Source: an optimization exercise on an open RTL-to-GDS flow (aim: small area, a short achievable clock period and few clock cycles per item). Production flows keep margins and buffers that such runs may drop.
At most, simulation tests tie the RTL to the original design; equivalence was not proved.
Not every run is shown, and edits may drop behaviour that the tests do not exercise.
Function not checked in runs 2 to 6: the RTL went through the layout flow alone.

$ cat design.v
`timescale 1ns / 1ps
module cordic(
    input clk,
    input rst,                 
    input start,               
    input signed [7:0] xin,  
    input signed [7:0] yin,  
    input signed [7:0] angle,  
    output reg signed [7:0] sine,  
    output reg done            
);
    parameter IDLE = 0;
    parameter STAGE_0 = 1;
    parameter STAGE_1 = 2;
    parameter STAGE_2 = 3;
    parameter STAGE_3 = 4;
    parameter STAGE_4 = 5;
    parameter STAGE_5 = 6;
    parameter STAGE_6 = 7;
    parameter STAGE_7 = 8;
    reg [3:0] state;   
    reg signed [7:0] x_stage[0:7];
    reg signed [7:0] y_stage[0:7];
    reg signed [7:0] z_stage[0:7];
    wire [7:0] atan_table [0:7];
    assign atan_table[0] = 8'b00110010;  
    assign atan_table[1] = 8'b00011101;  
    assign atan_table[2] = 8'b00001111; 
    assign atan_table[3] = 8'b00001000; 
    assign atan_table[4] = 8'b00000100; 
    assign atan_table[5] = 8'b00000010; 
    assign atan_table[6] = 8'b00000001; 
    assign atan_table[7] = 8'b00000000;
    always @(posedge clk) begin
    state <= 4'b0000;
    done <= 1'b0;
    if (rst) begin
        state <= IDLE;
    end else begin
        case (state)
            IDLE: begin
                x_stage[0] <= xin;
                y_stage[0] <= yin;
                z_stage[0] <= angle;
                state <= start ? STAGE_0 : IDLE;
            end
            STAGE_0: begin
                x_stage[1] <= (z_stage[0][7] ? x_stage[0] + (y_stage[0] >>> 0) : x_stage[0] - (y_stage[0] >>> 0));
                y_stage[1] <= (z_stage[0][7] ? y_stage[0] - (x_stage[0] >>> 0) : y_stage[0] + (x_stage[0] >>> 0));
                z_stage[1] <= (z_stage[0][7] ? z_stage[0] + atan_table[0] : z_stage[0] - atan_table[0]);
                state <= STAGE_1;
            end
            STAGE_1: begin
                x_stage[2] <= (z_stage[1][7] ? x_stage[1] + (y_stage[1] >>> 1) : x_stage[1] - (y_stage[1] >>> 1));
                y_stage[2] <= (z_stage[1][7] ? y_stage[1] - (x_stage[1] >>> 1) : y_stage[1] + (x_stage[1] >>> 1));
                z_stage[2] <= (z_stage[1][7] ? z_stage[1] + atan_table[1] : z_stage[1] - atan_table[1]);
                state <= STAGE_2;
            end
            STAGE_2: begin
                x_stage[3] <= (z_stage[2][7] ? x_stage[2] + (y_stage[2] >>> 2) : x_stage[2] - (y_stage[2] >>> 2));
                y_stage[3] <= (z_stage[2][7] ? y_stage[2] - (x_stage[2] >>> 2) : y_stage[2] + (x_stage[2] >>> 2));
                z_stage[3] <= (z_stage[2][7] ? z_stage[2] + atan_table[2] : z_stage[2] - atan_table[2]);
                state <= STAGE_3;
            end
             STAGE_3: begin
                x_stage[4] <= z_stage[3][7] ? x_stage[3] + (y_stage[3] >>> 3) : x_stage[3] - (y_stage[3] >>> 3);
                y_stage[4] <= z_stage[3][7] ? y_stage[3] - (x_stage[3] >>> 3) : y_stage[3] + (x_stage[3] >>> 3);
                z_stage[4] <= z_stage[3][7] ? z_stage[3] + atan_table[3] : z_stage[3] - atan_table[3];
                state <= STAGE_4;
            end
            STAGE_4: begin
                x_stage[5] <= z_stage[4][7] ? x_stage[4] + (y_stage[4] >>> 4) : x_stage[4] - (y_stage[4] >>> 4);
                y_stage[5] <= z_stage[4][7] ? y_stage[4] - (x_stage[4] >>> 4) : y_stage[4] + (x_stage[4] >>> 4);
                z_stage[5] <= z_stage[4][7] ? z_stage[4] + atan_table[4] : z_stage[4] - atan_table[4];
                state <= STAGE_5;
            end
            STAGE_5: begin
                x_stage[6] <= z_stage[5][7] ? x_stage[5] + (y_stage[5] >>> 5) : x_stage[5] - (y_stage[5] >>> 5);
                y_stage[6] <= z_stage[5][7] ? y_stage[5] - (x_stage[5] >>> 5) : y_stage[5] + (x_stage[5] >>> 5);
                z_stage[6] <= z_stage[5][7] ? z_stage[5] + atan_table[5] : z_stage[5] - atan_table[5];
                state <= STAGE_6;
            end
            STAGE_6: begin
                x_stage[7] <= z_stage[6][7] ? x_stage[6] + (y_stage[6] >>> 6) : x_stage[6] - (y_stage[6] >>> 6);
                y_stage[7] <= z_stage[6][7] ? y_stage[6] - (x_stage[6] >>> 6) : y_stage[6] + (x_stage[6] >>> 6);
                z_stage[7] <= z_stage[6][7] ? z_stage[6] + atan_table[6] : z_stage[6] - atan_table[6];
                state <= STAGE_7;
            end
            STAGE_7: begin
               sine <= (z_stage[7][7] ? y_stage[7] - (x_stage[7] >>> 7) : y_stage[7] + (x_stage[7] >>> 7));
                done <= 1'b1;
                state <= IDLE;   
            end
        endcase
    end
    end
endmodule
$ cat run.sh
#!/bin/bash
# synth_recipe.tcl (not shown) runs the flow's synth.tcl, then flattens the netlist and writes it again
# the make line also repeats each setting of config.mk as NAME=value (left out here)
make -C /OpenROAD-flow-scripts/flow DESIGN_CONFIG=/design/flow/config.mk WORK_HOME=/design/flow/orfs CLKGATE_MAP_FILE= SYNTH_SCRIPT=/design/flow/synth_recipe.tcl finish
$ cat config.mk
export PLATFORM = sky130hd
export DESIGN_NAME = cordic
export DESIGN_NICKNAME = cordic
export VERILOG_FILES = /design/flow/design.v
export SDC_FILE = /design/flow/constraint.sdc
export NUM_CORES = 4
export LEC_CHECK = 0
export CAP_MARGIN = 20
export CORE_MARGIN = 2
export CORE_UTILIZATION = 40
export SLEW_MARGIN = 20
$ cat constraint.sdc
create_clock -name core_clock -period 4.0 [get_ports {clk}]
set_input_delay 0.8000 -clock core_clock [delete_from_list [all_inputs] [get_ports {clk}]]
set_output_delay 0.8000 -clock core_clock [all_outputs]
set_load 0.01 [all_outputs]
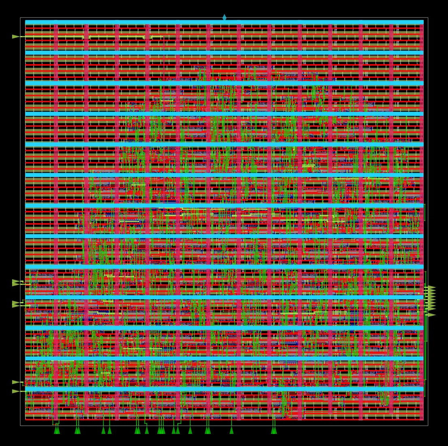
(run_1/chip.png)
Boundary Pins: 36
Design Area, Final: 0.0140 mm2
fin cells: 1568
die width: 182 um

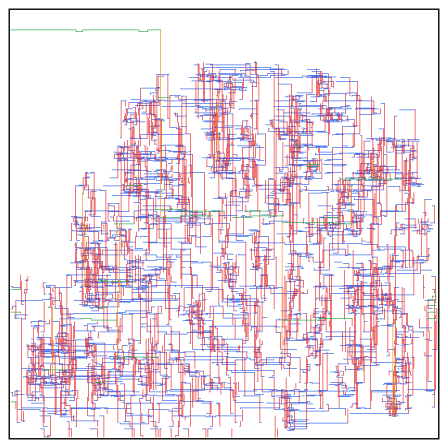
(run_1/layers.png)
legend:
  green:
    layer: M3
    wire_length: 378 um
  orange:
    layer: M4
    wire_length: 384 um
  red:
    layer: M2
    wire_length: 11300 um
  blue:
    layer: M1
    wire_length: 9160 um
Routed WL per cell: 13.6 um
DR vias: 7793

==> impl_metrics.py, run 1 <==
metrics = {
    "final_layout": {
        "layout.nonclk_buf_frac": 0.0287,
        "num-multi-input-gates": 788,
        "signal_buffers": 42,
        "regArea_mm2": 0.00566,
        "clockBufferCount": 17,
        "multi_input_area_share": 0.460,
        "clk_share": 0.0422,
        "inverters": 114,
        "final_nets": 1365,
        "layout_common_cells": "edfxtp_1, ha_1, inv_1",
        "largest_class": "multi-input combinational cells",
        "fill_cells": 2863,
        "diodes": 0,
    },
    "worst_hold_path": {
        "hold_depth": 0,
        "whs_endpoint": "z_stage[4][2]",
        "min_path_type": "register to register",
    },
    "cts": {
        "path_clk_slew_ns": 0.07,
        "cts_tree": "built",
        "cts_buffers": 17,
        "cts_sinks": 190,
        "hold_buffers": 0,
        "clk_latency_ns": 0.43,
        "post-cts-setup-buffers": 0,
        "cts-root-buf": "clkbuf_16",
        "postCtsResizedCells": 0,
    },
    "global_routing": {
        "grt_start_max_net_pins": 29,
        "overflow": 0,
        "antenna_found_initial": 0,
        "grt_pass1_vias": 7855,
        "grt_usage": 0.134,
    },
    "critical_path": {
        "cp.required_ns": 4.19,
        "crit_end": "x_stage[3][7]",
        "arrival_ns": 2.99,
        "critPathLaunchType": "register",
        "crit_fanout": 20,
        "critPathCaptureType": "register",
    },
    "floorplan": {
        "start_util": 0.403,
        "row_count": 65,
        "nWellTaps": 402,
        "core_area_mm2": 0.0313,
    },
    "timing": {
        "setup_tns_ns": 0,
        "fin_crit_ns": 2.80,
        "hold_viol": 0,
        "fin_crit_sh": 0.700,
        "slew_headroom": 0.408,
        "finalMaxSlewViolations": 0,
        "rsz0062_at_grt": "false",
    },
    "synth": {
        "synth.largest_area_cell": "edfxtp_1",
        "syn_nets": 1322,
        "synth_top_area_frac": 0.441,
        "synth.distinct_cells": 56,
        "yosys_register_bits": 190,
        "yosys-top-cells-area": "edfxtp_1, ha_1, xnor2_1, a21oi_1, inv_1",
        "syn_area_mm2": 0.0126,
        "avgSynthCellArea_um2": 11.4,
        "synth_flop_cell": "edfxtp_1",
        "synth_edf_count": 185,
    },
    "drt": {
        "drt_iter0_markers": 285,
        "antenna_left": 0,
        "drt_pass1_iterations": 5,
        "routed_via_density": 4.97,
    },
    "placed_design": {
        "dp_hpwl_um": 17000,
        "routabilityCongestion": 0.806,
    },
    "outcome": {
        "status": "complete, no violations",
    },
}
Testbench counts for the RTL of run 1, summed over its fixed seeds: cycles 36,000, items 4,000.
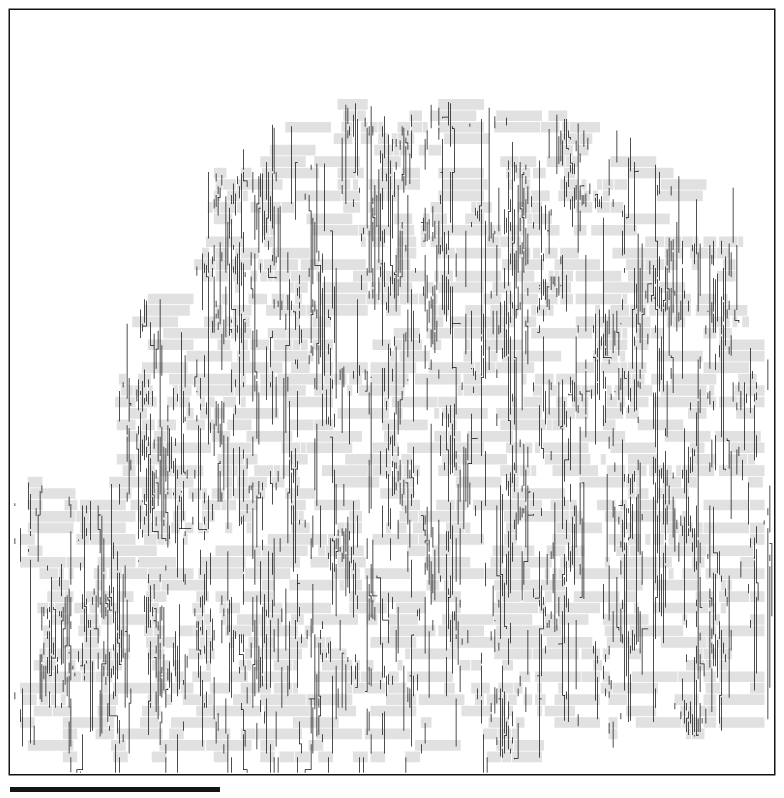
(run_1/m2.png)
Scale bar: 50 um.
nets with wire on the layer: 1131
wire length on this layer: 11300 um
share of all routed wire: 53%
longest straight run: 53.4 um
overall routed net length: 21300 um
met2 Track Usage GR: 0.258

[run 1: worst max-delay path, stage by stage (launching register included)]
cell	delay [ns]
edfxtp_1	0.82
mux2_2	0.44
ha_1	0.27
a21oi_1	0.12
nor2b_1	0.08
o21a_1	0.19
o21a_1	0.18
o41a_1	0.32
xnor2_1	0.13
[run 1: kinds of logic (layout without fill, tap and decap cells)]
logic type / after synthesis / after routing / synth area share
buf+inv: 132 / 188 / 0.0412
flops: 190 / 190 / 0.449
compound gates: 227 / 227 / 0.115
xor+xnor: 141 / 141 / 0.0990
mux: 28 / 28 / 0.0232
simple gates: 207 / 207 / 0.0765
fa+ha+maj: 185 / 185 / 0.196
[run 1: stage by stage]
stage	hold slack [ns]	setup WS (ns)	instances	util
detailed placement	0.405	1.22	1536	0.429
global placement	0.403	1.23	1536	0.429
CTS	0.424	1.19	1568	0.448
finish	0.422	1.20	1568	0.448
floorplan	0.400	0.719	1110	-
global route	0.433	1.02	1568	0.448
[run 1: state kept, by name, indices dropped and copies added, names as in the netlist]
name / cells
sine: 8
state: 4
x_stage: 57
z_stage: 57
y_stage: 63
done: 1
[run 1: Yosys cell counts, types with 4 or more instances]
| library cell | count |
|---|---|
| a21o_1 | 22 |
| a21oi_1 | 88 |
| a31oi_1 | 4 |
| buf_2 | 4 |
| clkbuf_1 | 10 |
| dfxtp_1 | 5 |
| edfxtp_1 | 185 |
| fa_1 | 21 |
| ha_1 | 164 |
| inv_1 | 113 |
| mux2_2 | 10 |
| mux2i_1 | 18 |
| nand2_1 | 18 |
| nand2b_1 | 9 |
| nor2_1 | 97 |
| nor2b_1 | 28 |
| nor3_1 | 38 |
| o21a_1 | 12 |
| o21ai_0 | 40 |
| o21bai_1 | 21 |
| o41a_1 | 4 |
| o41ai_1 | 11 |
| or3_1 | 4 |
| xnor2_1 | 104 |
| xor2_1 | 36 |
[run 1: metal layers]
layer	up-vias	routed length [um]	GRT usage
met1	3664	9160	0.147
met3	26	378	0.0231
met2	73	11300	0.258
met5	-	0	0
li1	4030	-	-
met4	0	383	0.0446
==> inputs of run 2 (changes only) <==
==> design.v (replaced) <==
`timescale 1ns / 1ps
module cordic(
    input clk,
    input rst,                 
    input start,               
    input signed [7:0] xin,
    input signed [7:0] yin,
    input signed [7:0] angle,
    output reg signed [7:0] sine,
    output reg done
);
    parameter CUT = 4;   
    function [23:0] rot;
        input [7:0] xi, yi, zi;
        input integer i;
        reg signed [7:0] x, y, z, xs, ys;
        reg [7:0] at;
        begin
            x = xi; y = yi; z = zi;
            case (i)
                0: at = 8'd50;
                1: at = 8'd29;
                2: at = 8'd15;
                3: at = 8'd8;
                4: at = 8'd4;
                5: at = 8'd2;
                default: at = 8'd1;
            endcase
            xs = x >>> i;
            ys = y >>> i;
            if (z[7]) rot = {x + ys, y - xs, z + at};
            else      rot = {x - ys, y + xs, z - at};
        end
    endfunction
    reg [23:0] s [0:7];
    integer k;
    always @(*) begin
        s[0] = {xin, yin, angle};
        for (k = 0; k < CUT; k = k + 1) s[k+1] = rot(s[k][23:16], s[k][15:8], s[k][7:0], k);
    end
    reg [23:0] mid;
    reg [23:0] t [0:7];
    reg signed [7:0] xf, yf;
    always @(posedge clk) begin
        mid <= s[CUT];
        done <= start & ~rst;
    end
    always @(*) begin
        t[CUT] = mid;
        for (k = CUT; k < 7; k = k + 1) t[k+1] = rot(t[k][23:16], t[k][15:8], t[k][7:0], k);
        xf = t[7][23:16];
        yf = t[7][15:8];
        sine = t[7][7] ? yf - (xf >>> 7) : yf + (xf >>> 7);
    end
endmodule
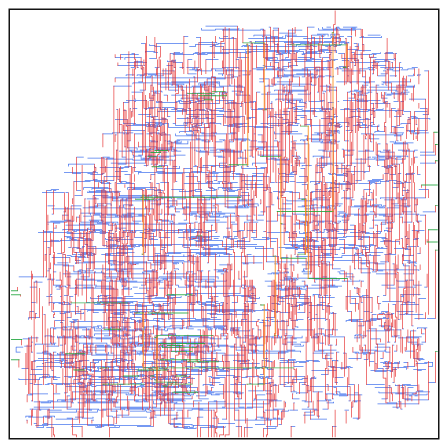
(run_2/layers.png)
legend:
  blue:
    layer: M1
    wire_length: 9610 um
  red:
    layer: M2
    wire_length: 12700 um
  orange:
    layer: M4
    wire_length: 339 um
  green:
    layer: M3
    wire_length: 457 um
GRT Util Overall: 0.215
Routed WL per cell: 13.7 um
overall routed net length: 23100 um
DR vias: 8339

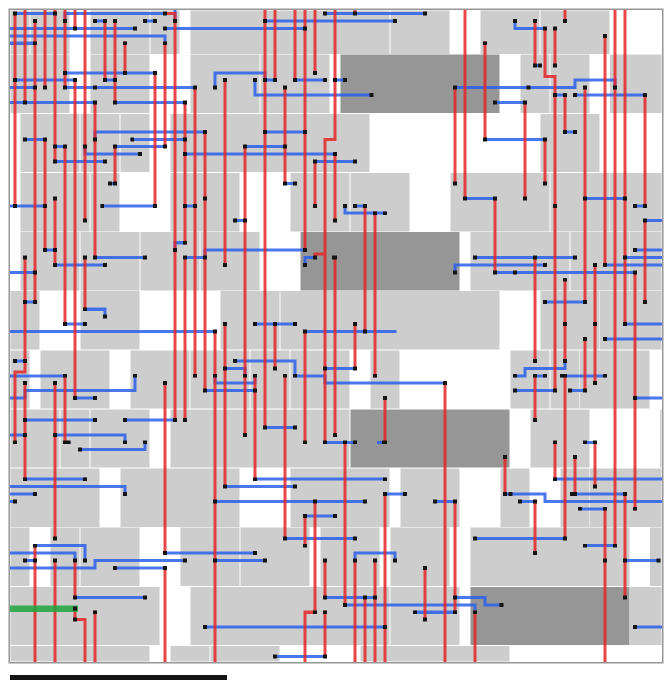
(run_2/closeup.png)
Scale bar: 10 um. Window x 92 to 122, y 21 to 51 um. Cells in grey, sequential cells in the stronger grey; small squares are vias.
legend:
  green:
    layer: M3
  blue:
    layer: M1
  red:
    layer: M2
sequential cells in the window: 4
most frequent: buf_4 (20), xnor2_1 (8), inv_1 (7)
cells with their middle in the window: 71
netlist names of flops here include: `mid` (4)

==> impl_metrics.py, run 2 <==
metrics = {
    "cts": {
        "cts_tree": "built",
        "cts_buffers": 3,
        "cts_sinks": 25,
        "hold_buffers": 0,
        "cts-root-buf": "clkbuf_16",
    },
    "worst_hold_path": {
        "hold_depth": 2,
        "min_path_type": "primary input to register",
    },
    "outcome": {
        "status": "finished with violations",
        "violations": "setup timing",
    },
    "floorplan": {
        "core_area_mm2": 0.0189,
        "die_w_um": 143,
        "start_util": 0.411,
        "row_count": 50,
    },
    "final_layout": {
        "top_regs": "mid (24), done (1)",
        "finalNonFillerCells": 1684,
        "final_cell_area_mm2": 0.0134,
        "diodes": 0,
        "layout_common_cells": "buf_4, ha_1, inv_1",
        "final_nets": 1638,
        "largest_register": "mid",
        "fill_cells": 1406,
    },
    "critical_path": {
        "crit_fanout": 5,
        "slowest_delay_ns": 0.39,
        "cp_slowest_cell": "a2111o_1",
        "path_common_cell": "xnor2_1",
        "arrival_ns": 7.84,
        "cp.required_ns": 3.20,
    },
    "placed_design": {
        "pre_cts_slack_ns": -5.02,
        "dp.cells": 1608,
        "dp_hpwl_um": 17500,
    },
    "timing": {
        "setup_viol": 29,
        "fin_ws_ns": -4.64,
        "finalMaxSlewViolations": 0,
        "fin_crit_sh": 2.16,
        "setup_tns_ns": -69.20,
        "slew_headroom": 0.703,
        "fin_crit_ns": 8.64,
        "hold_viol": 0,
    },
    "synth": {
        "yosys_register_bits": 25,
        "synth_edf_count": 0,
        "yosys-top-cells-area": "ha_1, xnor2_1, dfxtp_1, inv_1, a21oi_1",
        "synth_top_area_frac": 0.268,
        "synth_flop_cell": "dfxtp_1",
        "synth.largest_area_cell": "ha_1",
        "yosysMostFrequentCell": "ha_1",
        "syn_nets": 1194,
    },
    "drt": {
        "routed_via_density": 4.95,
        "antenna_left": 0,
        "drt_iter0_markers": 269,
        "drt_pass1_iterations": 5,
    },
    "global_routing": {
        "antenna_found_initial": 0,
    },
}
run 2: cell count changes after synthesis, moves of 15 or more:
cell and delta:
inv_1 +19, edfxtp_1 -185, dfxtp_1 +20, nor2_1 -31
xnor2_1 -18, nand2_1 +15, nor3_1 -28
run 2: per-layer routing:
metal | wire length [um] | global-route usage
met4 | 338 | 0.0325
met1 | 9610 | 0.259
met3 | 456 | 0.00771
met2 | 12700 | 0.429
met5 | 0 | 0
run 2: worst max-delay path, delay by kind of cell (launching register included):
| family | cells | cell delay, ns |
|---|---|---|
| and+or+nand+nor | 5 | 0.64 |
| adders and majority gates | 7 | 1.64 |
| buffers and inverters | 6 | 0.47 |
| xor gates and xnor gates | 8 | 1.41 |
| DFF | 1 | 0.36 |
| muxes | 2 | 0.48 |
| AOI/OAI and AO/OA | 17 | 2.57 |
run 2: timing repair:
action,in CTS,in global routing
setup endpoints to repair,31,30
buffers inserted,75,35
gates resized for setup,199,166
pin swaps,136,157
gates cloned,1,0
run 2: cell type report:
| type | count | area share |
|---|---|---|
| multi-input cells | 807 | 0.618 |
| repair buffers | 450 | 0.271 |
| inverters | 138 | 0.0425 |
| flip-flops and latches | 25 | 0.0380 |
| well taps | 260 | 0.0243 |
| clock buffers | 3 | 0.00561 |
| clock inverters | 1 | 0.000561 |
run 2: cell families (layout without fill, tap and decap cells):
| logic type | count (synthesis) | after routing | share of synthesized area |
|---|---|---|---|
| adders and majority gates | 186 | 186 | 0.319 |
| and+or+nand+nor | 192 | 192 | 0.124 |
| DFF | 25 | 25 | 0.0645 |
| AOI/OAI and AO/OA | 282 | 282 | 0.236 |
| xor gates and xnor gates | 132 | 132 | 0.160 |
| buffers and inverters | 149 | 592 | 0.0756 |
| muxes | 15 | 15 | 0.0203 |
run 2: worst paths after layout:
kind / start / endpoint / slack (ns)
hold / removal: rst / done / 1.07
setup / recovery: mid[13] / sine[7] / -4.64
==> inputs of run 3 (changes only) <==
==> design.v (replaced) <==
`timescale 1ns / 1ps
module cordic(
    input clk,
    input rst,                 
    input start,               
    input signed [7:0] xin,
    input signed [7:0] yin,
    input signed [7:0] angle,
    output reg signed [7:0] sine,
    output reg done
);
    reg signed [7:0] x, y, z;
    reg [2:0] cnt;
    reg busy;
    reg [7:0] at;
    always @(*) begin
        case (cnt)
            3'd0: at = 8'd50;
            3'd1: at = 8'd29;
            3'd2: at = 8'd15;
            3'd3: at = 8'd8;
            3'd4: at = 8'd4;
            3'd5: at = 8'd2;
            default: at = 8'd1;
        endcase
    end
    wire signed [7:0] xs = x >>> cnt;
    wire signed [7:0] ys = y >>> cnt;
    wire neg = z[7];
    always @(posedge clk) begin
        done <= 1'b0;
        if (rst) begin
            busy <= 1'b0;
        end else if (start) begin
            x <= xin;
            y <= yin;
            z <= angle;
            cnt <= 3'd0;
            busy <= 1'b1;
        end else if (busy) begin
            x <= neg ? x + ys : x - ys;
            y <= neg ? y - xs : y + xs;
            z <= neg ? z + at : z - at;
            cnt <= cnt + 3'd1;
            if (cnt == 3'd6) begin
                busy <= 1'b0;
                done <= 1'b1;
            end
        end
    end
    always @(*) sine = z[7] ? y - (x >>> 7) : y + (x >>> 7);
endmodule
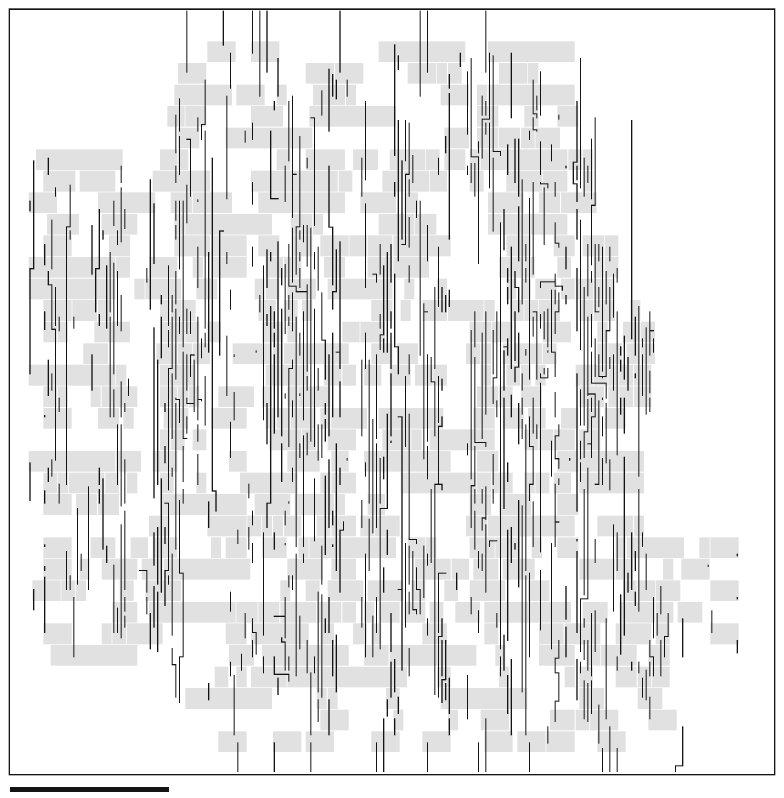
(run_3/m2.png)
Scale bar: 20 um.
nets with wire on the layer: 422
share of all routed wire: 49%
main direction: vertical
longest straight run: 53.7 um
wire length on this layer: 3830 um

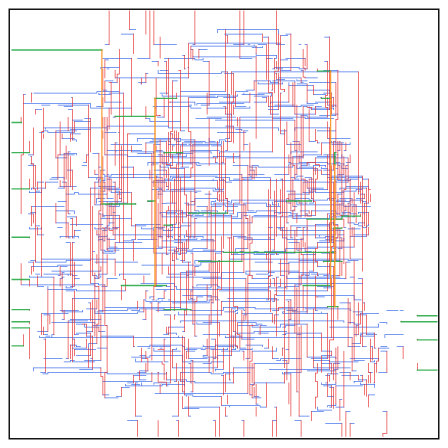
(run_3/layers.png)
legend:
  red:
    layer: M2
    wire_length: 3830 um
  green:
    layer: M3
    wire_length: 203 um
  orange:
    layer: M4
    wire_length: 157 um
  blue:
    layer: M1
    wire_length: 3670 um

==> impl_metrics.py, run 3 <==
metrics = {
    "outcome": {
        "status": "complete, no violations",
    },
    "worst_hold_path": {
        "hold_depth": 1,
        "hp-start": "busy",
        "min_path_type": "register to register",
        "whs_endpoint": "done",
    },
    "synth": {
        "synth_flop_cell": "edfxtp_1",
        "yosysMostFrequentCell": "o21ai_0",
        "synth.largest_area_cell": "edfxtp_1",
        "synth_edf_count": 27,
        "synth_top_area_frac": 0.237,
        "yosys-top-cells-area": "edfxtp_1, ha_1, o21ai_0, xnor2_1, a21oi_1",
        "yosys_register_bits": 29,
        "syn_nets": 456,
    },
    "critical_path": {
        "critPathBufInv": 1,
        "cp_slowest_cell": "clkdlybuf4s50_1",
        "crit_fanout": 8,
        "cp.required_ns": 3.20,
        "slowest_delay_ns": 0.55,
        "arrival_ns": 2.94,
    },
    "timing": {
        "fin_crit_sh": 0.934,
        "finalMaxSlewViolations": 0,
        "setup_tns_ns": 0,
        "fin_ws_ns": 0.262,
        "hold_viol": 0,
        "setup_viol": 0,
    },
    "placed_design": {
        "dp.cells": 522,
        "dp_hpwl_um": 5830,
    },
    "floorplan": {
        "start_util": 0.413,
        "row_count": 33,
    },
    "cts": {
        "cts_tree": "built",
        "cts_buffers": 5,
        "cts_sinks": 29,
    },
    "drt": {
        "routed_via_density": 5.44,
        "drt_pass1_iterations": 4,
        "num_vias": 2905,
        "routed_wl_um": 7870,
        "antenna_left": 0,
    },
    "final_layout": {
        "finalNonFillerCells": 534,
        "fill_cells": 810,
        "layout_common_cells": "ha_1, o21ai_0, clkdlybuf4s50_1",
        "diodes": 0,
        "final_nets": 496,
        "final_cell_area_mm2": 0.00406,
    },
    "global_routing": {
        "grt_usage": 0.179,
    },
}
run 3: cell types whose count changed after synthesis, moves of 27 or more:
cell and change:
inv_1 -111, a21oi_1 -67, edfxtp_1 +27, nor2_1 -37, xnor2_1 -66, ha_1 -129
run 3: timing repair:
action,in CTS,in global routing
hold buffers,0,0
endpoints found under the setup margin,1,5
setup buffers,1,3
gates resized for setup,0,4
run 3: how the worst max path moves through the flow:
stage,start,end,slack (ns),cells past startpoint
after floorplan,cnt[1],x[7],0.05,16
after global placement,cnt[1],z[7],0.12,16
after detailed placement,cnt[1],z[7],0.06,16
after CTS,cnt[1],z[7],0.05,16
after global routing,cnt[1],x[7],-0.03,15
final,x[7],sine[7],0.26,10
run 3: worst reg2reg max path, cell delays in order (launching register included):
cell and delay [ns]:
edfxtp_1 0.44, buf_4 0.17, mux4_2 0.48, o21ai_0 0.26, ha_1 0.29, nor2_1 0.11, a21oi_2 0.06, ha_1 0.29
a21o_1 0.15, a21oi_1 0.20, nor2b_1 0.07, o21a_1 0.20, o41ai_1 0.26, buf_4 0.17, xnor3_1 0.28, o21ai_1 0.13
run 3: logic make-up after synthesis:
kind of cell | count (synthesis) | share of synthesized area
buf+inv | 44 | 0.0524
fa+ha+maj | 41 | 0.159
xor+xnor | 35 | 0.0938
simple gates | 103 | 0.147
mux | 23 | 0.0989
flops | 29 | 0.249
compound gates | 113 | 0.200
run 3: final cells by class:
class / count / share of cell area
Clock buffer: 8 / 0.0197
Inverter: 21 / 0.0194
Multi-Input combinational cell: 315 / 0.591
Sequential cell: 29 / 0.210
Tap cell: 105 / 0.0324
Timing Repair Buffer: 56 / 0.128
run 3: layer usage:
| layer | part of all wire | vias to the layer above | global-route usage |
|---|---|---|---|
| met5 | 0 | - | 0 |
| met3 | 0.026 | 12 | 0.0194 |
| met2 | 0.49 | 47 | 0.311 |
| met4 | 0.020 | 0 | 0.0552 |
| met1 | 0.47 | 1373 | 0.235 |
| li1 | - | 1473 | - |
==> inputs of run 4 (changes only) <==
==> design.v (replaced) <==
`timescale 1ns / 1ps
module cordic(
    input clk,
    input rst,                 
    input start,               
    input signed [7:0] xin,
    input signed [7:0] yin,
    input signed [7:0] angle,
    output reg signed [7:0] sine,
    output reg done
);
    reg signed [7:0] x, y, z;
    reg [2:0] cnt;             
    reg [7:0] at;
    always @(*) begin
        case (cnt)
            3'd0: at = 8'd50;
            3'd1: at = 8'd29;
            3'd2: at = 8'd15;
            3'd3: at = 8'd8;
            3'd4: at = 8'd4;
            3'd5: at = 8'd2;
            default: at = 8'd1;
        endcase
    end
    wire signed [7:0] xa = start ? xin : x;
    wire signed [7:0] ya = start ? yin : y;
    wire signed [7:0] za = start ? angle : z;
    wire signed [7:0] xs = start ? xin : (x >>> cnt);
    wire signed [7:0] ys = start ? yin : (y >>> cnt);
    wire neg = za[7];
    always @(posedge clk) begin
        x <= neg ? xa + ys : xa - ys;
        y <= neg ? ya - xs : ya + xs;
        z <= neg ? za + at : za - at;
        done <= 1'b0;
        if (rst) begin
            cnt <= 3'd0;
        end else if (start) begin
            cnt <= 3'd1;
        end else if (cnt != 3'd0) begin
            cnt <= (cnt == 3'd6) ? 3'd0 : cnt + 3'd1;
            done <= (cnt == 3'd6);
        end
    end
    always @(*) sine = z[7] ? y - (x >>> 7) : y + (x >>> 7);
endmodule
--- a/config.mk
+++ b/config.mk
@@ -10,2 +10,3 @@
 export CORE_UTILIZATION = 40
+export SETUP_SLACK_MARGIN = 1.0
 export SLEW_MARGIN = 20
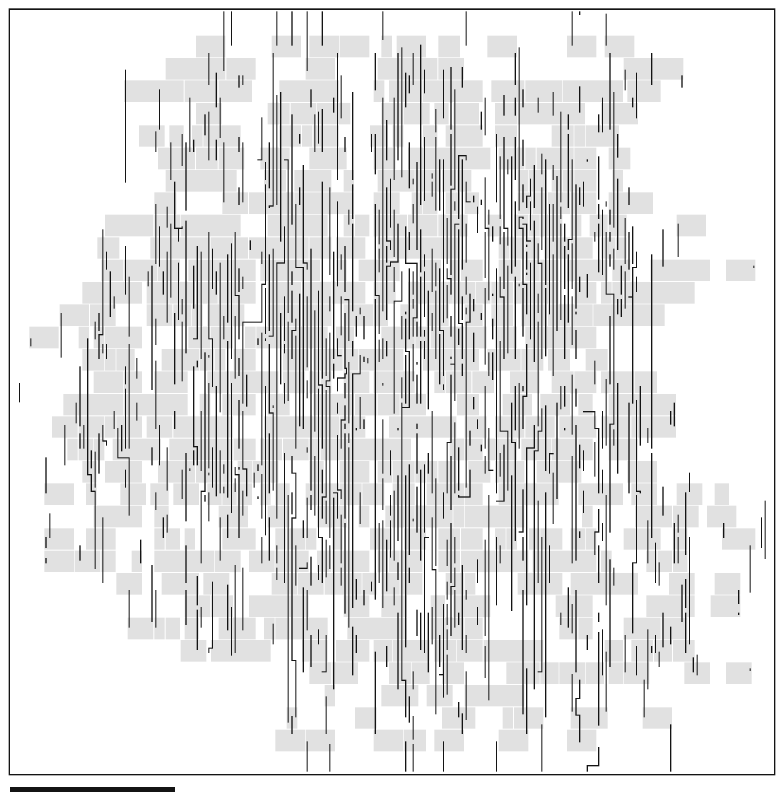
(run_4/m2.png)
Scale bar: 20 um.
main direction: vertical
share of all routed wire: 47%
longest straight run: 36.4 um
nets with wire on the layer: 446

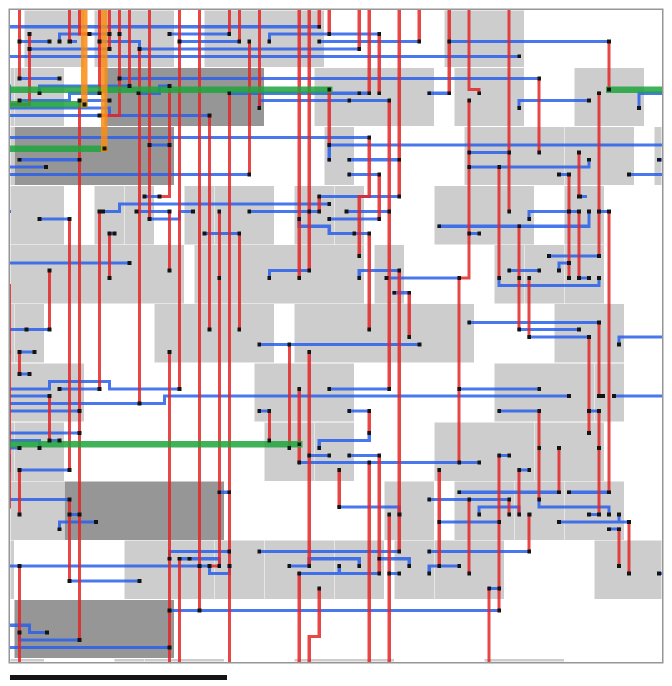
(run_4/closeup.png)
Scale bar: 10 um. Window x 55 to 85, y 8 to 38 um. Cells in grey, sequential cells in the stronger grey; small squares are vias.
legend:
  red:
    layer: M2
  blue:
    layer: M1
  green:
    layer: M3
  orange:
    layer: M4
cells with their middle in the window: 55
sequential cells in the window: 4
most frequent: inv_1 (7), xnor2_1 (6), ha_1 (6)
netlist names of flops here include: `y` (4)

==> impl_metrics.py, run 4 <==
metrics = {
    "outcome": {
        "status": "complete, no violations",
    },
    "global_routing": {
        "grt_usage": 0.205,
        "grt_pass1_wl_um": 14100,
        "grt_pass1_vias": 2931,
    },
    "synth": {
        "synth-xor-area-share": 0.116,
        "ys_async_sr_fraction": 0,
        "synth_mux_area_frac": 0.138,
        "synthAdderAreaFrac": 0.152,
        "synth_top_family_by_area": "compound AO/OA/AOI/OAI gates",
        "synth_compound_area_frac": 0.209,
        "yosys-top-cells-area": "dfxtp_1, ha_1, xnor2_1, mux2i_1, mux2_2",
        "synth_top_area_frac": 0.178,
        "avgSynthCellArea_um2": 8.42,
        "synth_flop_cell": "dfxtp_1",
        "yosysMostFrequentCell": "ha_1",
        "synth.distinct_cells": 64,
        "synth.largest_area_cell": "dfxtp_1",
        "syn_nets": 438,
        "synth_edf_count": 0,
        "yosys.area_share.simple": 0.140,
        "yosys_register_bits": 28,
    },
    "final_layout": {
        "final_nets": 526,
        "fill_cells": 694,
        "diodes": 0,
        "final_cell_area_mm2": 0.00434,
        "layout_common_cells": "buf_4, xnor2_1, clkdlybuf4s50_1",
    },
    "drt": {
        "num_vias": 3065,
        "drt_pass1_iterations": 5,
        "antenna_left": 0,
        "routed_via_density": 5.43,
        "routed_wl_um": 9050,
    },
    "cts": {
        "cts_sinks": 28,
        "htreeDepth": 1,
        "cts_tree": "built",
        "cts_buffers": 3,
    },
    "placed_design": {
        "post_dp_cell_area_mm2": 0.00366,
        "dp_hpwl_um": 6240,
        "port_buffers": 35,
    },
    "critical_path": {
        "slowest_delay_ns": 0.52,
        "crit_end": "x[7]",
        "crit_chain": "mux2_4 > mux4_2 > mux2i_4 > ha_4 > nand2_1 > o21ai_2 > ha_1 > a21o_1 > a21oi_2 > nor2b_1 > nor2_1 > nor2_2 > o41ai_2 > xnor2_1",
        "timing.rr.start": "cnt[0]",
        "cp.required_ns": 4.23,
        "path_class": "register to register",
        "arrival_ns": 3.42,
        "cp-startpoint": "cnt[0]",
        "cp_slowest_cell": "mux4_2",
        "crit_fanout": 7,
    },
    "floorplan": {
        "ios": 36,
        "row_count": 32,
        "start_util": 0.411,
        "dieArea_mm2": 0.00862,
    },
    "timing": {
        "finalMaxSlewViolations": 0,
        "worst_pin_slew_ns": 0.494,
        "setup_viol": 0,
        "fin_crit_sh": 0.798,
        "setup_tns_ns": 0,
        "hold_viol": 0,
    },
    "worst_hold_path": {
        "min_path_type": "register to register",
    },
}
[run 4: final cells by class]
| type | count | area, um2 | share of cell area |
|---|---|---|---|
| multi-input cells | 303 | 2600 | 0.599 |
| clock buffers | 3 | 41.3 | 0.00952 |
| well taps | 102 | 128 | 0.0294 |
| repair buffers | 98 | 850 | 0.196 |
| clock inverters | 1 | 30.0 | 0.00692 |
| inverters | 29 | 116 | 0.0268 |
| flip-flops and latches | 28 | 577 | 0.133 |
[run 4: how the worst min path moves through the flow]
| stage | startpoint | endpoint | slack [ns] | cells past startpoint |
|---|---|---|---|---|
| finish | z[0] | z[0] | 0.59 | 2 |
| CTS | z[0] | z[0] | 0.60 | 2 |
| global route | z[0] | z[0] | 0.63 | 2 |
| floorplan | z[0] | z[0] | 0.54 | 2 |
| detailed placement | z[0] | z[0] | 0.57 | 2 |
| global placement | z[0] | z[0] | 0.55 | 2 |
[run 4: kinds of logic after synthesis]
kind of cell | Yosys count
AO/OA/AOI/OAI | 101
adder cells (fa/ha/maj) | 36
XOR/XNOR | 41
AND/OR/NAND/NOR | 87
multiplexers | 38
flip-flops | 28
buffers and inverters | 44
[run 4: what timing repair did]
| item | in CTS | in global routing |
|---|---|---|
| endpoints found under the hold margin | 0 | 0 |
| resized for setup | 35 | 34 |
| hold buffers | 0 | 0 |
| setup buffers | 27 | 23 |
| pin swaps | 11 | 24 |
| setup endpoints to repair | 22 | 14 |
[run 4: stage by stage]
step / util / cells / setup WS [ns]
global route: 0.564 / 564 / 0.594
detailed placement: 0.476 / 510 / 0.412
floorplan: - / 375 / 0.996
global placement: 0.476 / 510 / 0.428
CTS: 0.524 / 541 / 0.827
finish: 0.564 / 564 / 0.808
[run 4: worst max-delay path: cells and delay by family (launching register included)]
kind / cells / cell delay (ns)
AOI/OAI and AO/OA: 4 / 0.62
xor gates and xnor gates: 1 / 0.15
adders and majority gates: 2 / 0.51
DFF: 1 / 0.42
muxes: 3 / 1.07
and+or+nand+nor: 4 / 0.37
[run 4: routing by layer]
metal | share of wire | global-route usage
met1 | 0.44 | 0.275
met2 | 0.47 | 0.335
met3 | 0.059 | 0.0317
met4 | 0.027 | 0.0699
met5 | 0 | 0
==> inputs of run 5 (changes only) <==
--- a/config.mk
+++ b/config.mk
@@ -10,3 +10,2 @@
 export CORE_UTILIZATION = 40
-export SETUP_SLACK_MARGIN = 1.0
 export SLEW_MARGIN = 20
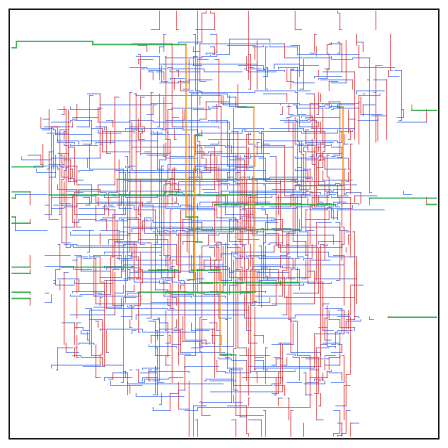
(run_5/layers.png)
legend:
  blue:
    layer: M1
    wire_length: 3660 um
  orange:
    layer: M4
    wire_length: 146 um
  green:
    layer: M3
    wire_length: 341 um
  red:
    layer: M2
    wire_length: 3580 um

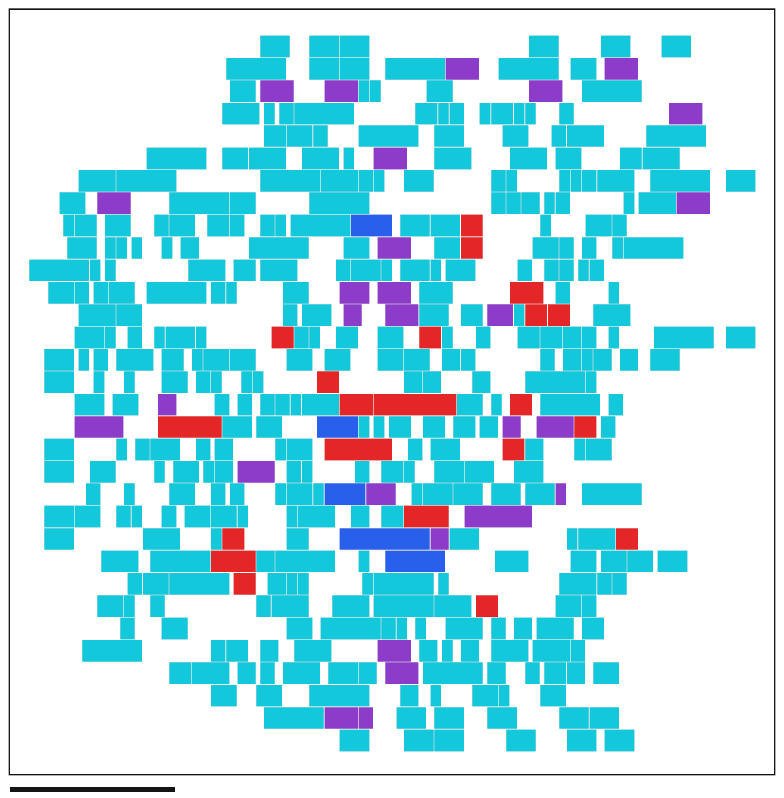
(run_5/sizing.png)
Scale bar: 20 um.
legend:
  purple:
    size: x2
    cells: 28
    most_used: mux2_2
  red:
    size: x3 and x4
    cells: 21
    most_used: buf_4
  cyan:
    size: x1 and smaller
    cells: 360
    most_used: clkdlybuf4s50_1
  blue:
    size: x6 and larger
    cells: 5
    most_used: clkbuf_8
P&R area growth vs syn: 18.4%
Design Area, Final: 0.00374 mm2

==> impl_metrics.py, run 5 <==
metrics = {
    "placed_design": {
        "port_buffers": 35,
        "routabilityCongestion": 0.858,
    },
    "final_layout": {
        "final_nets": 478,
        "diodes": 0,
        "fill_cells": 758,
        "multi_input_comb_area_mm2": 0.00240,
        "final_util": 0.486,
        "regArea_um2": 561,
        "layout_common_cells": "clkdlybuf4s50_1, ha_1, xnor2_1",
    },
    "drt": {
        "routed_wl_um": 7730,
        "routed_via_density": 5.30,
        "drt_pass1_iterations": 4,
        "antenna_left": 0,
    },
    "global_routing": {
        "grt_pass1_wl_um": 12800,
        "grt_pass1_vias": 2549,
    },
    "synth": {
        "yosys-top-cells-area": "dfxtp_1, ha_1, xnor2_1, mux2i_1, mux2_2",
        "synth.distinct_cells": 64,
        "synth_flop_cell": "dfxtp_1",
        "yosysMostFrequentCell": "ha_1",
        "synth_top_area_frac": 0.178,
        "synth_edf_count": 0,
        "synth.largest_area_cell": "dfxtp_1",
        "ys_async_sr_fraction": 0,
        "avgSynthCellArea_um2": 8.42,
    },
    "cts": {
        "cts_tree": "built",
        "cts_sinks": 28,
        "htreeDepth": 1,
        "post-cts-setup-buffers": 0,
    },
    "floorplan": {
        "start_util": 0.411,
        "dieArea_mm2": 0.00862,
        "ios": 36,
    },
    "critical_path": {
        "cp.required_ns": 4.19,
        "crit_fanout": 25,
        "path_class": "register to register",
    },
    "timing": {
        "setup_tns_ns": 0,
        "hold_viol": 0,
        "fin_ws_ns": 0.297,
        "finalMaxSlewViolations": 0,
        "fin_crit_sh": 0.926,
        "worst_pin_slew_ns": 0.510,
    },
    "worst_hold_path": {
        "min_path_type": "register to register",
    },
    "outcome": {
        "status": "complete, no violations",
    },
}
-- run 5: critical path, stage by stage, from the launching register on --
cell and delay [ns]:
dfxtp_1 0.48, buf_4 0.35, inv_1 0.21, a2111oi_0 0.41, buf_4 0.21, o41ai_4 0.10, inv_1 0.08, ha_1 0.22
o21a_1 0.21, inv_1 0.06, ha_1 0.21, nor2b_1 0.12, o21ai_0 0.15, nand2b_1 0.11, a21o_1 0.18, a21oi_1 0.21
o21ai_0 0.15, xnor2_1 0.14
-- run 5: stage by stage --
stage               std cells  area, um2
finish                    516       3740
global placement          512       3650
global route              516       3740
CTS                       516       3720
floorplan                 375       3160
detailed placement        512       3650
-- run 5: metal layers --
layer	routed length, um	track usage	up-vias
met1	3660	0.266	1282
met4	146	0.0588	0
li1	-	-	1397
met5	0	0	-
met3	340	0.0195	11
met2	3580	0.296	46
-- run 5: final timing paths --
path | end | cells after the start | slack (ns) | from
setup reg to reg | y[7] | 17 | 0.30 | cnt[0]
hold / removal | z[0] | 2 | 0.58 | z[0]
setup / recovery | y[7] | 17 | 0.30 | cnt[0]
hold reg to reg | z[0] | 2 | 0.58 | z[0]
-- run 5: cells by family after synthesis --
kind of cell / count (synthesis) / share of synthesized area
flops: 28 / 0.178
compound gates: 101 / 0.209
mux: 38 / 0.138
simple gates: 87 / 0.140
fa+ha+maj: 36 / 0.152
xor+xnor: 41 / 0.116
buf+inv: 44 / 0.0674
-- run 5: layout make-up --
type / count / share of cell area
inverters: 29 / 0.0291
clock inverters: 1 / 0.00804
flip-flops and latches: 28 / 0.150
multi-input cells: 303 / 0.642
clock buffers: 3 / 0.0111
well taps: 102 / 0.0342
repair buffers: 50 / 0.126
-- run 5: repair_timing --
| item | CTS | global route |
|---|---|---|
| hold endpoints to repair | 0 | 0 |
| gates resized for setup | 0 | 2 |
| hold buffers | 0 | 0 |
| endpoints found under the setup margin | 0 | 2 |
==> inputs of run 6 (changes only) <==
==> design.v (replaced) <==
`timescale 1ns / 1ps
module cordic(
    input clk,
    input rst,                 
    input start,               
    input signed [7:0] xin,
    input signed [7:0] yin,
    input signed [7:0] angle,
    output reg signed [7:0] sine,
    output reg done
);
    reg signed [7:0] x, y, z;
    reg [6:0] ph;
    wire idle = ph[0];
    reg [7:0] xs, ys, at;
    integer j, k;
    always @(*) begin
        for (j = 0; j < 8; j = j + 1) begin
            xs[j] = idle & xin[j];
            ys[j] = idle & yin[j];
            for (k = 1; k < 7; k = k + 1) begin
                xs[j] = xs[j] | (ph[k] & x[(j + k > 7) ? 7 : j + k]);
                ys[j] = ys[j] | (ph[k] & y[(j + k > 7) ? 7 : j + k]);
            end
        end
        at = ({8{idle}} & 8'd50) | ({8{ph[1]}} & 8'd29) | ({8{ph[2]}} & 8'd15)
           | ({8{ph[3]}} & 8'd8) | ({8{ph[4]}} & 8'd4) | ({8{ph[5]}} & 8'd2)
           | ({8{ph[6]}} & 8'd1);
    end
    wire signed [7:0] xa = idle ? xin : x;
    wire signed [7:0] ya = idle ? yin : y;
    wire signed [7:0] za = idle ? angle : z;
    wire neg = za[7];
    always @(posedge clk) begin
        x <= neg ? xa + ys : xa - ys;
        y <= neg ? ya - xs : ya + xs;
        z <= neg ? za + at : za - at;
        done <= ph[6] & ~rst;
        if (rst)
            ph <= 7'b0000001;
        else if (idle)
            ph <= start ? 7'b0000010 : 7'b0000001;
        else
            ph <= {ph[5:0], ph[6]};
    end
    always @(*) sine = z[7] ? y - (x >>> 7) : y + (x >>> 7);
endmodule
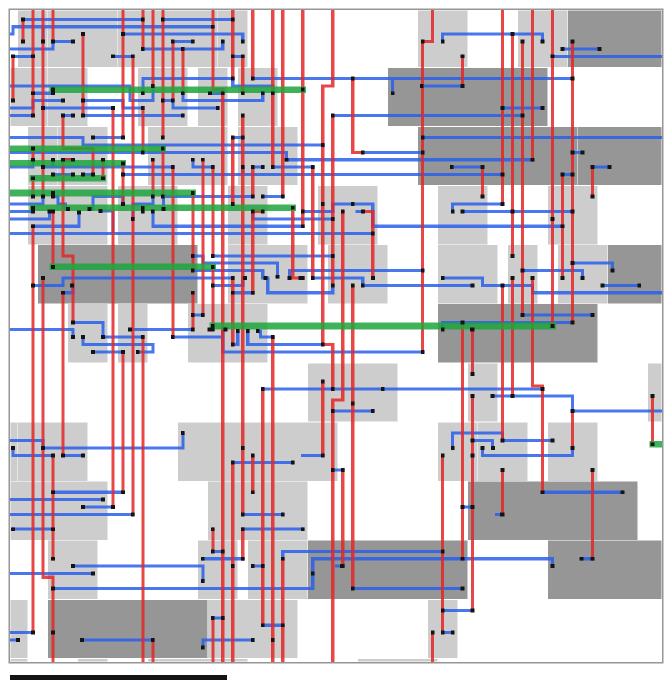
(run_6/closeup.png)
Scale bar: 10 um. Window x 53 to 83, y 8 to 38 um. Cells in grey, sequential cells in the stronger grey; small squares are vias.
legend:
  red:
    layer: M2
  blue:
    layer: M1
  green:
    layer: M3
netlist names of flops here include: `ph` (6), `x` (3)
most frequent: dfxtp_1 (9), and2_1 (5)
cells with their middle in the window: 54
sequential cells in the window: 10

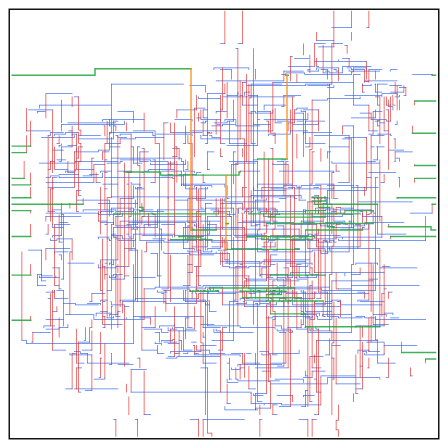
(run_6/layers.png)
legend:
  green:
    layer: M3
    wire_length: 458 um
  red:
    layer: M2
    wire_length: 3300 um
  blue:
    layer: M1
    wire_length: 3020 um
  orange:
    layer: M4
    wire_length: 67.3 um

==> impl_metrics.py, run 6 <==
metrics = {
    "timing": {
        "slew_headroom": 0.494,
        "fin_crit_ns": 3.62,
        "setup_viol": 0,
        "skew_ns": 0.0100,
        "clock.fmax_mhz": 276,
        "hold_ws_ns": 0.498,
        "finalMaxSlewViolations": 0,
        "setup_tns_ns": 0,
        "worst_pin_slew_ns": 0.759,
        "fin_crit_sh": 0.905,
        "hold_viol": 0,
    },
    "global_routing": {
        "grt_pass1_vias": 2553,
        "grt_usage": 0.181,
        "antenna_found_initial": 0,
        "overflow": 0,
        "grt_pass1_wl_um": 12000,
    },
    "critical_path": {
        "cp_slowest_cell": "clkdlybuf4s50_1",
        "slowest_delay_ns": 0.54,
        "crit_chain": "nand2_1 > ha_1 > nor2b_1 > o21ai_0 > a21boi_0 > o21ai_0 > nor2b_1 > xnor2_1 > clkdlybuf4s50_1",
        "crit_fanout": 8,
        "critPathLaunchType": "register",
        "r2r_slack_ns": 0.79,
        "critPathCaptureType": "primary output",
        "cp.required_ns": 3.20,
        "arrival_ns": 2.82,
        "critPathBufInv": 1,
        "path_delay_family": "compound AO/OA/AOI/OAI gates",
        "path_class": "register to primary output",
    },
    "worst_hold_path": {
        "min_path_type": "register to register",
    },
    "synth": {
        "synth_top_area_frac": 0.215,
        "synth.largest_area_cell": "dfxtp_1",
        "ys_async_sr_fraction": 0,
        "syn_nets": 413,
        "synth_edf_count": 0,
        "yosysMostFrequentCell": "dfxtp_1",
        "synthCells": 352,
        "yosys_register_bits": 32,
        "yosys-top-cells-area": "dfxtp_1, ha_1, xnor2_1, mux2_2, nor2_1",
        "synth.distinct_cells": 52,
        "synth_common_cells": "dfxtp_1, ha_1, xnor2_1",
        "avgSynthCellArea_um2": 8.45,
        "synth_flop_cell": "dfxtp_1",
    },
    "drt": {
        "drt_pass1_iterations": 8,
        "avgRoutedWirePerCell_um": 14.3,
        "antenna_left": 0,
        "drt_iter0_markers": 215,
        "routed_via_density": 5.40,
        "routed_wl_um": 6850,
    },
    "final_layout": {
        "finalNonFillerCells": 480,
        "final_common_cell": "clkdlybuf4s50_1",
        "final_nets": 441,
        "final_cell_area_mm2": 0.00350,
        "layout_common_cells": "clkdlybuf4s50_1, dfxtp_1, ha_1",
        "diodes": 0,
        "syn_to_final_growth_pct": 17.6,
        "fill_cells": 734,
        "regArea_um2": 642,
        "drive_gt1_frac": 0.0971,
        "multi_input_comb_area_mm2": 0.00214,
    },
    "placed_design": {
        "post_dp_cell_area_mm2": 0.00338,
        "dp_hpwl_um": 5190,
        "routabilityCongestion": 0.836,
        "dp.cells": 472,
        "port_buffers": 35,
    },
    "floorplan": {
        "die_h_um": 90.2,
        "start_util": 0.412,
        "ios": 36,
        "dieArea_mm2": 0.00814,
    },
    "cts": {
        "hold_buffers": 0,
        "cts_sinks": 32,
        "post-cts-setup-buffers": 0,
        "cts_buffer_depth": 2,
        "postCtsResizedCells": 0,
        "cts_buffers": 5,
        "clk_latency_ns": 0.30,
        "htreeDepth": 2,
        "cts_tree": "built",
    },
    "outcome": {
        "status": "complete, no violations",
    },
}
[run 6: changes by cell type after synthesis, sizes merged, moves of 4 or more]
cell	before	now
a21oi	29	17
a222oi	1	10
a22oi	3	11
clkbuf	3	7
dfxtp	28	32
inv	29	23
mux2	19	14
mux2i	18	3
nand2b	9	3
o21ai	28	18
[run 6: area by class of cell]
| type | instances | area share |
|---|---|---|
| clock buffer | 5 | 0.0197 |
| clock inverter | 3 | 0.0132 |
| inverter | 23 | 0.0247 |
| multi-input combinational | 277 | 0.611 |
| sequential | 32 | 0.183 |
| tap | 99 | 0.0354 |
| timing repair buffer | 41 | 0.113 |
[run 6: worst register-to-register path, stage by stage, from the launching register on]
cell      delay (ns)
dfxtp_1         0.68
a222oi_1        0.22
and3_1          0.27
ha_1            0.29
nor2_1          0.04
a21oi_1         0.28
ha_1            0.28
a21oi_1         0.13
nor2b_1         0.07
o21a_1          0.18
o21a_1          0.18
o41a_1          0.34
xnor2_1         0.14
[run 6: metal layers]
layer / share of wire / global-route usage / up-vias
li1: - / - / 1317
met1: 0.44 / 0.227 / 1177
met2: 0.48 / 0.309 / 91
met3: 0.067 / 0.0461 / 7
met4: 0.0098 / 0.0436 / 0
met5: 0 / 0 / -
[run 6: path summary, 6_finish.rpt]
path         start      end  cells past startpoint
max           z[7]  sine[5]                      9
min reg2reg  ph[6]     done                      1
max reg2reg  ph[4]     x[7]                     12
min          ph[6]     done                      1
[run 6: kinds of logic (layout without fill, tap and decap cells)]
family | after synthesis | count (layout) | synth area share
xor gates and xnor gates | 40 | 40 | 0.118
buffers and inverters | 43 | 72 | 0.0669
DFF | 32 | 32 | 0.215
AOI/OAI and AO/OA | 88 | 88 | 0.211
muxes | 17 | 17 | 0.0631
adders and majority gates | 34 | 34 | 0.153
and+or+nand+nor | 98 | 98 | 0.173
[run 6: stage by stage]
step,util,setup slack [ns]
2_1_floorplan,-,1.03
3_3_place_gp,0.469,0.303
3_5_place_dp,0.469,0.293
4_1_cts,0.485,0.333
5_1_grt,0.485,0.0888
6_report,0.485,0.381
==> inputs of run 7 (changes only) <==
--- a/design.v
+++ b/design.v
@@ -33,6 +33,15 @@
     wire neg = za[7];
+    function [7:0] addsub;
+        input [7:0] a, b;
+        input n;
+        reg [8:0] t;
+        begin
+            t = {a, 1'b1} + {b ^ {8{n}}, n};
+            addsub = t[8:1];
+        end
+    endfunction
     always @(posedge clk) begin
-        x <= neg ? xa + ys : xa - ys;
-        y <= neg ? ya - xs : ya + xs;
-        z <= neg ? za + at : za - at;
+        x <= addsub(xa, ys, ~neg);
+        y <= addsub(ya, xs, neg);
+        z <= addsub(za, at, ~neg);
         done <= ph[6] & ~rst;
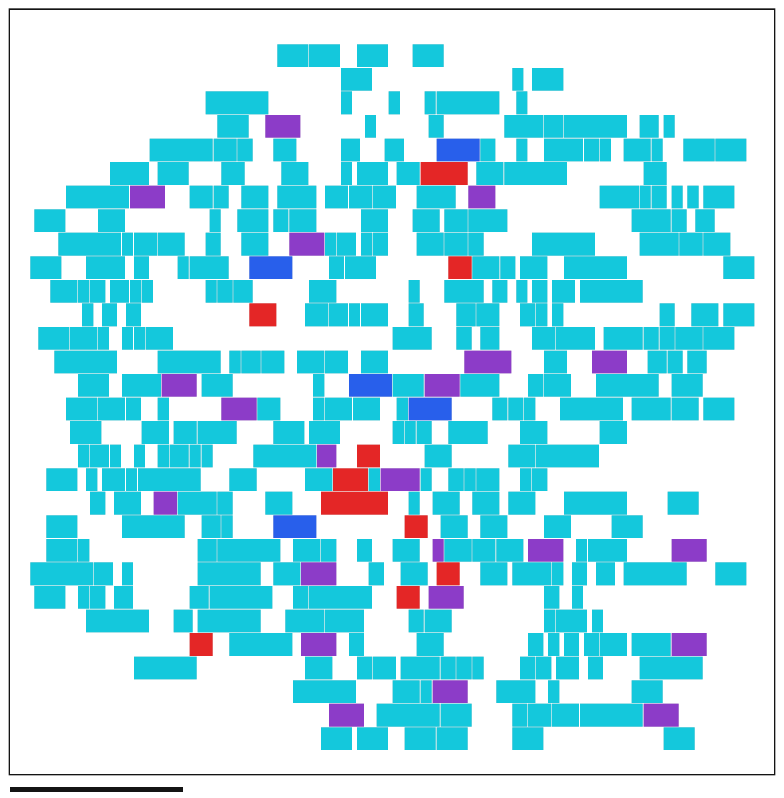
(run_7/sizing.png)
Scale bar: 20 um.
legend:
  cyan:
    size: x1 and smaller
    cells: 334
    most_used: xnor2_1
  red:
    size: x3 and x4
    cells: 10
    most_used: buf_4
  blue:
    size: x6 and larger
    cells: 5
    most_used: clkbuf_8
  purple:
    size: x2
    cells: 22
    most_used: mux2_2

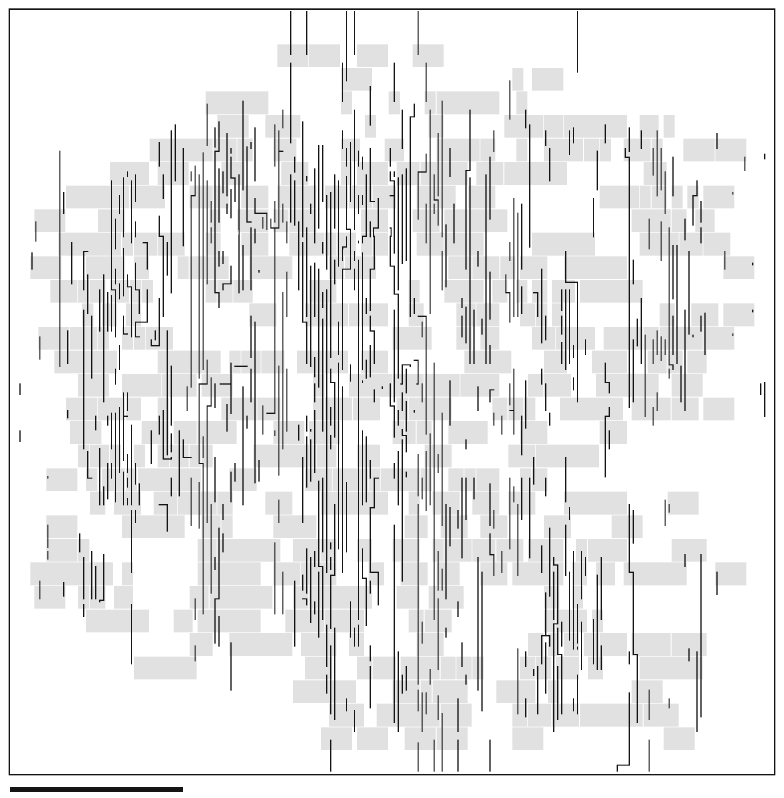
(run_7/m2.png)
Scale bar: 20 um.
wire length on this layer: 2950 um
share of all routed wire: 43%
nets with wire on the layer: 329
longest straight run: 41.5 um
main direction: vertical

==> impl_metrics.py, run 7 <==
metrics = {
    "critical_path": {
        "timing.rr.start": "ph[3]",
        "path_class": "register to primary output",
        "cp_slowest_cell": "clkdlybuf4s50_1",
        "critPathLaunchType": "register",
        "cp.required_ns": 3.20,
        "critPathCaptureType": "primary output",
        "r2r_slack_ns": 1.14,
    },
    "floorplan": {
        "dieArea_mm2": 0.00779,
        "start_util": 0.416,
    },
    "timing": {
        "worst_pin_slew_ns": 0.821,
        "hold_viol": 0,
        "skew_ns": 0.0102,
        "clock.fmax_mhz": 276,
        "setup_tns_ns": 0,
        "fin_crit_sh": 0.904,
        "fin_ws_ns": 0.383,
        "slew_headroom": 0.452,
    },
    "cts": {
        "clk_latency_ns": 0.30,
        "cts_buffers": 5,
        "postCtsResizedCells": 0,
        "htreeDepth": 2,
    },
    "final_layout": {
        "final_common_cell": "xnor2_1",
        "drive_gt1_frac": 0.0997,
        "syn_to_final_growth_pct": 18.1,
        "final_cell_area_mm2": 0.00335,
    },
    "drt": {
        "routed_via_density": 5.31,
        "avgRoutedWirePerCell_um": 14.8,
    },
    "synth": {
        "synth_flop_cell": "dfxtp_1",
        "ys_async_sr_fraction": 0,
        "yosys_register_bits": 32,
        "synth_top_area_frac": 0.226,
        "synth.distinct_cells": 48,
        "syn_nets": 398,
    },
    "placed_design": {
        "dp_hpwl_um": 5100,
        "pre_cts_slack_ns": 0.520,
        "post_dp_cell_area_mm2": 0.00326,
        "port_buffers": 35,
    },
    "global_routing": {
        "antenna_found_initial": 0,
        "grt_pass1_vias": 2375,
    },
    "worst_hold_path": {
        "hold_depth": 3,
        "whs_endpoint": "z[7]",
        "hp-start": "z[6]",
    },
    "outcome": {
        "status": "complete, no violations",
    },
}
Testbench counts for the RTL of run 7, summed over its fixed seeds: cycles 28,000, items 4,000.
run 7: changes by cell type after synthesis, moves of 4 or more:
cell / delta
xnor2_1: +15
nor2_1: -12
o21ai_0: +11
nand2_1: +9
clkbuf_1: +5
a21oi_1: +4
inv_1: -4
nor2b_1: -4
run 7: worst max-delay path, delay by kind of cell (launching register included):
family | cells | cell delay [ns]
buffers and inverters | 1 | 0.54
adder cells (fa/ha/maj) | 1 | 0.34
flip-flops | 1 | 0.35
AND/OR/NAND/NOR | 3 | 0.54
XOR/XNOR | 1 | 0.12
AO/OA/AOI/OAI | 3 | 0.61
run 7: layout make-up:
| class | instances | area [um2] |
|---|---|---|
| well taps | 96 | 120 |
| clock buffers | 5 | 68.8 |
| flip-flops and latches | 32 | 641 |
| fillers | 678 | 3480 |
| multi-input cells | 272 | 2040 |
| clock inverters | 3 | 23.8 |
| inverters | 20 | 75.1 |
| repair buffers | 39 | 380 |
run 7: cells by family (layout without fill, tap and decap cells):
family                   Yosys count  in the layout  synth area share
flip-flops                        32             32             0.226
adder cells (fa/ha/maj)           29             29             0.130
XOR/XNOR                          52             52             0.160
AND/OR/NAND/NOR                   83             83             0.143
buffers and inverters             38             67            0.0542
multiplexers                      17             17            0.0688
AO/OA/AOI/OAI                     91             91             0.218
run 7: worst max-delay path by stage:
stage	startpoint	to	slack, ns	depth (start not counted)
after floorplan	x[7]	sine[7]	1.18	9
after global placement	angle[7]	y[7]	0.57	11
after detailed placement	angle[7]	y[7]	0.52	11
after CTS	z[7]	sine[5]	0.35	9
after global routing	x[7]	sine[7]	0.13	9
final	z[7]	sine[5]	0.38	9
run 7: metrics by stage:
stage | hold slack (ns) | cells | utilization
6_report | 0.661 | 467 | 0.491
5_1_grt | 0.690 | 467 | 0.491
4_1_cts | 0.663 | 467 | 0.491
3_5_place_dp | 0.653 | 459 | 0.477
3_3_place_gp | 0.645 | 459 | 0.477
2_1_floorplan | 0.594 | 342 | -
run 7: per-layer routing:
layer / share of wire / GRT usage / vias up / wire, um
met4: 0.0088 / 0.0482 / 0 / 61
met3: 0.051 / 0.0336 / 7 / 349
met2: 0.43 / 0.295 / 67 / 2950
met1: 0.51 / 0.271 / 1132 / 3540
li1: - / - / 1273 / -
met5: 0 / 0 / - / 0
==> inputs of run 8 (changes only) <==
--- a/config.mk
+++ b/config.mk
@@ -10,2 +10,3 @@
 export CORE_UTILIZATION = 40
+export SETUP_SLACK_MARGIN = 0.8
 export SLEW_MARGIN = 20
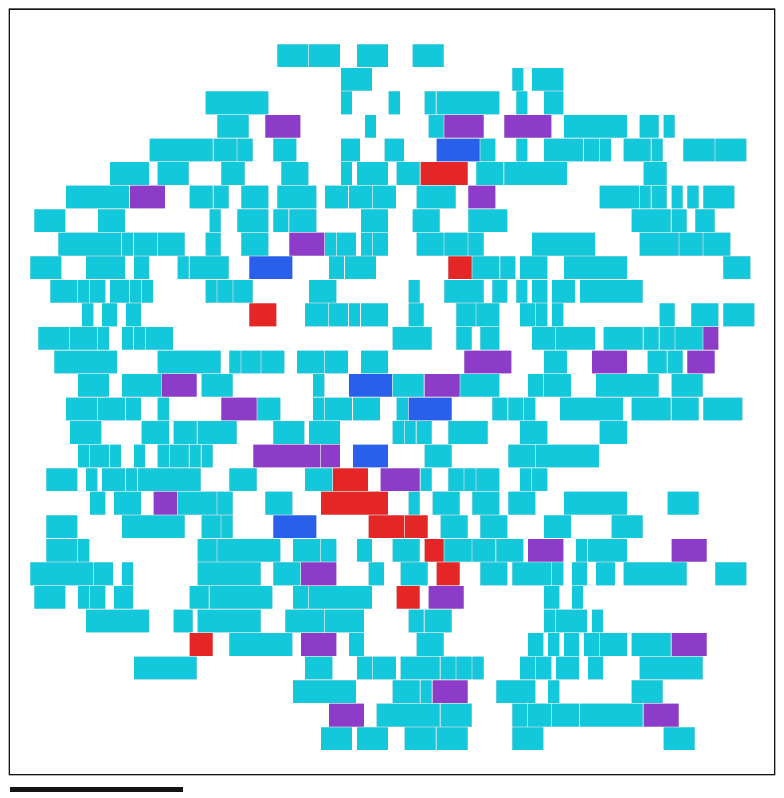
(run_8/sizing.png)
Scale bar: 20 um.
legend:
  red:
    size: x3 and x4
    cells: 11
    most_used: buf_4
  blue:
    size: x6 and larger
    cells: 6
    most_used: clkbuf_8
  purple:
    size: x2
    cells: 26
    most_used: mux2_2
  cyan:
    size: x1 and smaller
    cells: 328
    most_used: xnor2_1
PnR worst setup slack: 0.717 ns
Design Area, Final: 0.00337 mm2
Signal buffers: 39

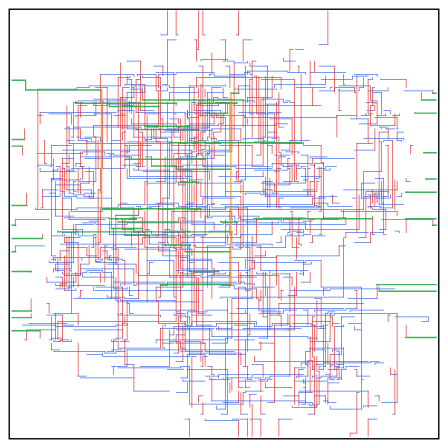
(run_8/layers.png)
legend:
  blue:
    layer: M1
    wire_length: 3490 um
  orange:
    layer: M4
    wire_length: 63.9 um
  green:
    layer: M3
    wire_length: 415 um
  red:
    layer: M2
    wire_length: 2990 um
GRT Util Overall: 0.189
Routed WL per cell: 14.9 um
DR vias: 2501
overall routed net length: 6960 um

==> impl_metrics.py, run 8 <==
metrics = {
    "cts": {
        "cts-root-buf": "clkbuf_8",
        "cts_buffers": 5,
        "htreeDepth": 2,
        "clk_latency_ns": 0.30,
        "cts_sinks": 32,
    },
    "critical_path": {
        "timing.rr.start": "ph[3]",
        "r2r_slack_ns": 1.15,
        "cp.required_ns": 3.20,
        "critPathCaptureType": "primary output",
        "cp-startpoint": "z[7]",
        "critPathLaunchType": "register",
        "path_class": "register to primary output",
    },
    "final_layout": {
        "final_nets": 426,
        "drive_gt1_frac": 0.116,
        "fill_cells": 680,
        "final_common_cell": "xnor2_1",
        "final_util": 0.494,
        "multi_input_comb_area_mm2": 0.00206,
        "syn_to_final_growth_pct": 18.9,
        "regArea_um2": 642,
    },
    "job": {
        "cap_viol_max_count": 0,
    },
    "synth": {
        "avgSynthCellArea_um2": 8.30,
        "synth_top_area_frac": 0.226,
        "synth.distinct_cells": 48,
        "yosys_register_bits": 32,
        "syn_nets": 398,
        "synth_flop_cell": "dfxtp_1",
        "ys_async_sr_fraction": 0,
    },
    "worst_hold_path": {
        "whs_endpoint": "z[7]",
        "hold_depth": 3,
        "hp-start": "z[6]",
    },
    "timing": {
        "hold_viol": 0,
        "hold_ws_ns": 0.661,
        "setup_tns_ns": 0,
        "worst_pin_slew_ns": 0.825,
        "clock.fmax_mhz": 305,
        "skew_ns": 0.00961,
        "fin_crit_sh": 0.821,
        "slew_headroom": 0.449,
    },
    "floorplan": {
        "dieArea_mm2": 0.00779,
        "start_util": 0.416,
    },
    "placed_design": {
        "port_buffers": 35,
        "post_dp_cell_area_mm2": 0.00326,
        "dp_hpwl_um": 5100,
    },
    "global_routing": {
        "grt_use_met3": 0.0336,
        "use_met2": 0.295,
        "grt_pass1_vias": 2371,
        "gr-usage-met1": 0.271,
        "grt-busiest-layer": "met2",
        "antenna_found_initial": 0,
    },
    "outcome": {
        "status": "complete, no violations",
    },
    "drt": {
        "routed_via_density": 5.36,
    },
}
-- run 8: critical path, stage by stage (launching register included) --
cell and delay, ns:
dfxtp_1 0.38, nand2_4 0.11, ha_1 0.28, nor2b_1 0.13, o21ai_1 0.16, a21boi_1 0.11, o21ai_1 0.18, nor2b_2 0.18
xnor2_1 0.11, clkdlybuf4s50_1 0.54
-- run 8: logic make-up after synthesis --
family	share of synthesized area
buffers and inverters	0.0542
multiplexers	0.0688
flip-flops	0.226
AO/OA/AOI/OAI	0.218
XOR/XNOR	0.160
AND/OR/NAND/NOR	0.143
adder cells (fa/ha/maj)	0.130
-- run 8: worst max-delay path by stage --
stage,end
after detailed placement,y[7]
after floorplan,sine[7]
after CTS,sine[5]
after global placement,y[7]
final,sine[5]
after global routing,sine[5]
-- run 8: stage by stage --
stage                     worst slack [ns]  std cells
after floorplan                       1.18        342
after global placement               0.570        459
after detailed placement             0.520        459
after CTS                            0.676        467
after global routing                 0.547        467
final                                0.717        467
-- run 8: final cells by class --
class                      instances  area share
clock buffer                       5      0.0204
clock inverter                     3     0.00704
inverter                          20      0.0230
multi-input combinational        272       0.611
sequential                        32       0.190
tap                               96      0.0356
timing repair buffer              39       0.113
-- run 8: what timing repair did --
action / in CTS / in global routing
hold buffers: 0 / 0
setup endpoints to repair: 4 / 7
cloned: 0 / 0
setup buffers: 0 / 0
resized for setup: 9 / 8
-- run 8: routing by layer --
metal	share of wire	vias to the layer above
li1	-	1275
met1	0.50	1151
met2	0.43	69
met3	0.060	6
met4	0.0091	0
met5	0	-
==> inputs of run 9 (changes only) <==
--- a/config.mk
+++ b/config.mk
@@ -10,3 +10,3 @@
 export CORE_UTILIZATION = 40
-export SETUP_SLACK_MARGIN = 0.8
+export SETUP_SLACK_MARGIN = 0.4
 export SLEW_MARGIN = 20
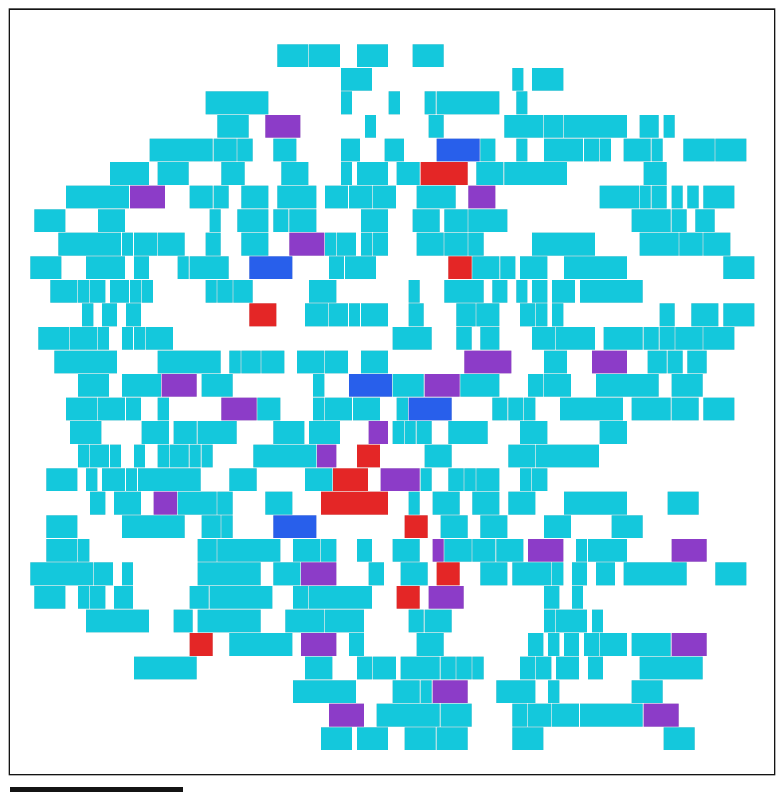
(run_9/sizing.png)
Scale bar: 20 um.
legend:
  purple:
    size: x2
    cells: 23
    most_used: mux2_2
  red:
    size: x3 and x4
    cells: 10
    most_used: buf_4
  cyan:
    size: x1 and smaller
    cells: 333
    most_used: xnor2_1
  blue:
    size: x6 and larger
    cells: 5
    most_used: clkbuf_8
PnR worst setup slack: 0.589 ns
P&R area growth vs syn: 18.2%

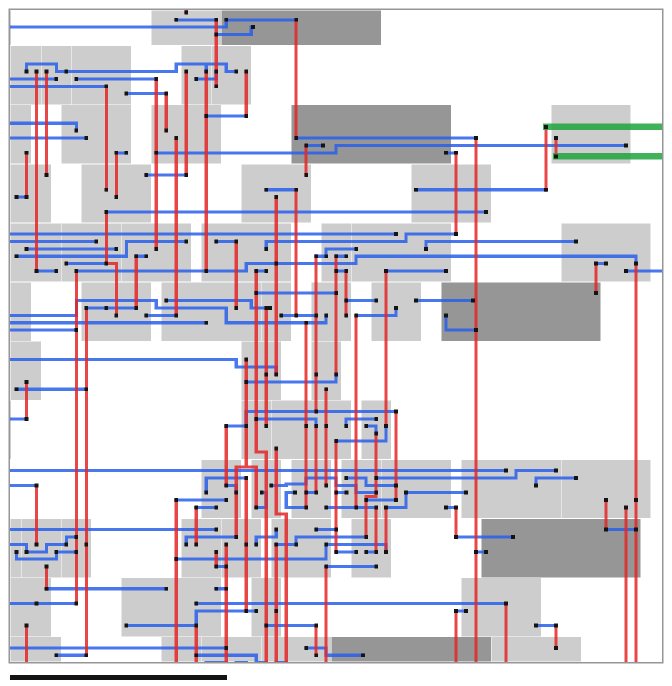
(run_9/closeup.png)
Scale bar: 10 um. Window x 51 to 81, y 7 to 37 um. Cells in grey, sequential cells in the stronger grey; small squares are vias.
legend:
  blue:
    layer: M1
  green:
    layer: M3
  red:
    layer: M2
netlist names of flops here include: `z` (3), `y` (1)
sequential cells in the window: 4
most frequent: xnor2_1 (8)
cells with their middle in the window: 50

==> impl_metrics.py, run 9 <==
metrics = {
    "global_routing": {
        "overflow": 0,
        "grt_start_max_net_pins": 47,
        "antenna_found_initial": 0,
        "grt_pass1_vias": 2368,
        "grt_usage": 0.189,
        "grt_pass1_wl_um": 11600,
    },
    "worst_hold_path": {
        "min_path_type": "register to register",
    },
    "timing": {
        "clock.fmax_mhz": 293,
        "skew_ns": 0.00946,
        "worst_pin_slew_ns": 0.804,
        "fin_crit_ns": 3.41,
        "setup_tns_ns": 0,
        "rsz0062_at_grt": "false",
        "slew_headroom": 0.463,
        "finalMaxSlewViolations": 0,
        "fin_crit_sh": 0.853,
        "setup_viol": 0,
        "hold_viol": 0,
    },
    "floorplan": {
        "ios": 36,
        "die_h_um": 88.2,
        "die_w_um": 88.2,
        "dieArea_mm2": 0.00779,
        "core_area_mm2": 0.00683,
        "start_util": 0.416,
        "row_count": 30,
    },
    "drt": {
        "drt_pass1_iterations": 7,
        "drt_iter0_markers": 179,
        "routed_wl_um": 6900,
        "antenna_left": 0,
        "avgRoutedWirePerCell_um": 14.8,
        "routed_via_density": 5.33,
        "drc_errors": 0,
        "num_vias": 2487,
    },
    "synth": {
        "synth_top_area_frac": 0.226,
        "yosys_warnings": 1,
        "syn_area_mm2": 0.00284,
        "yosys_register_bits": 32,
        "avgSynthCellArea_um2": 8.30,
        "synth_common_cells": "xnor2_1, dfxtp_1, nand2_1",
        "syn_nets": 398,
        "synth_edf_count": 0,
        "yosysMostFrequentCell": "xnor2_1",
        "synth_flop_cell": "dfxtp_1",
        "synth.largest_area_cell": "dfxtp_1",
        "synth.distinct_cells": 48,
        "yosys-top-cells-area": "dfxtp_1, xnor2_1, ha_1, mux2_2, o21ai_0",
        "synthCells": 342,
        "ys_async_sr_fraction": 0,
        "ys_seq_area_frac": 0.226,
    },
    "critical_path": {
        "arrival_ns": 2.61,
        "cp.required_ns": 3.20,
        "critPathCaptureType": "primary output",
        "path_class": "register to primary output",
        "crit_fanout": 8,
        "critPathLaunchType": "register",
    },
    "placed_design": {
        "port_buffers": 35,
        "dp_hpwl_um": 5100,
        "routabilityCongestion": 0.812,
    },
    "outcome": {
        "status": "complete, no violations",
    },
    "cts": {
        "path_clk_slew_ns": 0.08,
        "clk_latency_ns": 0.30,
        "cts-root-buf": "clkbuf_8",
        "cts_sinks": 32,
        "htreeDepth": 2,
        "cts_buffer_depth": 2,
        "cts_tree": "built",
        "cts_buffers": 5,
    },
    "final_layout": {
        "final_nets": 426,
        "final_util": 0.491,
        "final_common_cell": "xnor2_1",
        "drive_gt1_frac": 0.102,
        "layout_common_cells": "xnor2_1, clkdlybuf4s50_1, dfxtp_1",
        "top_regs": "x (8), y (8), z (8)",
        "diodes": 0,
    },
    "job": {
        "cap_viol_max_count": 0,
    },
}
## run 9: layer usage
metal	GRT usage	vias up	routed length [um]
li1	-	1275	-
met5	0	-	0
met3	0.0336	8	442
met1	0.271	1129	3460
met2	0.295	75	2920
met4	0.0482	0	79
## run 9: worst paths after layout
path              start  endpoint  slack, ns  depth (start not counted)
setup / recovery   x[7]   sine[6]       0.59                         10
hold / removal     z[6]      z[7]       0.66                          3
setup reg to reg  ph[3]      x[7]       1.15                          9
hold reg to reg    z[6]      z[7]       0.66                          3
## run 9: layout make-up
class	count	area (um2)
Tap cell	96	120
Clock inverter	3	23.8
Timing Repair Buffer	39	380
Inverter	20	75.1
Clock buffer	5	68.8
Multi-Input combinational cell	272	2050
Fill cell	681	3480
Sequential cell	32	641
## run 9: worst max-delay path, stage by stage (launching register included)
cell             delay (ns)
dfxtp_1                0.33
buf_4                  0.18
ha_1                   0.21
fa_1                   0.41
nor2b_1                0.12
o21ai_0                0.08
nand2b_1               0.11
a21o_1                 0.13
a21oi_1                0.07
xnor2_1                0.13
clkdlybuf4s50_1        0.54
## run 9: kinds of logic (layout without fill, tap and decap cells)
| kind of cell | count (synthesis) | after routing | synth area share |
|---|---|---|---|
| buf+inv | 38 | 67 | 0.0542 |
| simple gates | 83 | 83 | 0.143 |
| fa+ha+maj | 29 | 29 | 0.130 |
| compound gates | 91 | 91 | 0.218 |
| flops | 32 | 32 | 0.226 |
| mux | 17 | 17 | 0.0688 |
| xor+xnor | 52 | 52 | 0.160 |
## run 9: stage by stage
step	setup WS [ns]	std cells	hold WS (ns)	area, um2
after CTS	0.469	467	0.663	3360
after detailed placement	0.520	459	0.653	3260
after floorplan	1.18	342	0.594	2840
final	0.589	467	0.660	3360
after global routing	0.404	467	0.690	3360
after global placement	0.570	459	0.645	3260
## run 9: timing repair
action                     in CTS  in global routing
hold buffers                    0                  0
gates cloned                    0                  0
pin swaps                       0                  0
setup endpoints to repair       2                  2
resized for setup               1                  2
setup buffers                   0                  0
==> inputs of run 10 (changes only) <==
--- a/config.mk
+++ b/config.mk
@@ -10,3 +10,3 @@
 export CORE_UTILIZATION = 40
-export SETUP_SLACK_MARGIN = 0.4
+export SETUP_SLACK_MARGIN = 1.2
 export SLEW_MARGIN = 20
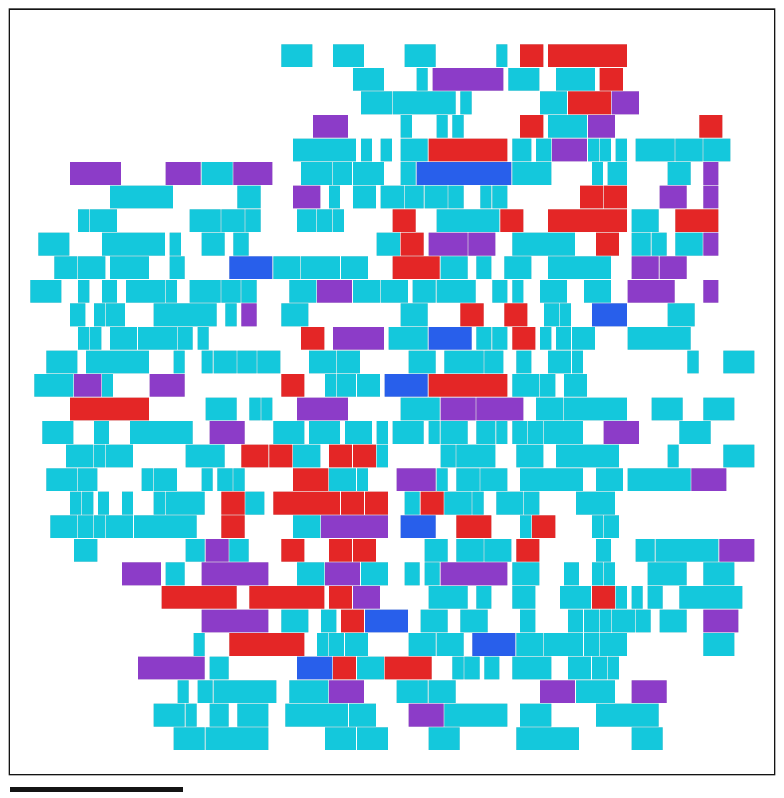
(run_10/sizing.png)
Scale bar: 20 um.
legend:
  cyan:
    size: x1 and smaller
    cells: 298
    most_used: xnor2_1
  blue:
    size: x6 and larger
    cells: 9
    most_used: clkbuf_8
  purple:
    size: x2
    cells: 46
    most_used: mux2_2
  red:
    size: x3 and x4
    cells: 48
    most_used: buf_4
PnR worst setup slack: 1.18 ns
P&R area growth vs syn: 33.1%
Signal buffers: 69

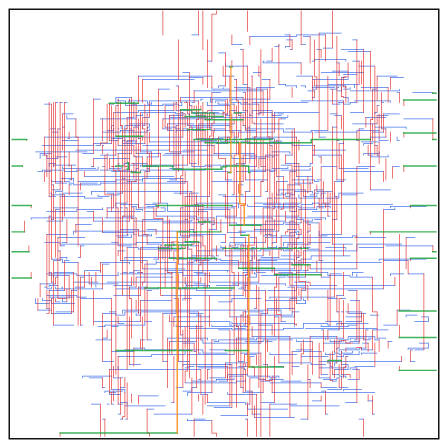
(run_10/layers.png)
legend:
  orange:
    layer: M4
    wire_length: 108 um
  green:
    layer: M3
    wire_length: 380 um
  red:
    layer: M2
    wire_length: 3800 um
  blue:
    layer: M1
    wire_length: 3670 um

==> impl_metrics.py, run 10 <==
metrics = {
    "drt": {
        "antenna_left": 0,
        "avgRoutedWirePerCell_um": 16.0,
        "num_vias": 2708,
        "drc_errors": 0,
        "routed_wl_um": 7960,
        "drt_pass1_iterations": 8,
        "drt_iter0_markers": 261,
        "routed_via_density": 5.45,
    },
    "global_routing": {
        "overflow": 0,
        "antenna_found_initial": 0,
        "grt_usage": 0.200,
        "grt_pass1_wl_um": 12100,
        "grt_start_max_net_pins": 47,
        "grt_pass1_vias": 2478,
    },
    "synth": {
        "synthCells": 342,
        "yosysMostFrequentCell": "xnor2_1",
        "yosys_warnings": 1,
        "yosys_register_bits": 32,
        "avgSynthCellArea_um2": 8.30,
        "synth_common_cells": "xnor2_1, dfxtp_1, nand2_1",
        "synth.distinct_cells": 48,
        "ys_seq_area_frac": 0.226,
        "ys_async_sr_fraction": 0,
        "syn_nets": 398,
        "synth_top_area_frac": 0.226,
        "yosys-top-cells-area": "dfxtp_1, xnor2_1, ha_1, mux2_2, o21ai_0",
        "synth.largest_area_cell": "dfxtp_1",
        "syn_area_mm2": 0.00284,
        "synth_edf_count": 0,
        "synth_flop_cell": "dfxtp_1",
    },
    "timing": {
        "slew_headroom": 0.680,
        "clock.fmax_mhz": 355,
        "finalMaxSlewViolations": 0,
        "fin_crit_ns": 2.82,
        "hold_viol": 0,
        "fin_crit_sh": 0.705,
        "rsz0062_at_grt": "true",
        "setup_viol": 0,
        "worst_pin_slew_ns": 0.479,
        "setup_tns_ns": 0,
        "hold_ws_ns": 0.510,
        "skew_ns": 0.00492,
    },
    "cts": {
        "cts_tree": "built",
        "cts_buffer_depth": 2,
        "cts_buffers": 5,
        "path_clk_slew_ns": 0.07,
        "htreeDepth": 2,
        "cts_sinks": 32,
        "clk_latency_ns": 0.29,
        "cts-root-buf": "clkbuf_8",
    },
    "final_layout": {
        "top_regs": "x (8), y (8), z (8)",
        "final_nets": 456,
        "drive_gt1_frac": 0.257,
        "final_common_cell": "xnor2_1",
        "layout_common_cells": "xnor2_1, buf_4, nand2_1",
        "final_util": 0.553,
        "diodes": 0,
    },
    "critical_path": {
        "arrival_ns": 2.02,
        "cp_slowest_cell": "dfxtp_2",
        "timing.rr.start": "ph[5]",
        "cp-startpoint": "x[7]",
        "path_class": "register to primary output",
        "crit_fanout": 4,
        "cp.required_ns": 3.20,
        "crit_chain": "nand2_4 > buf_6 > ha_4 > nor2b_4 > o21ai_2 > nand2b_1 > a21o_1 > a21oi_2 > xnor2_1 > buf_2",
        "critPathLaunchType": "register",
        "slowest_delay_ns": 0.36,
        "critPathCaptureType": "primary output",
    },
    "job": {
        "cap_viol_max_count": 0,
    },
    "floorplan": {
        "start_util": 0.416,
        "die_w_um": 88.2,
        "dieArea_mm2": 0.00779,
        "die_h_um": 88.2,
        "ios": 36,
        "row_count": 30,
        "core_area_mm2": 0.00683,
    },
    "placed_design": {
        "port_buffers": 35,
        "routabilityCongestion": 0.834,
        "dp_hpwl_um": 5190,
    },
    "worst_hold_path": {
        "hp-start": "ph[4]",
        "min_path_type": "register to register",
    },
    "outcome": {
        "status": "complete, no violations",
    },
}
[run 10: cell counts after synthesis]
Identical to the previous run, type by type.
[run 10: stage by stage]
step | setup slack, ns | instances | instance area, um2
2_1_floorplan | 1.23 | 342 | 2840
3_3_place_gp | 0.391 | 458 | 3260
3_5_place_dp | 0.309 | 458 | 3260
5_1_grt | 1.06 | 497 | 3780
6_report | 1.18 | 497 | 3780
4_1_cts | 1.12 | 483 | 3560
[run 10: final cells by class]
cell class,instances,area (um2)
Clock buffer,6,72.6
Fill cell,648,3050
Timing Repair Buffer,69,596
Clock inverter,2,35.0
Multi-Input combinational cell,272,2210
Sequential cell,32,658
Inverter,20,82.6
Tap cell,96,120
[run 10: worst max-delay path: cells and delay by family (launching register included)]
family	cells	cell delay [ns]
AOI/OAI and AO/OA	3	0.43
xor gates and xnor gates	1	0.13
adders and majority gates	1	0.24
buffers and inverters	2	0.28
DFF	1	0.36
and+or+nand+nor	3	0.29
[run 10: metal layers]
metal	wire, um	part of all wire	up-vias	track usage
met1	3670	0.46	1285	0.268
met2	3800	0.48	85	0.328
met5	0	0	-	0
li1	-	-	1329	-
met3	380	0.048	9	0.0364
met4	108	0.014	0	0.0647
[run 10: what timing repair did]
action                                  in CTS  in global routing
hold buffers                                 0                  0
pin swaps                                   15                 22
setup buffers                               17                 14
endpoints found under the setup margin      23                 11
resized for setup                           43                 31
[run 10: worst paths after layout]
| path | end | slack, ns | cells past startpoint |
|---|---|---|---|
| hold reg to reg | ph[5] | 0.51 | 1 |
| setup reg to reg | x[7] | 1.34 | 9 |
| hold / removal | ph[5] | 0.51 | 1 |
| setup / recovery | sine[6] | 1.18 | 10 |
[run 10: cell families after synthesis]
logic type	count (synthesis)	share of synthesized area
DFF	32	0.226
xor gates and xnor gates	52	0.160
adders and majority gates	29	0.130
muxes	17	0.0688
and+or+nand+nor	83	0.143
AOI/OAI and AO/OA	91	0.218
buffers and inverters	38	0.0542
==> inputs of run 11 (changes only) <==
--- a/config.mk
+++ b/config.mk
@@ -9,4 +9,4 @@
 export CORE_MARGIN = 2
-export CORE_UTILIZATION = 40
-export SETUP_SLACK_MARGIN = 1.2
+export CORE_UTILIZATION = 70
+export SETUP_SLACK_MARGIN = 0.8
 export SLEW_MARGIN = 20
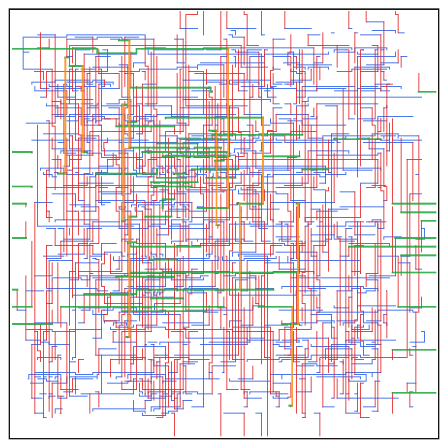
(run_11/layers.png)
legend:
  red:
    layer: M2
    wire_length: 3590 um
  blue:
    layer: M1
    wire_length: 2890 um
  orange:
    layer: M4
    wire_length: 188 um
  green:
    layer: M3
    wire_length: 451 um

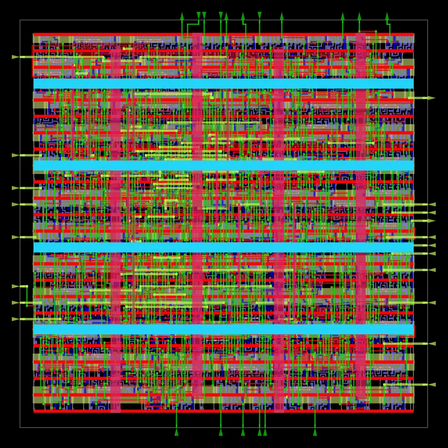
(run_11/chip.png)
Final Core Density: 0.843
Die Y: 67.7 um
die width: 67.7 um
num rows: 23
fin cells: 421

==> impl_metrics.py, run 11 <==
metrics = {
    "timing": {
        "clock.fmax_mhz": 326,
        "fin_crit_sh": 0.768,
        "fin_ws_ns": 0.928,
        "setup_tns_ns": 0,
        "hold_viol": 0,
        "finalMaxSlewViolations": 0,
        "fin_crit_ns": 3.07,
    },
    "floorplan": {
        "dieArea_mm2": 0.00458,
        "core_area_mm2": 0.00394,
        "ios": 36,
        "start_util": 0.720,
    },
    "synth": {
        "syn_nets": 398,
        "synth_flop_cell": "dfxtp_1",
        "synthCells": 342,
        "synth_top_area_frac": 0.226,
        "synth_common_cells": "xnor2_1, dfxtp_1, nand2_1",
        "avgSynthCellArea_um2": 8.30,
        "synth_top_family_by_area": "compound AO/OA/AOI/OAI gates",
        "ys_async_sr_fraction": 0,
        "yosys_register_bits": 32,
        "yosysMostFrequentCell": "xnor2_1",
        "synth.largest_area_cell": "dfxtp_1",
        "synth-xor-area-share": 0.160,
        "synthAdderAreaFrac": 0.130,
        "yosys_warnings": 1,
        "yosys.area_share.simple": 0.143,
        "syn_area_mm2": 0.00284,
        "synth_compound_area_frac": 0.218,
    },
    "critical_path": {
        "critPathCaptureType": "register",
        "path_class": "primary input to register",
        "arrival_ns": 3.25,
        "crit_end": "y[7]",
        "crit_chain": "clkdlybuf4s50_1 > mux2_2 > inv_6 > xnor2_1 > ha_1 > a21o_1 > a21oi_1 > nor2b_1 > a311oi_2 > o21ai_1 > xnor2_1",
        "crit_fanout": 17,
        "timing.rr.start": "ph[3]",
        "critPathLaunchType": "primary input",
        "cp.required_ns": 4.17,
        "r2r_slack_ns": 1.08,
    },
    "final_layout": {
        "layout_common_cells": "xnor2_1, clkdlybuf4s50_1, nand2_1, dfxtp_1, ha_1",
        "diodes": 0,
        "top_regs": "x (8), y (8), z (8)",
        "drive_gt1_frac": 0.119,
    },
    "placed_design": {
        "pre_cts_slack_ns": 0.452,
        "dp_hpwl_um": 5200,
        "routabilityCongestion": 0.894,
    },
    "drt": {
        "drt_iter0_markers": 223,
        "drc_errors": 0,
        "avgRoutedWirePerCell_um": 16.9,
        "routed_wl_um": 7120,
        "wirelength_met1_um": 2890,
        "routed.top_layer": "met4",
        "routed_via_density": 6.20,
        "antenna_left": 0,
        "route.met2.wl_um": 3590,
    },
    "cts": {
        "path_clk_slew_ns": 0.07,
        "clk_latency_ns": 0.29,
        "hold_buffers": 0,
        "htreeDepth": 2,
        "cts_sinks": 32,
        "cts_buffers": 5,
    },
    "global_routing": {
        "grt_pass1_vias": 2671,
        "grt_pass1_wl_um": 11500,
        "grt_start_max_net_pins": 47,
        "antenna_found_initial": 0,
        "overflow": 0,
    },
    "worst_hold_path": {
        "hold_depth": 1,
    },
    "job": {
        "cap_viol_max_count": 0,
    },
    "outcome": {
        "status": "complete, no violations",
    },
}
## run 11: layer usage
metal	global-route usage	vias to the layer above
li1	-	1271
met1	0.391	1212
met2	0.586	104
met3	0.0700	23
met4	0.161	0
met5	0	-
## run 11: area by class of cell
class	instances	area (um2)
Clock buffer	6	82.6
Sequential cell	32	648
Tap cell	50	62.6
Timing Repair Buffer	39	375
Fill cell	259	619
Clock inverter	2	10.0
Multi-Input combinational cell	272	2060
Inverter	20	80.1
## run 11: how the worst min path moves through the flow
stage,to,startpoint,slack [ns]
after detailed placement,ph[6],ph[5],0.63
final,ph[6],ph[5],0.66
after floorplan,ph[4],ph[3],0.59
after global routing,ph[6],ph[5],0.69
after global placement,ph[6],ph[5],0.62
after CTS,ph[6],ph[5],0.64
## run 11: kinds of logic after synthesis
kind of cell             after synthesis
multiplexers                          17
AO/OA/AOI/OAI                         91
XOR/XNOR                              52
buffers and inverters                 38
adder cells (fa/ha/maj)               29
flip-flops                            32
AND/OR/NAND/NOR                       83
## run 11: metrics by stage
step,utilization,hold WS (ns),std cells,cell area [um2]
CTS,0.839,0.641,421,3310
global route,0.843,0.689,421,3320
global placement,0.809,0.622,411,3190
finish,0.843,0.663,421,3320
detailed placement,0.809,0.626,411,3190
floorplan,-,0.594,342,2840
## run 11: what timing repair did
action                                  in CTS  in global routing
endpoints found under the setup margin       6                  6
setup buffers                                2                  0
gates resized for setup                     13                  7
## run 11: worst max-delay path, delay by kind of cell
kind / cells / cell delay, ns
adder cells (fa/ha/maj): 1 / 0.35
AND/OR/NAND/NOR: 1 / 0.07
multiplexers: 1 / 0.35
buffers and inverters: 2 / 0.66
AO/OA/AOI/OAI: 4 / 0.77
XOR/XNOR: 2 / 0.24
==> inputs of run 12 (changes only) <==
==> flow/run.sh (new file) <==
#!/bin/bash
# The standard layout, with the port buffers made from buf_2 cells instead of the
# slow delay buffers buffer_ports picks by default.
set -euo pipefail
export BUFFER_PORTS_ARGS="-buffer_cell sky130_fd_sc_hd__buf_2"
bash standard.sh > standard.log 2>&1
==> standard.sh (new file) <==
#!/bin/bash
# synth_recipe.tcl (not shown) runs the flow's synth.tcl, then flattens the netlist and writes it again
# the make line also repeats each setting of config.mk as NAME=value (left out here)
make -C /OpenROAD-flow-scripts/flow DESIGN_CONFIG=/design/flow/config.mk WORK_HOME=/design/flow/orfs CLKGATE_MAP_FILE= SYNTH_SCRIPT=/design/flow/synth_recipe.tcl "${@:-finish}"
--- a/config.mk
+++ b/config.mk
@@ -9,3 +9,3 @@
 export CORE_MARGIN = 2
-export CORE_UTILIZATION = 70
+export CORE_UTILIZATION = 40
 export SETUP_SLACK_MARGIN = 0.8
removed: run.sh
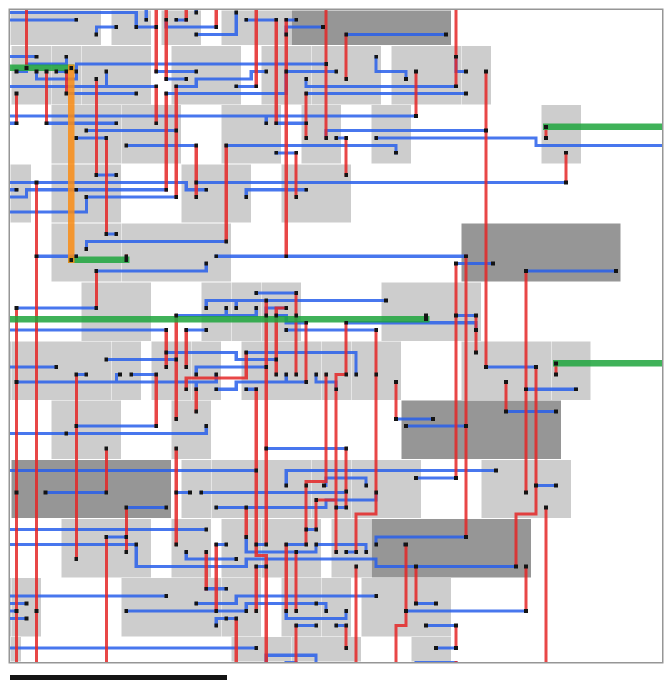
(run_12/closeup.png)
Scale bar: 10 um. Window x 51 to 81, y 7 to 37 um. Cells in grey, sequential cells in the stronger grey; small squares are vias.
legend:
  green:
    layer: M3
  blue:
    layer: M1
  red:
    layer: M2
  orange:
    layer: M4
most frequent: xnor2_1 (10), a21oi_1 (6)
cells with their middle in the window: 60
sequential cells in the window: 5
netlist names of flops here include: `z` (4), `y` (1)

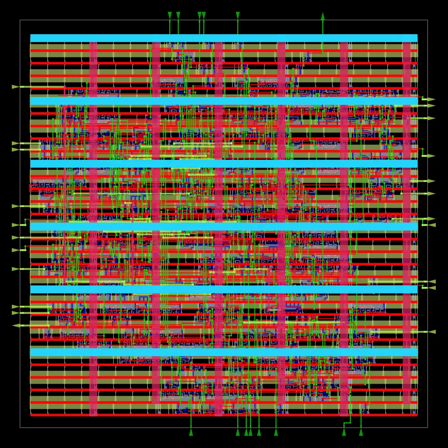
(run_12/chip.png)
Design Area, Final: 0.00317 mm2
die width: 88.2 um

==> impl_metrics.py, run 12 <==
metrics = {
    "final_layout": {
        "drive_gt1_frac": 0.195,
        "top_regs": "x (8), y (8), z (8)",
        "fill_cells": 712,
        "final_util": 0.464,
        "regArea_um2": 644,
        "diodes": 0,
        "layout_common_cells": "xnor2_1, buf_2, dfxtp_1",
        "multi_input_comb_area_mm2": 0.00205,
    },
    "synth": {
        "synth_top_area_frac": 0.226,
        "synth_common_cells": "xnor2_1, dfxtp_1, nand2_1",
        "syn_area_mm2": 0.00284,
        "ys_async_sr_fraction": 0,
        "yosys_register_bits": 32,
        "yosys_warnings": 1,
        "syn_nets": 398,
        "synthCells": 342,
        "avgSynthCellArea_um2": 8.30,
    },
    "cts": {
        "path_clk_slew_ns": 0.08,
        "cts_buffers": 5,
        "htreeDepth": 2,
        "clk_latency_ns": 0.29,
    },
    "global_routing": {
        "grt_pass1_vias": 2195,
        "grt_pass1_wl_um": 10800,
        "grt_start_max_net_pins": 47,
        "overflow": 0,
    },
    "floorplan": {
        "row_count": 30,
        "dieArea_mm2": 0.00779,
        "core_area_mm2": 0.00683,
        "start_util": 0.416,
    },
    "drt": {
        "routed_via_density": 5.20,
        "avgRoutedWirePerCell_um": 13.6,
        "drt_iter0_markers": 155,
        "routed_wl_um": 6340,
        "drc_errors": 0,
        "antenna_left": 0,
    },
    "timing": {
        "hold_viol": 0,
        "hold_ws_ns": 0.653,
        "finalMaxSlewViolations": 0,
        "fin_crit_sh": 0.758,
        "fin_ws_ns": 0.967,
    },
    "placed_design": {
        "pre_cts_slack_ns": 0.720,
        "routabilityCongestion": 0.833,
    },
    "critical_path": {
        "arrival_ns": 2.23,
        "path_class": "register to primary output",
        "critPathCaptureType": "primary output",
        "cp.required_ns": 3.20,
        "critPathLaunchType": "register",
    },
    "job": {
        "cap_viol_max_count": 0,
    },
    "outcome": {
        "status": "complete, no violations",
    },
}
## run 12: cell count changes in the layout (fill, tap and decap cells not counted), moves of 2 or more
cell             change
a21oi_1              +2
clkdlybuf4s50_1     -31
a21oi_2              -2
clkinvlp_4           +2
buf_2               +35
clkinv_2             -2
buf_4                -2
dlygate4sd2_1        -2
## run 12: logic make-up (layout without fill, tap and decap cells)
family | after synthesis | count (layout) | synth area share
xor+xnor | 52 | 52 | 0.160
compound gates | 91 | 91 | 0.218
buf+inv | 38 | 65 | 0.0542
fa+ha+maj | 29 | 29 | 0.130
flops | 32 | 32 | 0.226
simple gates | 83 | 83 | 0.143
mux | 17 | 17 | 0.0688
## run 12: layer usage
metal	vias up	GRT usage	share of wire
met2	67	0.256	0.41
met4	0	0.0482	0.011
met3	6	0.0299	0.062
met5	-	0	0
li1	1270	-	-
met1	1076	0.271	0.52
## run 12: timing repair
item / CTS / global route
endpoints found under the setup margin: 3 / 2
hold buffers: 0 / 0
gates resized for setup: 3 / 2
## run 12: worst max-delay path: stages, from the launching register on
cell,delay [ns]
dfxtp_4,0.44
nand2_2,0.16
ha_1,0.34
nor2b_1,0.14
o21ai_0,0.15
nand2b_1,0.10
a21o_1,0.18
a21oi_1,0.16
xnor2_1,0.13
buf_2,0.14
## run 12: layout make-up
class,instances,area share
Timing Repair Buffer,37,0.0600
Sequential cell,32,0.203
Multi-Input combinational cell,272,0.646
Tap cell,96,0.0379
Clock inverter,3,0.00750
Inverter,20,0.0237
Clock buffer,5,0.0217
## run 12: path summary, 6_finish.rpt
kind | from | to | slack (ns) | depth (start not counted)
worst max-delay path | x[7] | sine[6] | 0.97 | 9
worst min-delay path | z[6] | z[7] | 0.65 | 3
worst max register to register | ph[3] | x[7] | 1.18 | 9
worst min register to register | z[6] | z[7] | 0.65 | 3
## run 12: per-stage QoR
stage	area, um2	instances
after floorplan	2840	342
after global placement	3070	457
after detailed placement	3070	457
after CTS	3170	465
after global routing	3170	465
final	3170	465
==> inputs of run 13 (changes only) <==
--- a/config.mk
+++ b/config.mk
@@ -9,4 +9,4 @@
 export CORE_MARGIN = 2
-export CORE_UTILIZATION = 40
-export SETUP_SLACK_MARGIN = 0.8
+export CORE_UTILIZATION = 70
+export SETUP_SLACK_MARGIN = 1.2
 export SLEW_MARGIN = 20
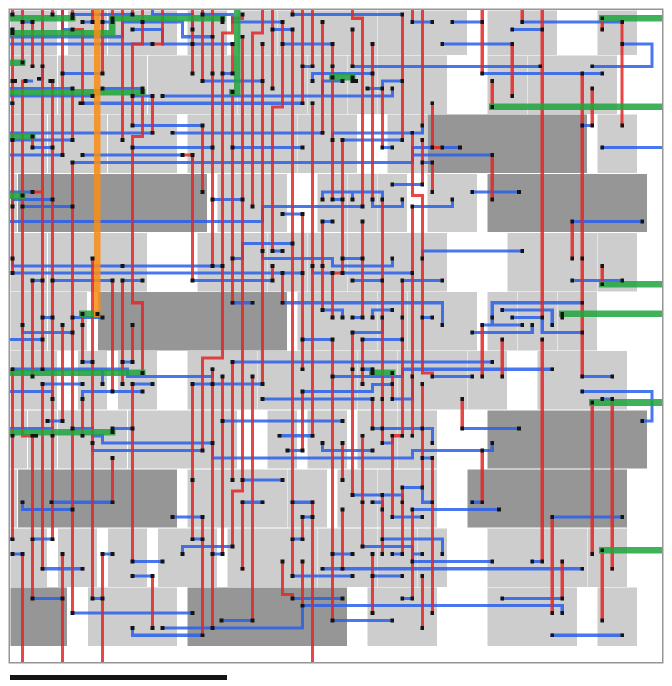
(run_13/closeup.png)
Scale bar: 10 um. Window x 36 to 66, y 2 to 32 um. Cells in grey, sequential cells in the stronger grey; small squares are vias.
legend:
  red:
    layer: M2
  orange:
    layer: M4
  green:
    layer: M3
  blue:
    layer: M1
most frequent: buf_2 (11), xnor2_1 (10)
sequential cells in the window: 8
cells with their middle in the window: 86
netlist names of flops here include: `z` (7), `x` (1)

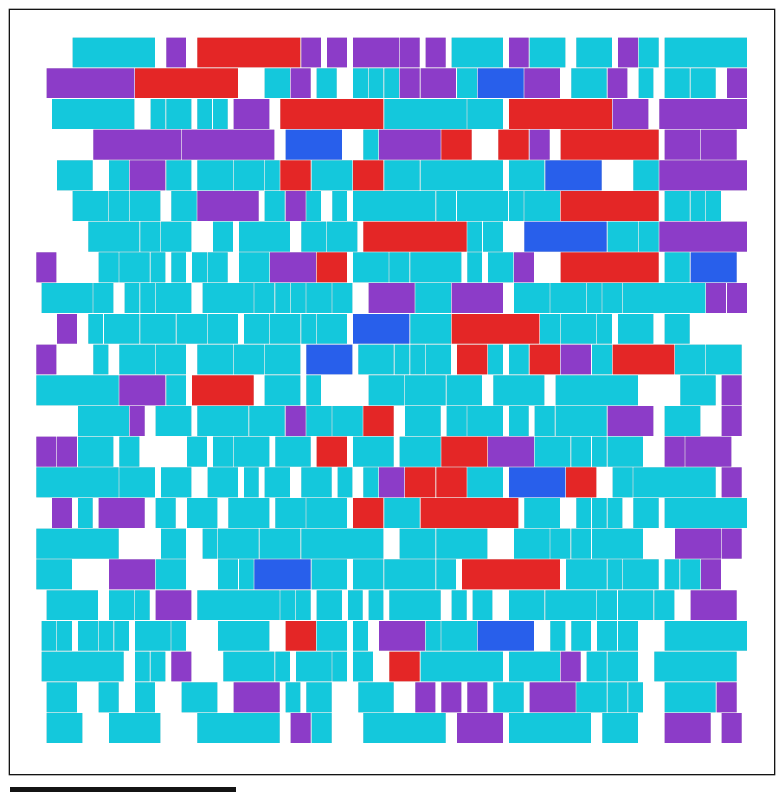
(run_13/sizing.png)
Scale bar: 20 um.
legend:
  blue:
    size: x6 and larger
    cells: 10
    most_used: clkbuf_8
  purple:
    size: x2
    cells: 73
    most_used: buf_2
  cyan:
    size: x1 and smaller
    cells: 272
    most_used: xnor2_1
  red:
    size: x3 and x4
    cells: 29
    most_used: buf_4

==> impl_metrics.py, run 13 <==
metrics = {
    "synth": {
        "avgSynthCellArea_um2": 8.30,
        "synth.distinct_cells": 48,
        "ys_seq_area_frac": 0.226,
        "synth_top_area_frac": 0.226,
        "yosys_register_bits": 32,
        "yosys.area_share.simple": 0.143,
        "synth_compound_area_frac": 0.218,
        "synth-xor-area-share": 0.160,
        "yosysMostFrequentCell": "xnor2_1",
        "syn_nets": 398,
        "ys_async_sr_fraction": 0,
        "synth_top_family_by_area": "compound AO/OA/AOI/OAI gates",
        "yosys-top-cells-area": "dfxtp_1, xnor2_1, ha_1, mux2_2, o21ai_0",
        "syn_area_mm2": 0.00284,
        "synth_mux_area_frac": 0.0688,
        "synth_flop_cell": "dfxtp_1",
        "synthCells": 342,
        "synth_edf_count": 0,
        "synthAdderAreaFrac": 0.130,
        "yosys_warnings": 1,
        "synth_common_cells": "xnor2_1, dfxtp_1, nand2_1",
        "synth.largest_area_cell": "dfxtp_1",
    },
    "placed_design": {
        "routabilityCongestion": 0.975,
        "dp.cells": 410,
        "port_buffers": 35,
        "dp_hpwl_um": 4840,
    },
    "floorplan": {
        "row_count": 23,
        "dieArea_mm2": 0.00458,
        "core_area_mm2": 0.00394,
        "ios": 36,
        "die_h_um": 67.7,
        "die_w_um": 67.7,
        "start_util": 0.720,
    },
    "cts": {
        "htreeDepth": 2,
        "hold_buffers": 0,
        "cts_buffer_depth": 2,
        "clk_latency_ns": 0.29,
        "cts_tree": "built",
        "cts-root-buf": "clkbuf_8",
        "cts_buffers": 5,
        "path_clk_slew_ns": 0.07,
        "cts_sinks": 32,
    },
    "job": {
        "cap_viol_max_count": 0,
    },
    "critical_path": {
        "arrival_ns": 2.13,
        "reg2reg_to": "y[7]",
        "slowest_delay_ns": 0.39,
        "crit_fanout": 3,
        "critPathCaptureType": "primary output",
        "r2r_slack_ns": 1.27,
        "path_delay_family": "adder cells",
        "cp_slowest_cell": "dfxtp_4",
        "crit_end": "sine[6]",
        "cp-startpoint": "x[7]",
        "critPathLaunchType": "register",
        "path_class": "register to primary output",
        "r2r_cells": 10,
        "timing.rr.start": "ph[5]",
        "cp.required_ns": 3.20,
        "crit_chain": "ha_4 > fa_2 > nor2b_1 > o21ai_1 > nand2b_1 > a21o_1 > a21oi_2 > xnor2_1 > buf_2",
        "critPathBufInv": 1,
        "cp.depth": 9,
    },
    "drt": {
        "drt_pass1_iterations": 9,
        "antenna_left": 0,
        "avgRoutedWirePerCell_um": 17.6,
        "routed_via_density": 6.30,
        "drt_iter0_markers": 200,
        "num_vias": 2734,
        "routed_wl_um": 7650,
        "drc_errors": 0,
    },
    "timing": {
        "clock.fmax_mhz": 341,
        "hold_viol": 0,
        "finalMaxSlewViolations": 0,
        "slew_headroom": 0.694,
        "fin_crit_sh": 0.733,
        "worst_pin_slew_ns": 0.458,
        "setup_viol": 0,
        "skew_ns": 0.00246,
        "rsz0062_at_grt": "true",
        "fin_crit_ns": 2.93,
        "setup_tns_ns": 0,
    },
    "final_layout": {
        "final_nets": 439,
        "final_util": 0.856,
        "top_regs": "x (8), y (8), z (8)",
        "drive_gt1_frac": 0.292,
        "finalNonFillerCells": 434,
        "final_common_cell": "xnor2_1",
        "syn_to_final_growth_pct": 18.9,
        "layout_common_cells": "xnor2_1, buf_2, nand2_1",
        "fill_cells": 240,
        "diodes": 0,
    },
    "global_routing": {
        "grt_usage": 0.335,
        "grt_pass1_vias": 2400,
        "grt_pass1_wl_um": 11400,
        "grt_start_max_net_pins": 47,
        "overflow": 0,
        "antenna_found_initial": 0,
    },
    "outcome": {
        "status": "complete, no violations",
    },
    "worst_hold_path": {
        "min_path_type": "register to register",
        "hp-start": "ph[5]",
    },
}
-- run 13: how the worst min path moves through the flow --
| stage | end | slack (ns) | cells past startpoint |
|---|---|---|---|
| 6_report | ph[6] | 0.55 | 1 |
| 5_1_grt | ph[6] | 0.55 | 1 |
| 4_1_cts | ph[5] | 0.60 | 1 |
| 3_5_place_dp | z[7] | 0.67 | 3 |
| 3_3_place_gp | z[7] | 0.65 | 3 |
| 2_1_floorplan | ph[4] | 0.59 | 2 |
-- run 13: kinds of logic (layout without fill, tap and decap cells) --
group           Yosys count  after routing
compound gates           91             91
xor+xnor                 52             52
mux                      17             17
flops                    32             32
fa+ha+maj                29             29
buf+inv                  38             80
simple gates             83             83
-- run 13: repair_timing --
item / 4_1_cts / 5_1_grt
gates resized for setup: 22 / 23
pin swaps: 5 / 10
endpoints found under the setup margin: 10 / 9
setup buffers: 6 / 10
-- run 13: layer usage --
layer / global-route usage / part of all wire / vias to the layer above
li1: - / - / 1297
met1: 0.402 / 0.41 / 1244
met2: 0.577 / 0.48 / 168
met3: 0.0717 / 0.082 / 25
met4: 0.135 / 0.027 / 0
met5: 0 / 0 / -
-- run 13: area by class of cell --
cell class | count | area [um2] | area share
Inverter | 20 | 82.6 | 0.0245
Timing Repair Buffer | 52 | 310 | 0.0920
Sequential cell | 32 | 666 | 0.197
Clock buffer | 6 | 82.6 | 0.0245
Multi-Input combinational cell | 272 | 2160 | 0.640
Clock inverter | 2 | 10.0 | 0.00297
Tap cell | 50 | 62.6 | 0.0185
-- run 13: stage by stage --
| step | instance area [um2] | setup slack, ns | hold slack [ns] |
|---|---|---|---|
| final | 3370 | 1.07 | 0.549 |
| after global routing | 3370 | 1.01 | 0.553 |
| after CTS | 3240 | 1.18 | 0.601 |
| after detailed placement | 3010 | 0.723 | 0.667 |
| after global placement | 3010 | 0.754 | 0.648 |
| after floorplan | 2840 | 1.23 | 0.594 |
==> inputs of run 14 (changes only) <==
--- a/config.mk
+++ b/config.mk
@@ -7,2 +7,3 @@
 export LEC_CHECK = 0
+export ABC_CLOCK_PERIOD_IN_PS = 2000
 export CAP_MARGIN = 20
@@ -10,3 +11,3 @@
 export CORE_UTILIZATION = 70
-export SETUP_SLACK_MARGIN = 1.2
+export SETUP_SLACK_MARGIN = 0.8
 export SLEW_MARGIN = 20
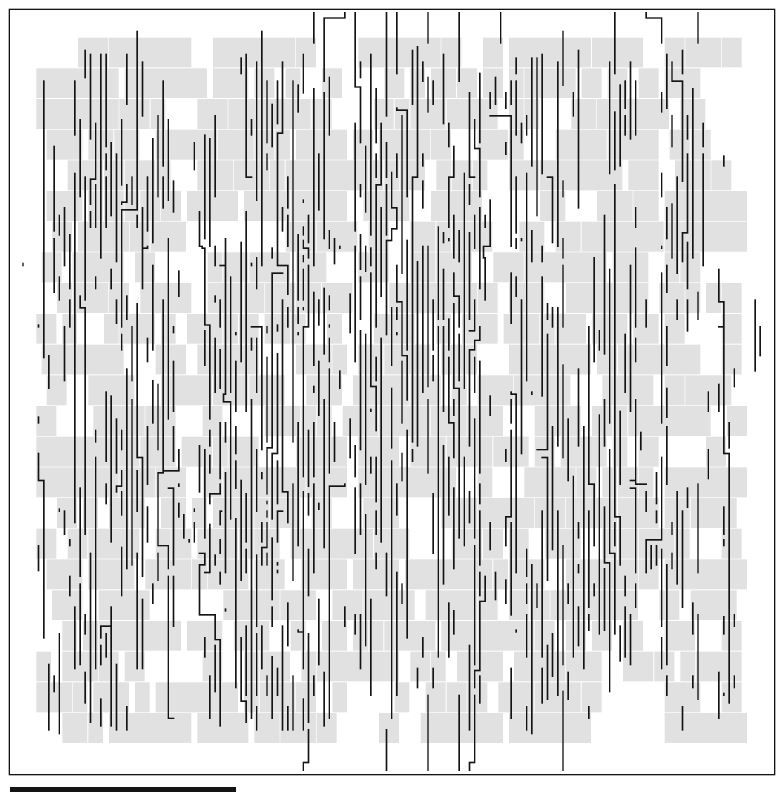
(run_14/m2.png)
Scale bar: 20 um.
wire length on this layer: 3310 um
longest straight run: 32.0 um
nets with wire on the layer: 353

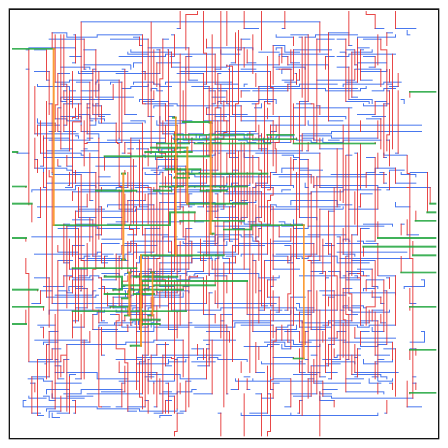
(run_14/layers.png)
legend:
  orange:
    layer: M4
    wire_length: 139 um
  green:
    layer: M3
    wire_length: 399 um
  blue:
    layer: M1
    wire_length: 2810 um
  red:
    layer: M2
    wire_length: 3310 um

==> impl_metrics.py, run 14 <==
metrics = {
    "synth": {
        "ys_seq_area_frac": 0.226,
        "syn_area_mm2": 0.00284,
        "yosys-top-cells-area": "dfxtp_1, xnor2_1, ha_1, mux2_2, o21ai_0",
        "synth_common_cells": "xnor2_1, dfxtp_1, nand2_1",
        "ys_async_sr_fraction": 0,
        "synth.largest_area_cell": "dfxtp_1",
        "synth_flop_cell": "dfxtp_1",
        "syn_nets": 398,
        "yosysMostFrequentCell": "xnor2_1",
        "avgSynthCellArea_um2": 8.30,
        "synthCells": 342,
        "yosys_register_bits": 32,
        "synth_edf_count": 0,
        "synth.distinct_cells": 48,
        "synth_top_area_frac": 0.226,
        "yosys_warnings": 1,
    },
    "final_layout": {
        "syn_to_final_growth_pct": 9.39,
        "final_common_cell": "xnor2_1",
        "finalNonFillerCells": 418,
        "drive_gt1_frac": 0.193,
        "diodes": 0,
        "final_nets": 423,
        "top_regs": "x (8), y (8), z (8)",
        "layout_common_cells": "xnor2_1, buf_2, nand2_1, dfxtp_1, ha_1",
    },
    "floorplan": {
        "die_h_um": 67.7,
        "ios": 36,
        "start_util": 0.720,
        "die_w_um": 67.7,
        "dieArea_mm2": 0.00458,
        "core_area_mm2": 0.00394,
        "row_count": 23,
    },
    "outcome": {
        "status": "complete, no violations",
    },
    "timing": {
        "fin_crit_ns": 3.06,
        "skew_ns": 0.00462,
        "hold_viol": 0,
        "clock.fmax_mhz": 326,
        "slew_headroom": 0.478,
        "setup_viol": 0,
        "finalMaxSlewViolations": 0,
        "worst_pin_slew_ns": 0.782,
        "fin_ws_ns": 0.936,
        "setup_tns_ns": 0,
        "hold_ws_ns": 0.646,
        "rsz0062_at_grt": "false",
        "fin_crit_sh": 0.766,
    },
    "critical_path": {
        "critPathLaunchType": "register",
        "arrival_ns": 2.26,
        "critPathCaptureType": "primary output",
        "cp.required_ns": 3.20,
        "crit_fanout": 8,
        "path_class": "register to primary output",
    },
    "drt": {
        "routed_via_density": 6.15,
        "drt_pass1_iterations": 5,
        "drc_errors": 0,
        "routed_wl_um": 6660,
        "antenna_left": 0,
        "avgRoutedWirePerCell_um": 15.9,
        "drt_iter0_markers": 189,
        "num_vias": 2570,
    },
    "cts": {
        "clk_latency_ns": 0.29,
        "cts_buffers": 5,
        "path_clk_slew_ns": 0.07,
        "cts_buffer_depth": 2,
        "cts_tree": "built",
        "cts_sinks": 32,
        "post-cts-setup-buffers": 0,
        "htreeDepth": 2,
        "cts-root-buf": "clkbuf_8",
    },
    "placed_design": {
        "port_buffers": 35,
        "dp.cells": 410,
        "pre_cts_slack_ns": 0.717,
        "dp_hpwl_um": 4950,
        "routabilityCongestion": 0.917,
    },
    "global_routing": {
        "grt_start_max_net_pins": 47,
        "grt_pass1_wl_um": 10600,
        "antenna_found_initial": 0,
        "overflow": 0,
        "grt_usage": 0.311,
        "grt_pass1_vias": 2335,
    },
    "job": {
        "cap_viol_max_count": 0,
    },
    "worst_hold_path": {
        "min_path_type": "register to register",
    },
}
## run 14: cell counts after synthesis
Identical to the previous run, type by type.
## run 14: per-layer routing
| layer | vias up | track usage | share of wire |
|---|---|---|---|
| met5 | - | 0 | 0 |
| met4 | 0 | 0.133 | 0.021 |
| met3 | 18 | 0.0600 | 0.060 |
| met2 | 104 | 0.540 | 0.50 |
| met1 | 1178 | 0.371 | 0.42 |
| li1 | 1270 | - | - |
## run 14: critical path, cell delays in order (launching register included)
cell and delay (ns):
dfxtp_2 0.41, nand2_2 0.16, ha_1 0.35, nor2b_1 0.14, o21ai_0 0.16, nand2b_1 0.11, a21o_1 0.19, a21oi_1 0.17
xnor2_1 0.13, buf_2 0.14
## run 14: through the flow
| step | util | cell area, um2 |
|---|---|---|
| after floorplan | - | 2840 |
| after global placement | 0.762 | 3010 |
| after detailed placement | 0.762 | 3010 |
| after CTS | 0.786 | 3100 |
| after global routing | 0.788 | 3110 |
| final | 0.788 | 3110 |
## run 14: cell families after synthesis
kind of cell / share of synthesized area
adder cells (fa/ha/maj): 0.130
AO/OA/AOI/OAI: 0.218
XOR/XNOR: 0.160
buffers and inverters: 0.0542
AND/OR/NAND/NOR: 0.143
multiplexers: 0.0688
flip-flops: 0.226
## run 14: area by class of cell
type                    count  area, um2
well taps                  50       62.6
fillers                   289        837
multi-input cells         272       2050
flip-flops and latches     32        646
clock buffers               8       90.1
repair buffers             36        183
inverters                  20       75.1
## run 14: what timing repair did
action | CTS | global route
pin swaps | 0 | 1
endpoints found under the hold margin | 0 | 0
gates resized for setup | 4 | 4
hold buffers | 0 | 0
setup endpoints to repair | 3 | 3
## run 14: final timing paths
path	start	depth (start not counted)	slack, ns	endpoint
setup / recovery	z[7]	9	0.94	sine[6]
hold reg to reg	z[6]	3	0.65	z[7]
setup reg to reg	ph[3]	9	1.13	x[7]
hold / removal	z[6]	3	0.65	z[7]

==> gallery <==
Met2 routing.
image #1
Scale bar: 20 um.
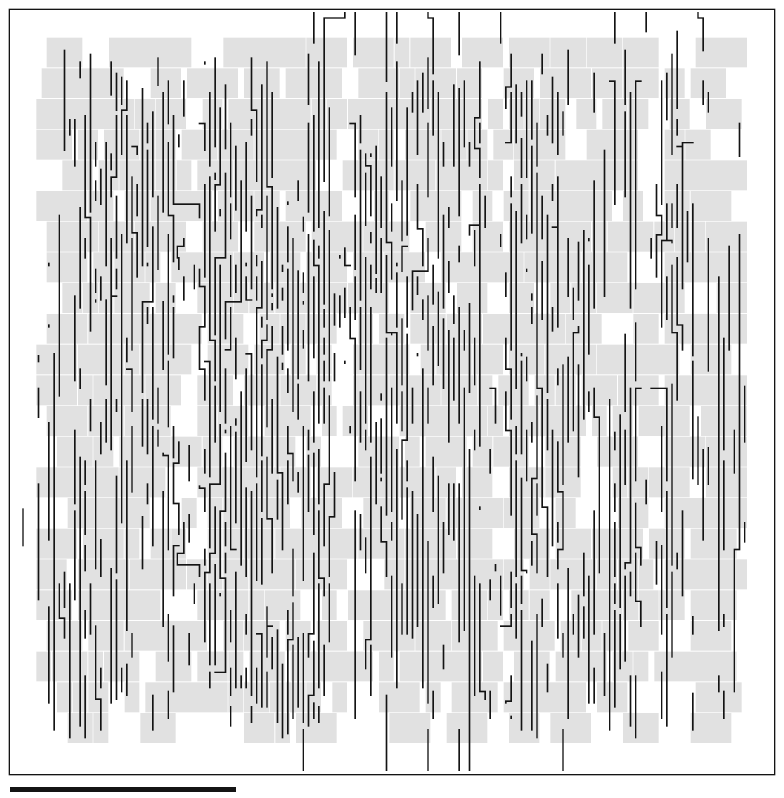
image #2
Scale bar: 20 um.
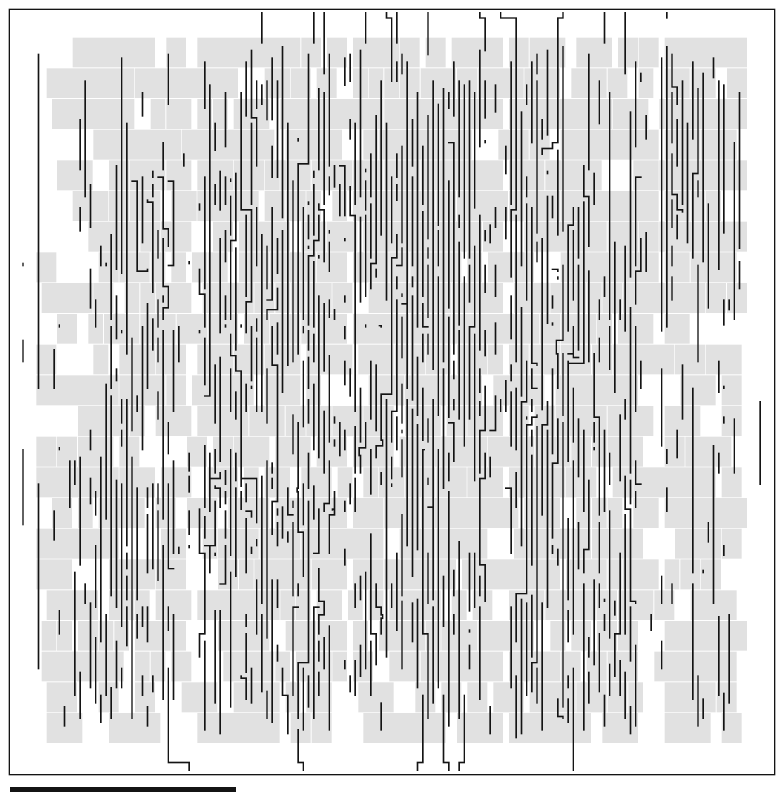
image #3
Scale bar: 50 um.
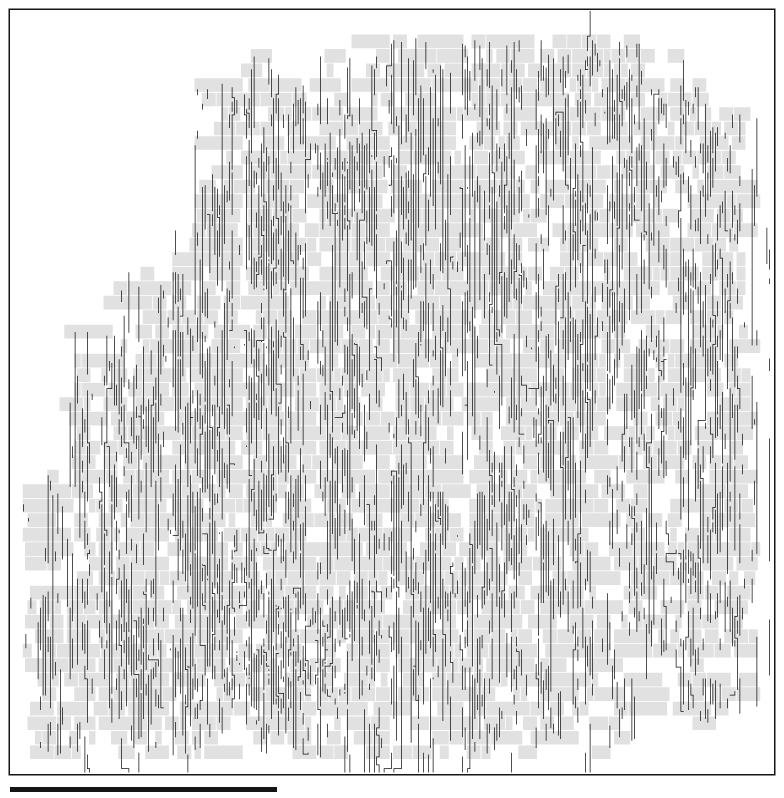
image #4
Scale bar: 20 um.
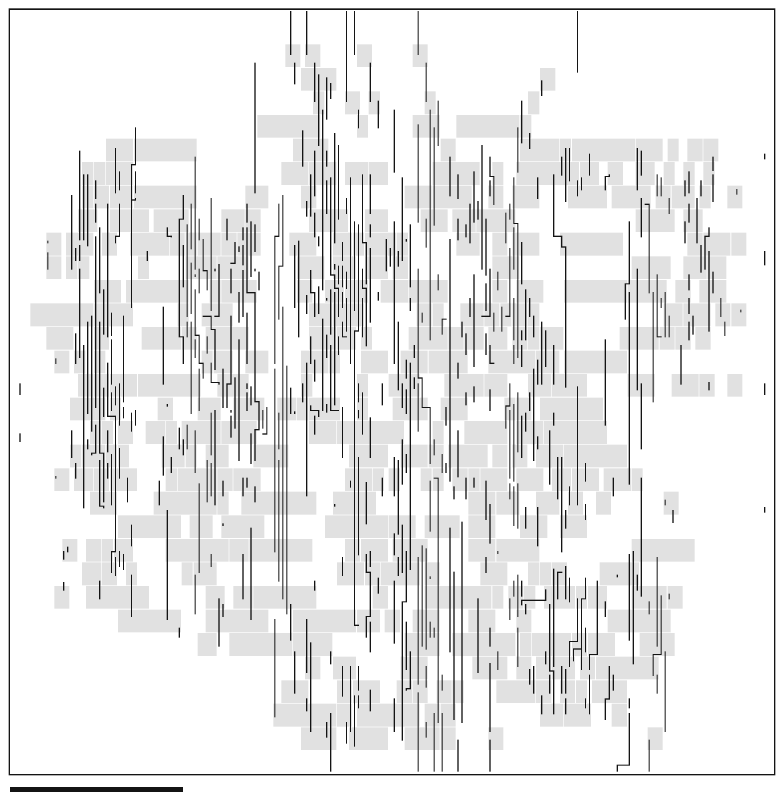
- largest die: image #3
run 11 -> image #1
run 13 -> image #2
run 12 -> image #4
run 2 -> image #3

==> afterwards: timing with drivers on the ports <==
In the flow no input, the clock included, has a driving cell. The finished layouts below were timed again as built, in two steps.
Step 1 (the two cells are an assumption about what drives the block):
set clk [get_ports {clk}]
set_driving_cell -lib_cell sky130_fd_sc_hd__clkbuf_16 $clk
set_driving_cell -lib_cell sky130_fd_sc_hd__buf_2 [delete_from_list [all_inputs] $clk]
Step 2 also shifts input and output timing later by t, the mid clock arrival at the registers, as if the neighbouring blocks saw the same clock.
Slacks: no drivers / after step 1 / after step 2; pairs: no drivers / after step 1.
run	shift t [ns]	setup WS [ns]	clock arrival spread, ns
run 1	0.474	1.198 / 1.198 / 1.198	0.011 / 0.011
run 2	0.300	-4.635 / -4.674 / -4.373	0.004 / 0.005
run 3	0.304	0.262 / 0.234 / 0.289	0.008 / 0.008
run 4	0.322	0.808 / 0.808 / 0.535	0.003 / 0.003
run 5	0.316	0.297 / 0.268 / 0.297	0.003 / 0.004
run 6	0.321	0.381 / 0.351 / 0.249	0.010 / 0.010
run 7	0.324	0.383 / 0.353 / 0.514	0.010 / 0.010
run 8	0.323	0.717 / 0.688 / 0.643	0.010 / 0.009
run 9	0.322	0.589 / 0.561 / 0.508	0.010 / 0.010
run 10	0.319	1.179 / 1.149 / 0.964	0.005 / 0.005
run 11	0.320	0.928 / 0.900 / 0.601	0.007 / 0.007
run 12	0.318	0.967 / 0.935 / 0.709	0.008 / 0.008
run 13	0.320	1.068 / 1.040 / 0.934	0.002 / 0.002
run 14	0.319	0.936 / 0.907 / 0.686	0.005 / 0.005
For run 11, which loses most, drivers alone change the setup slack by -0.028 ns; drivers and shift together by -0.327 ns.
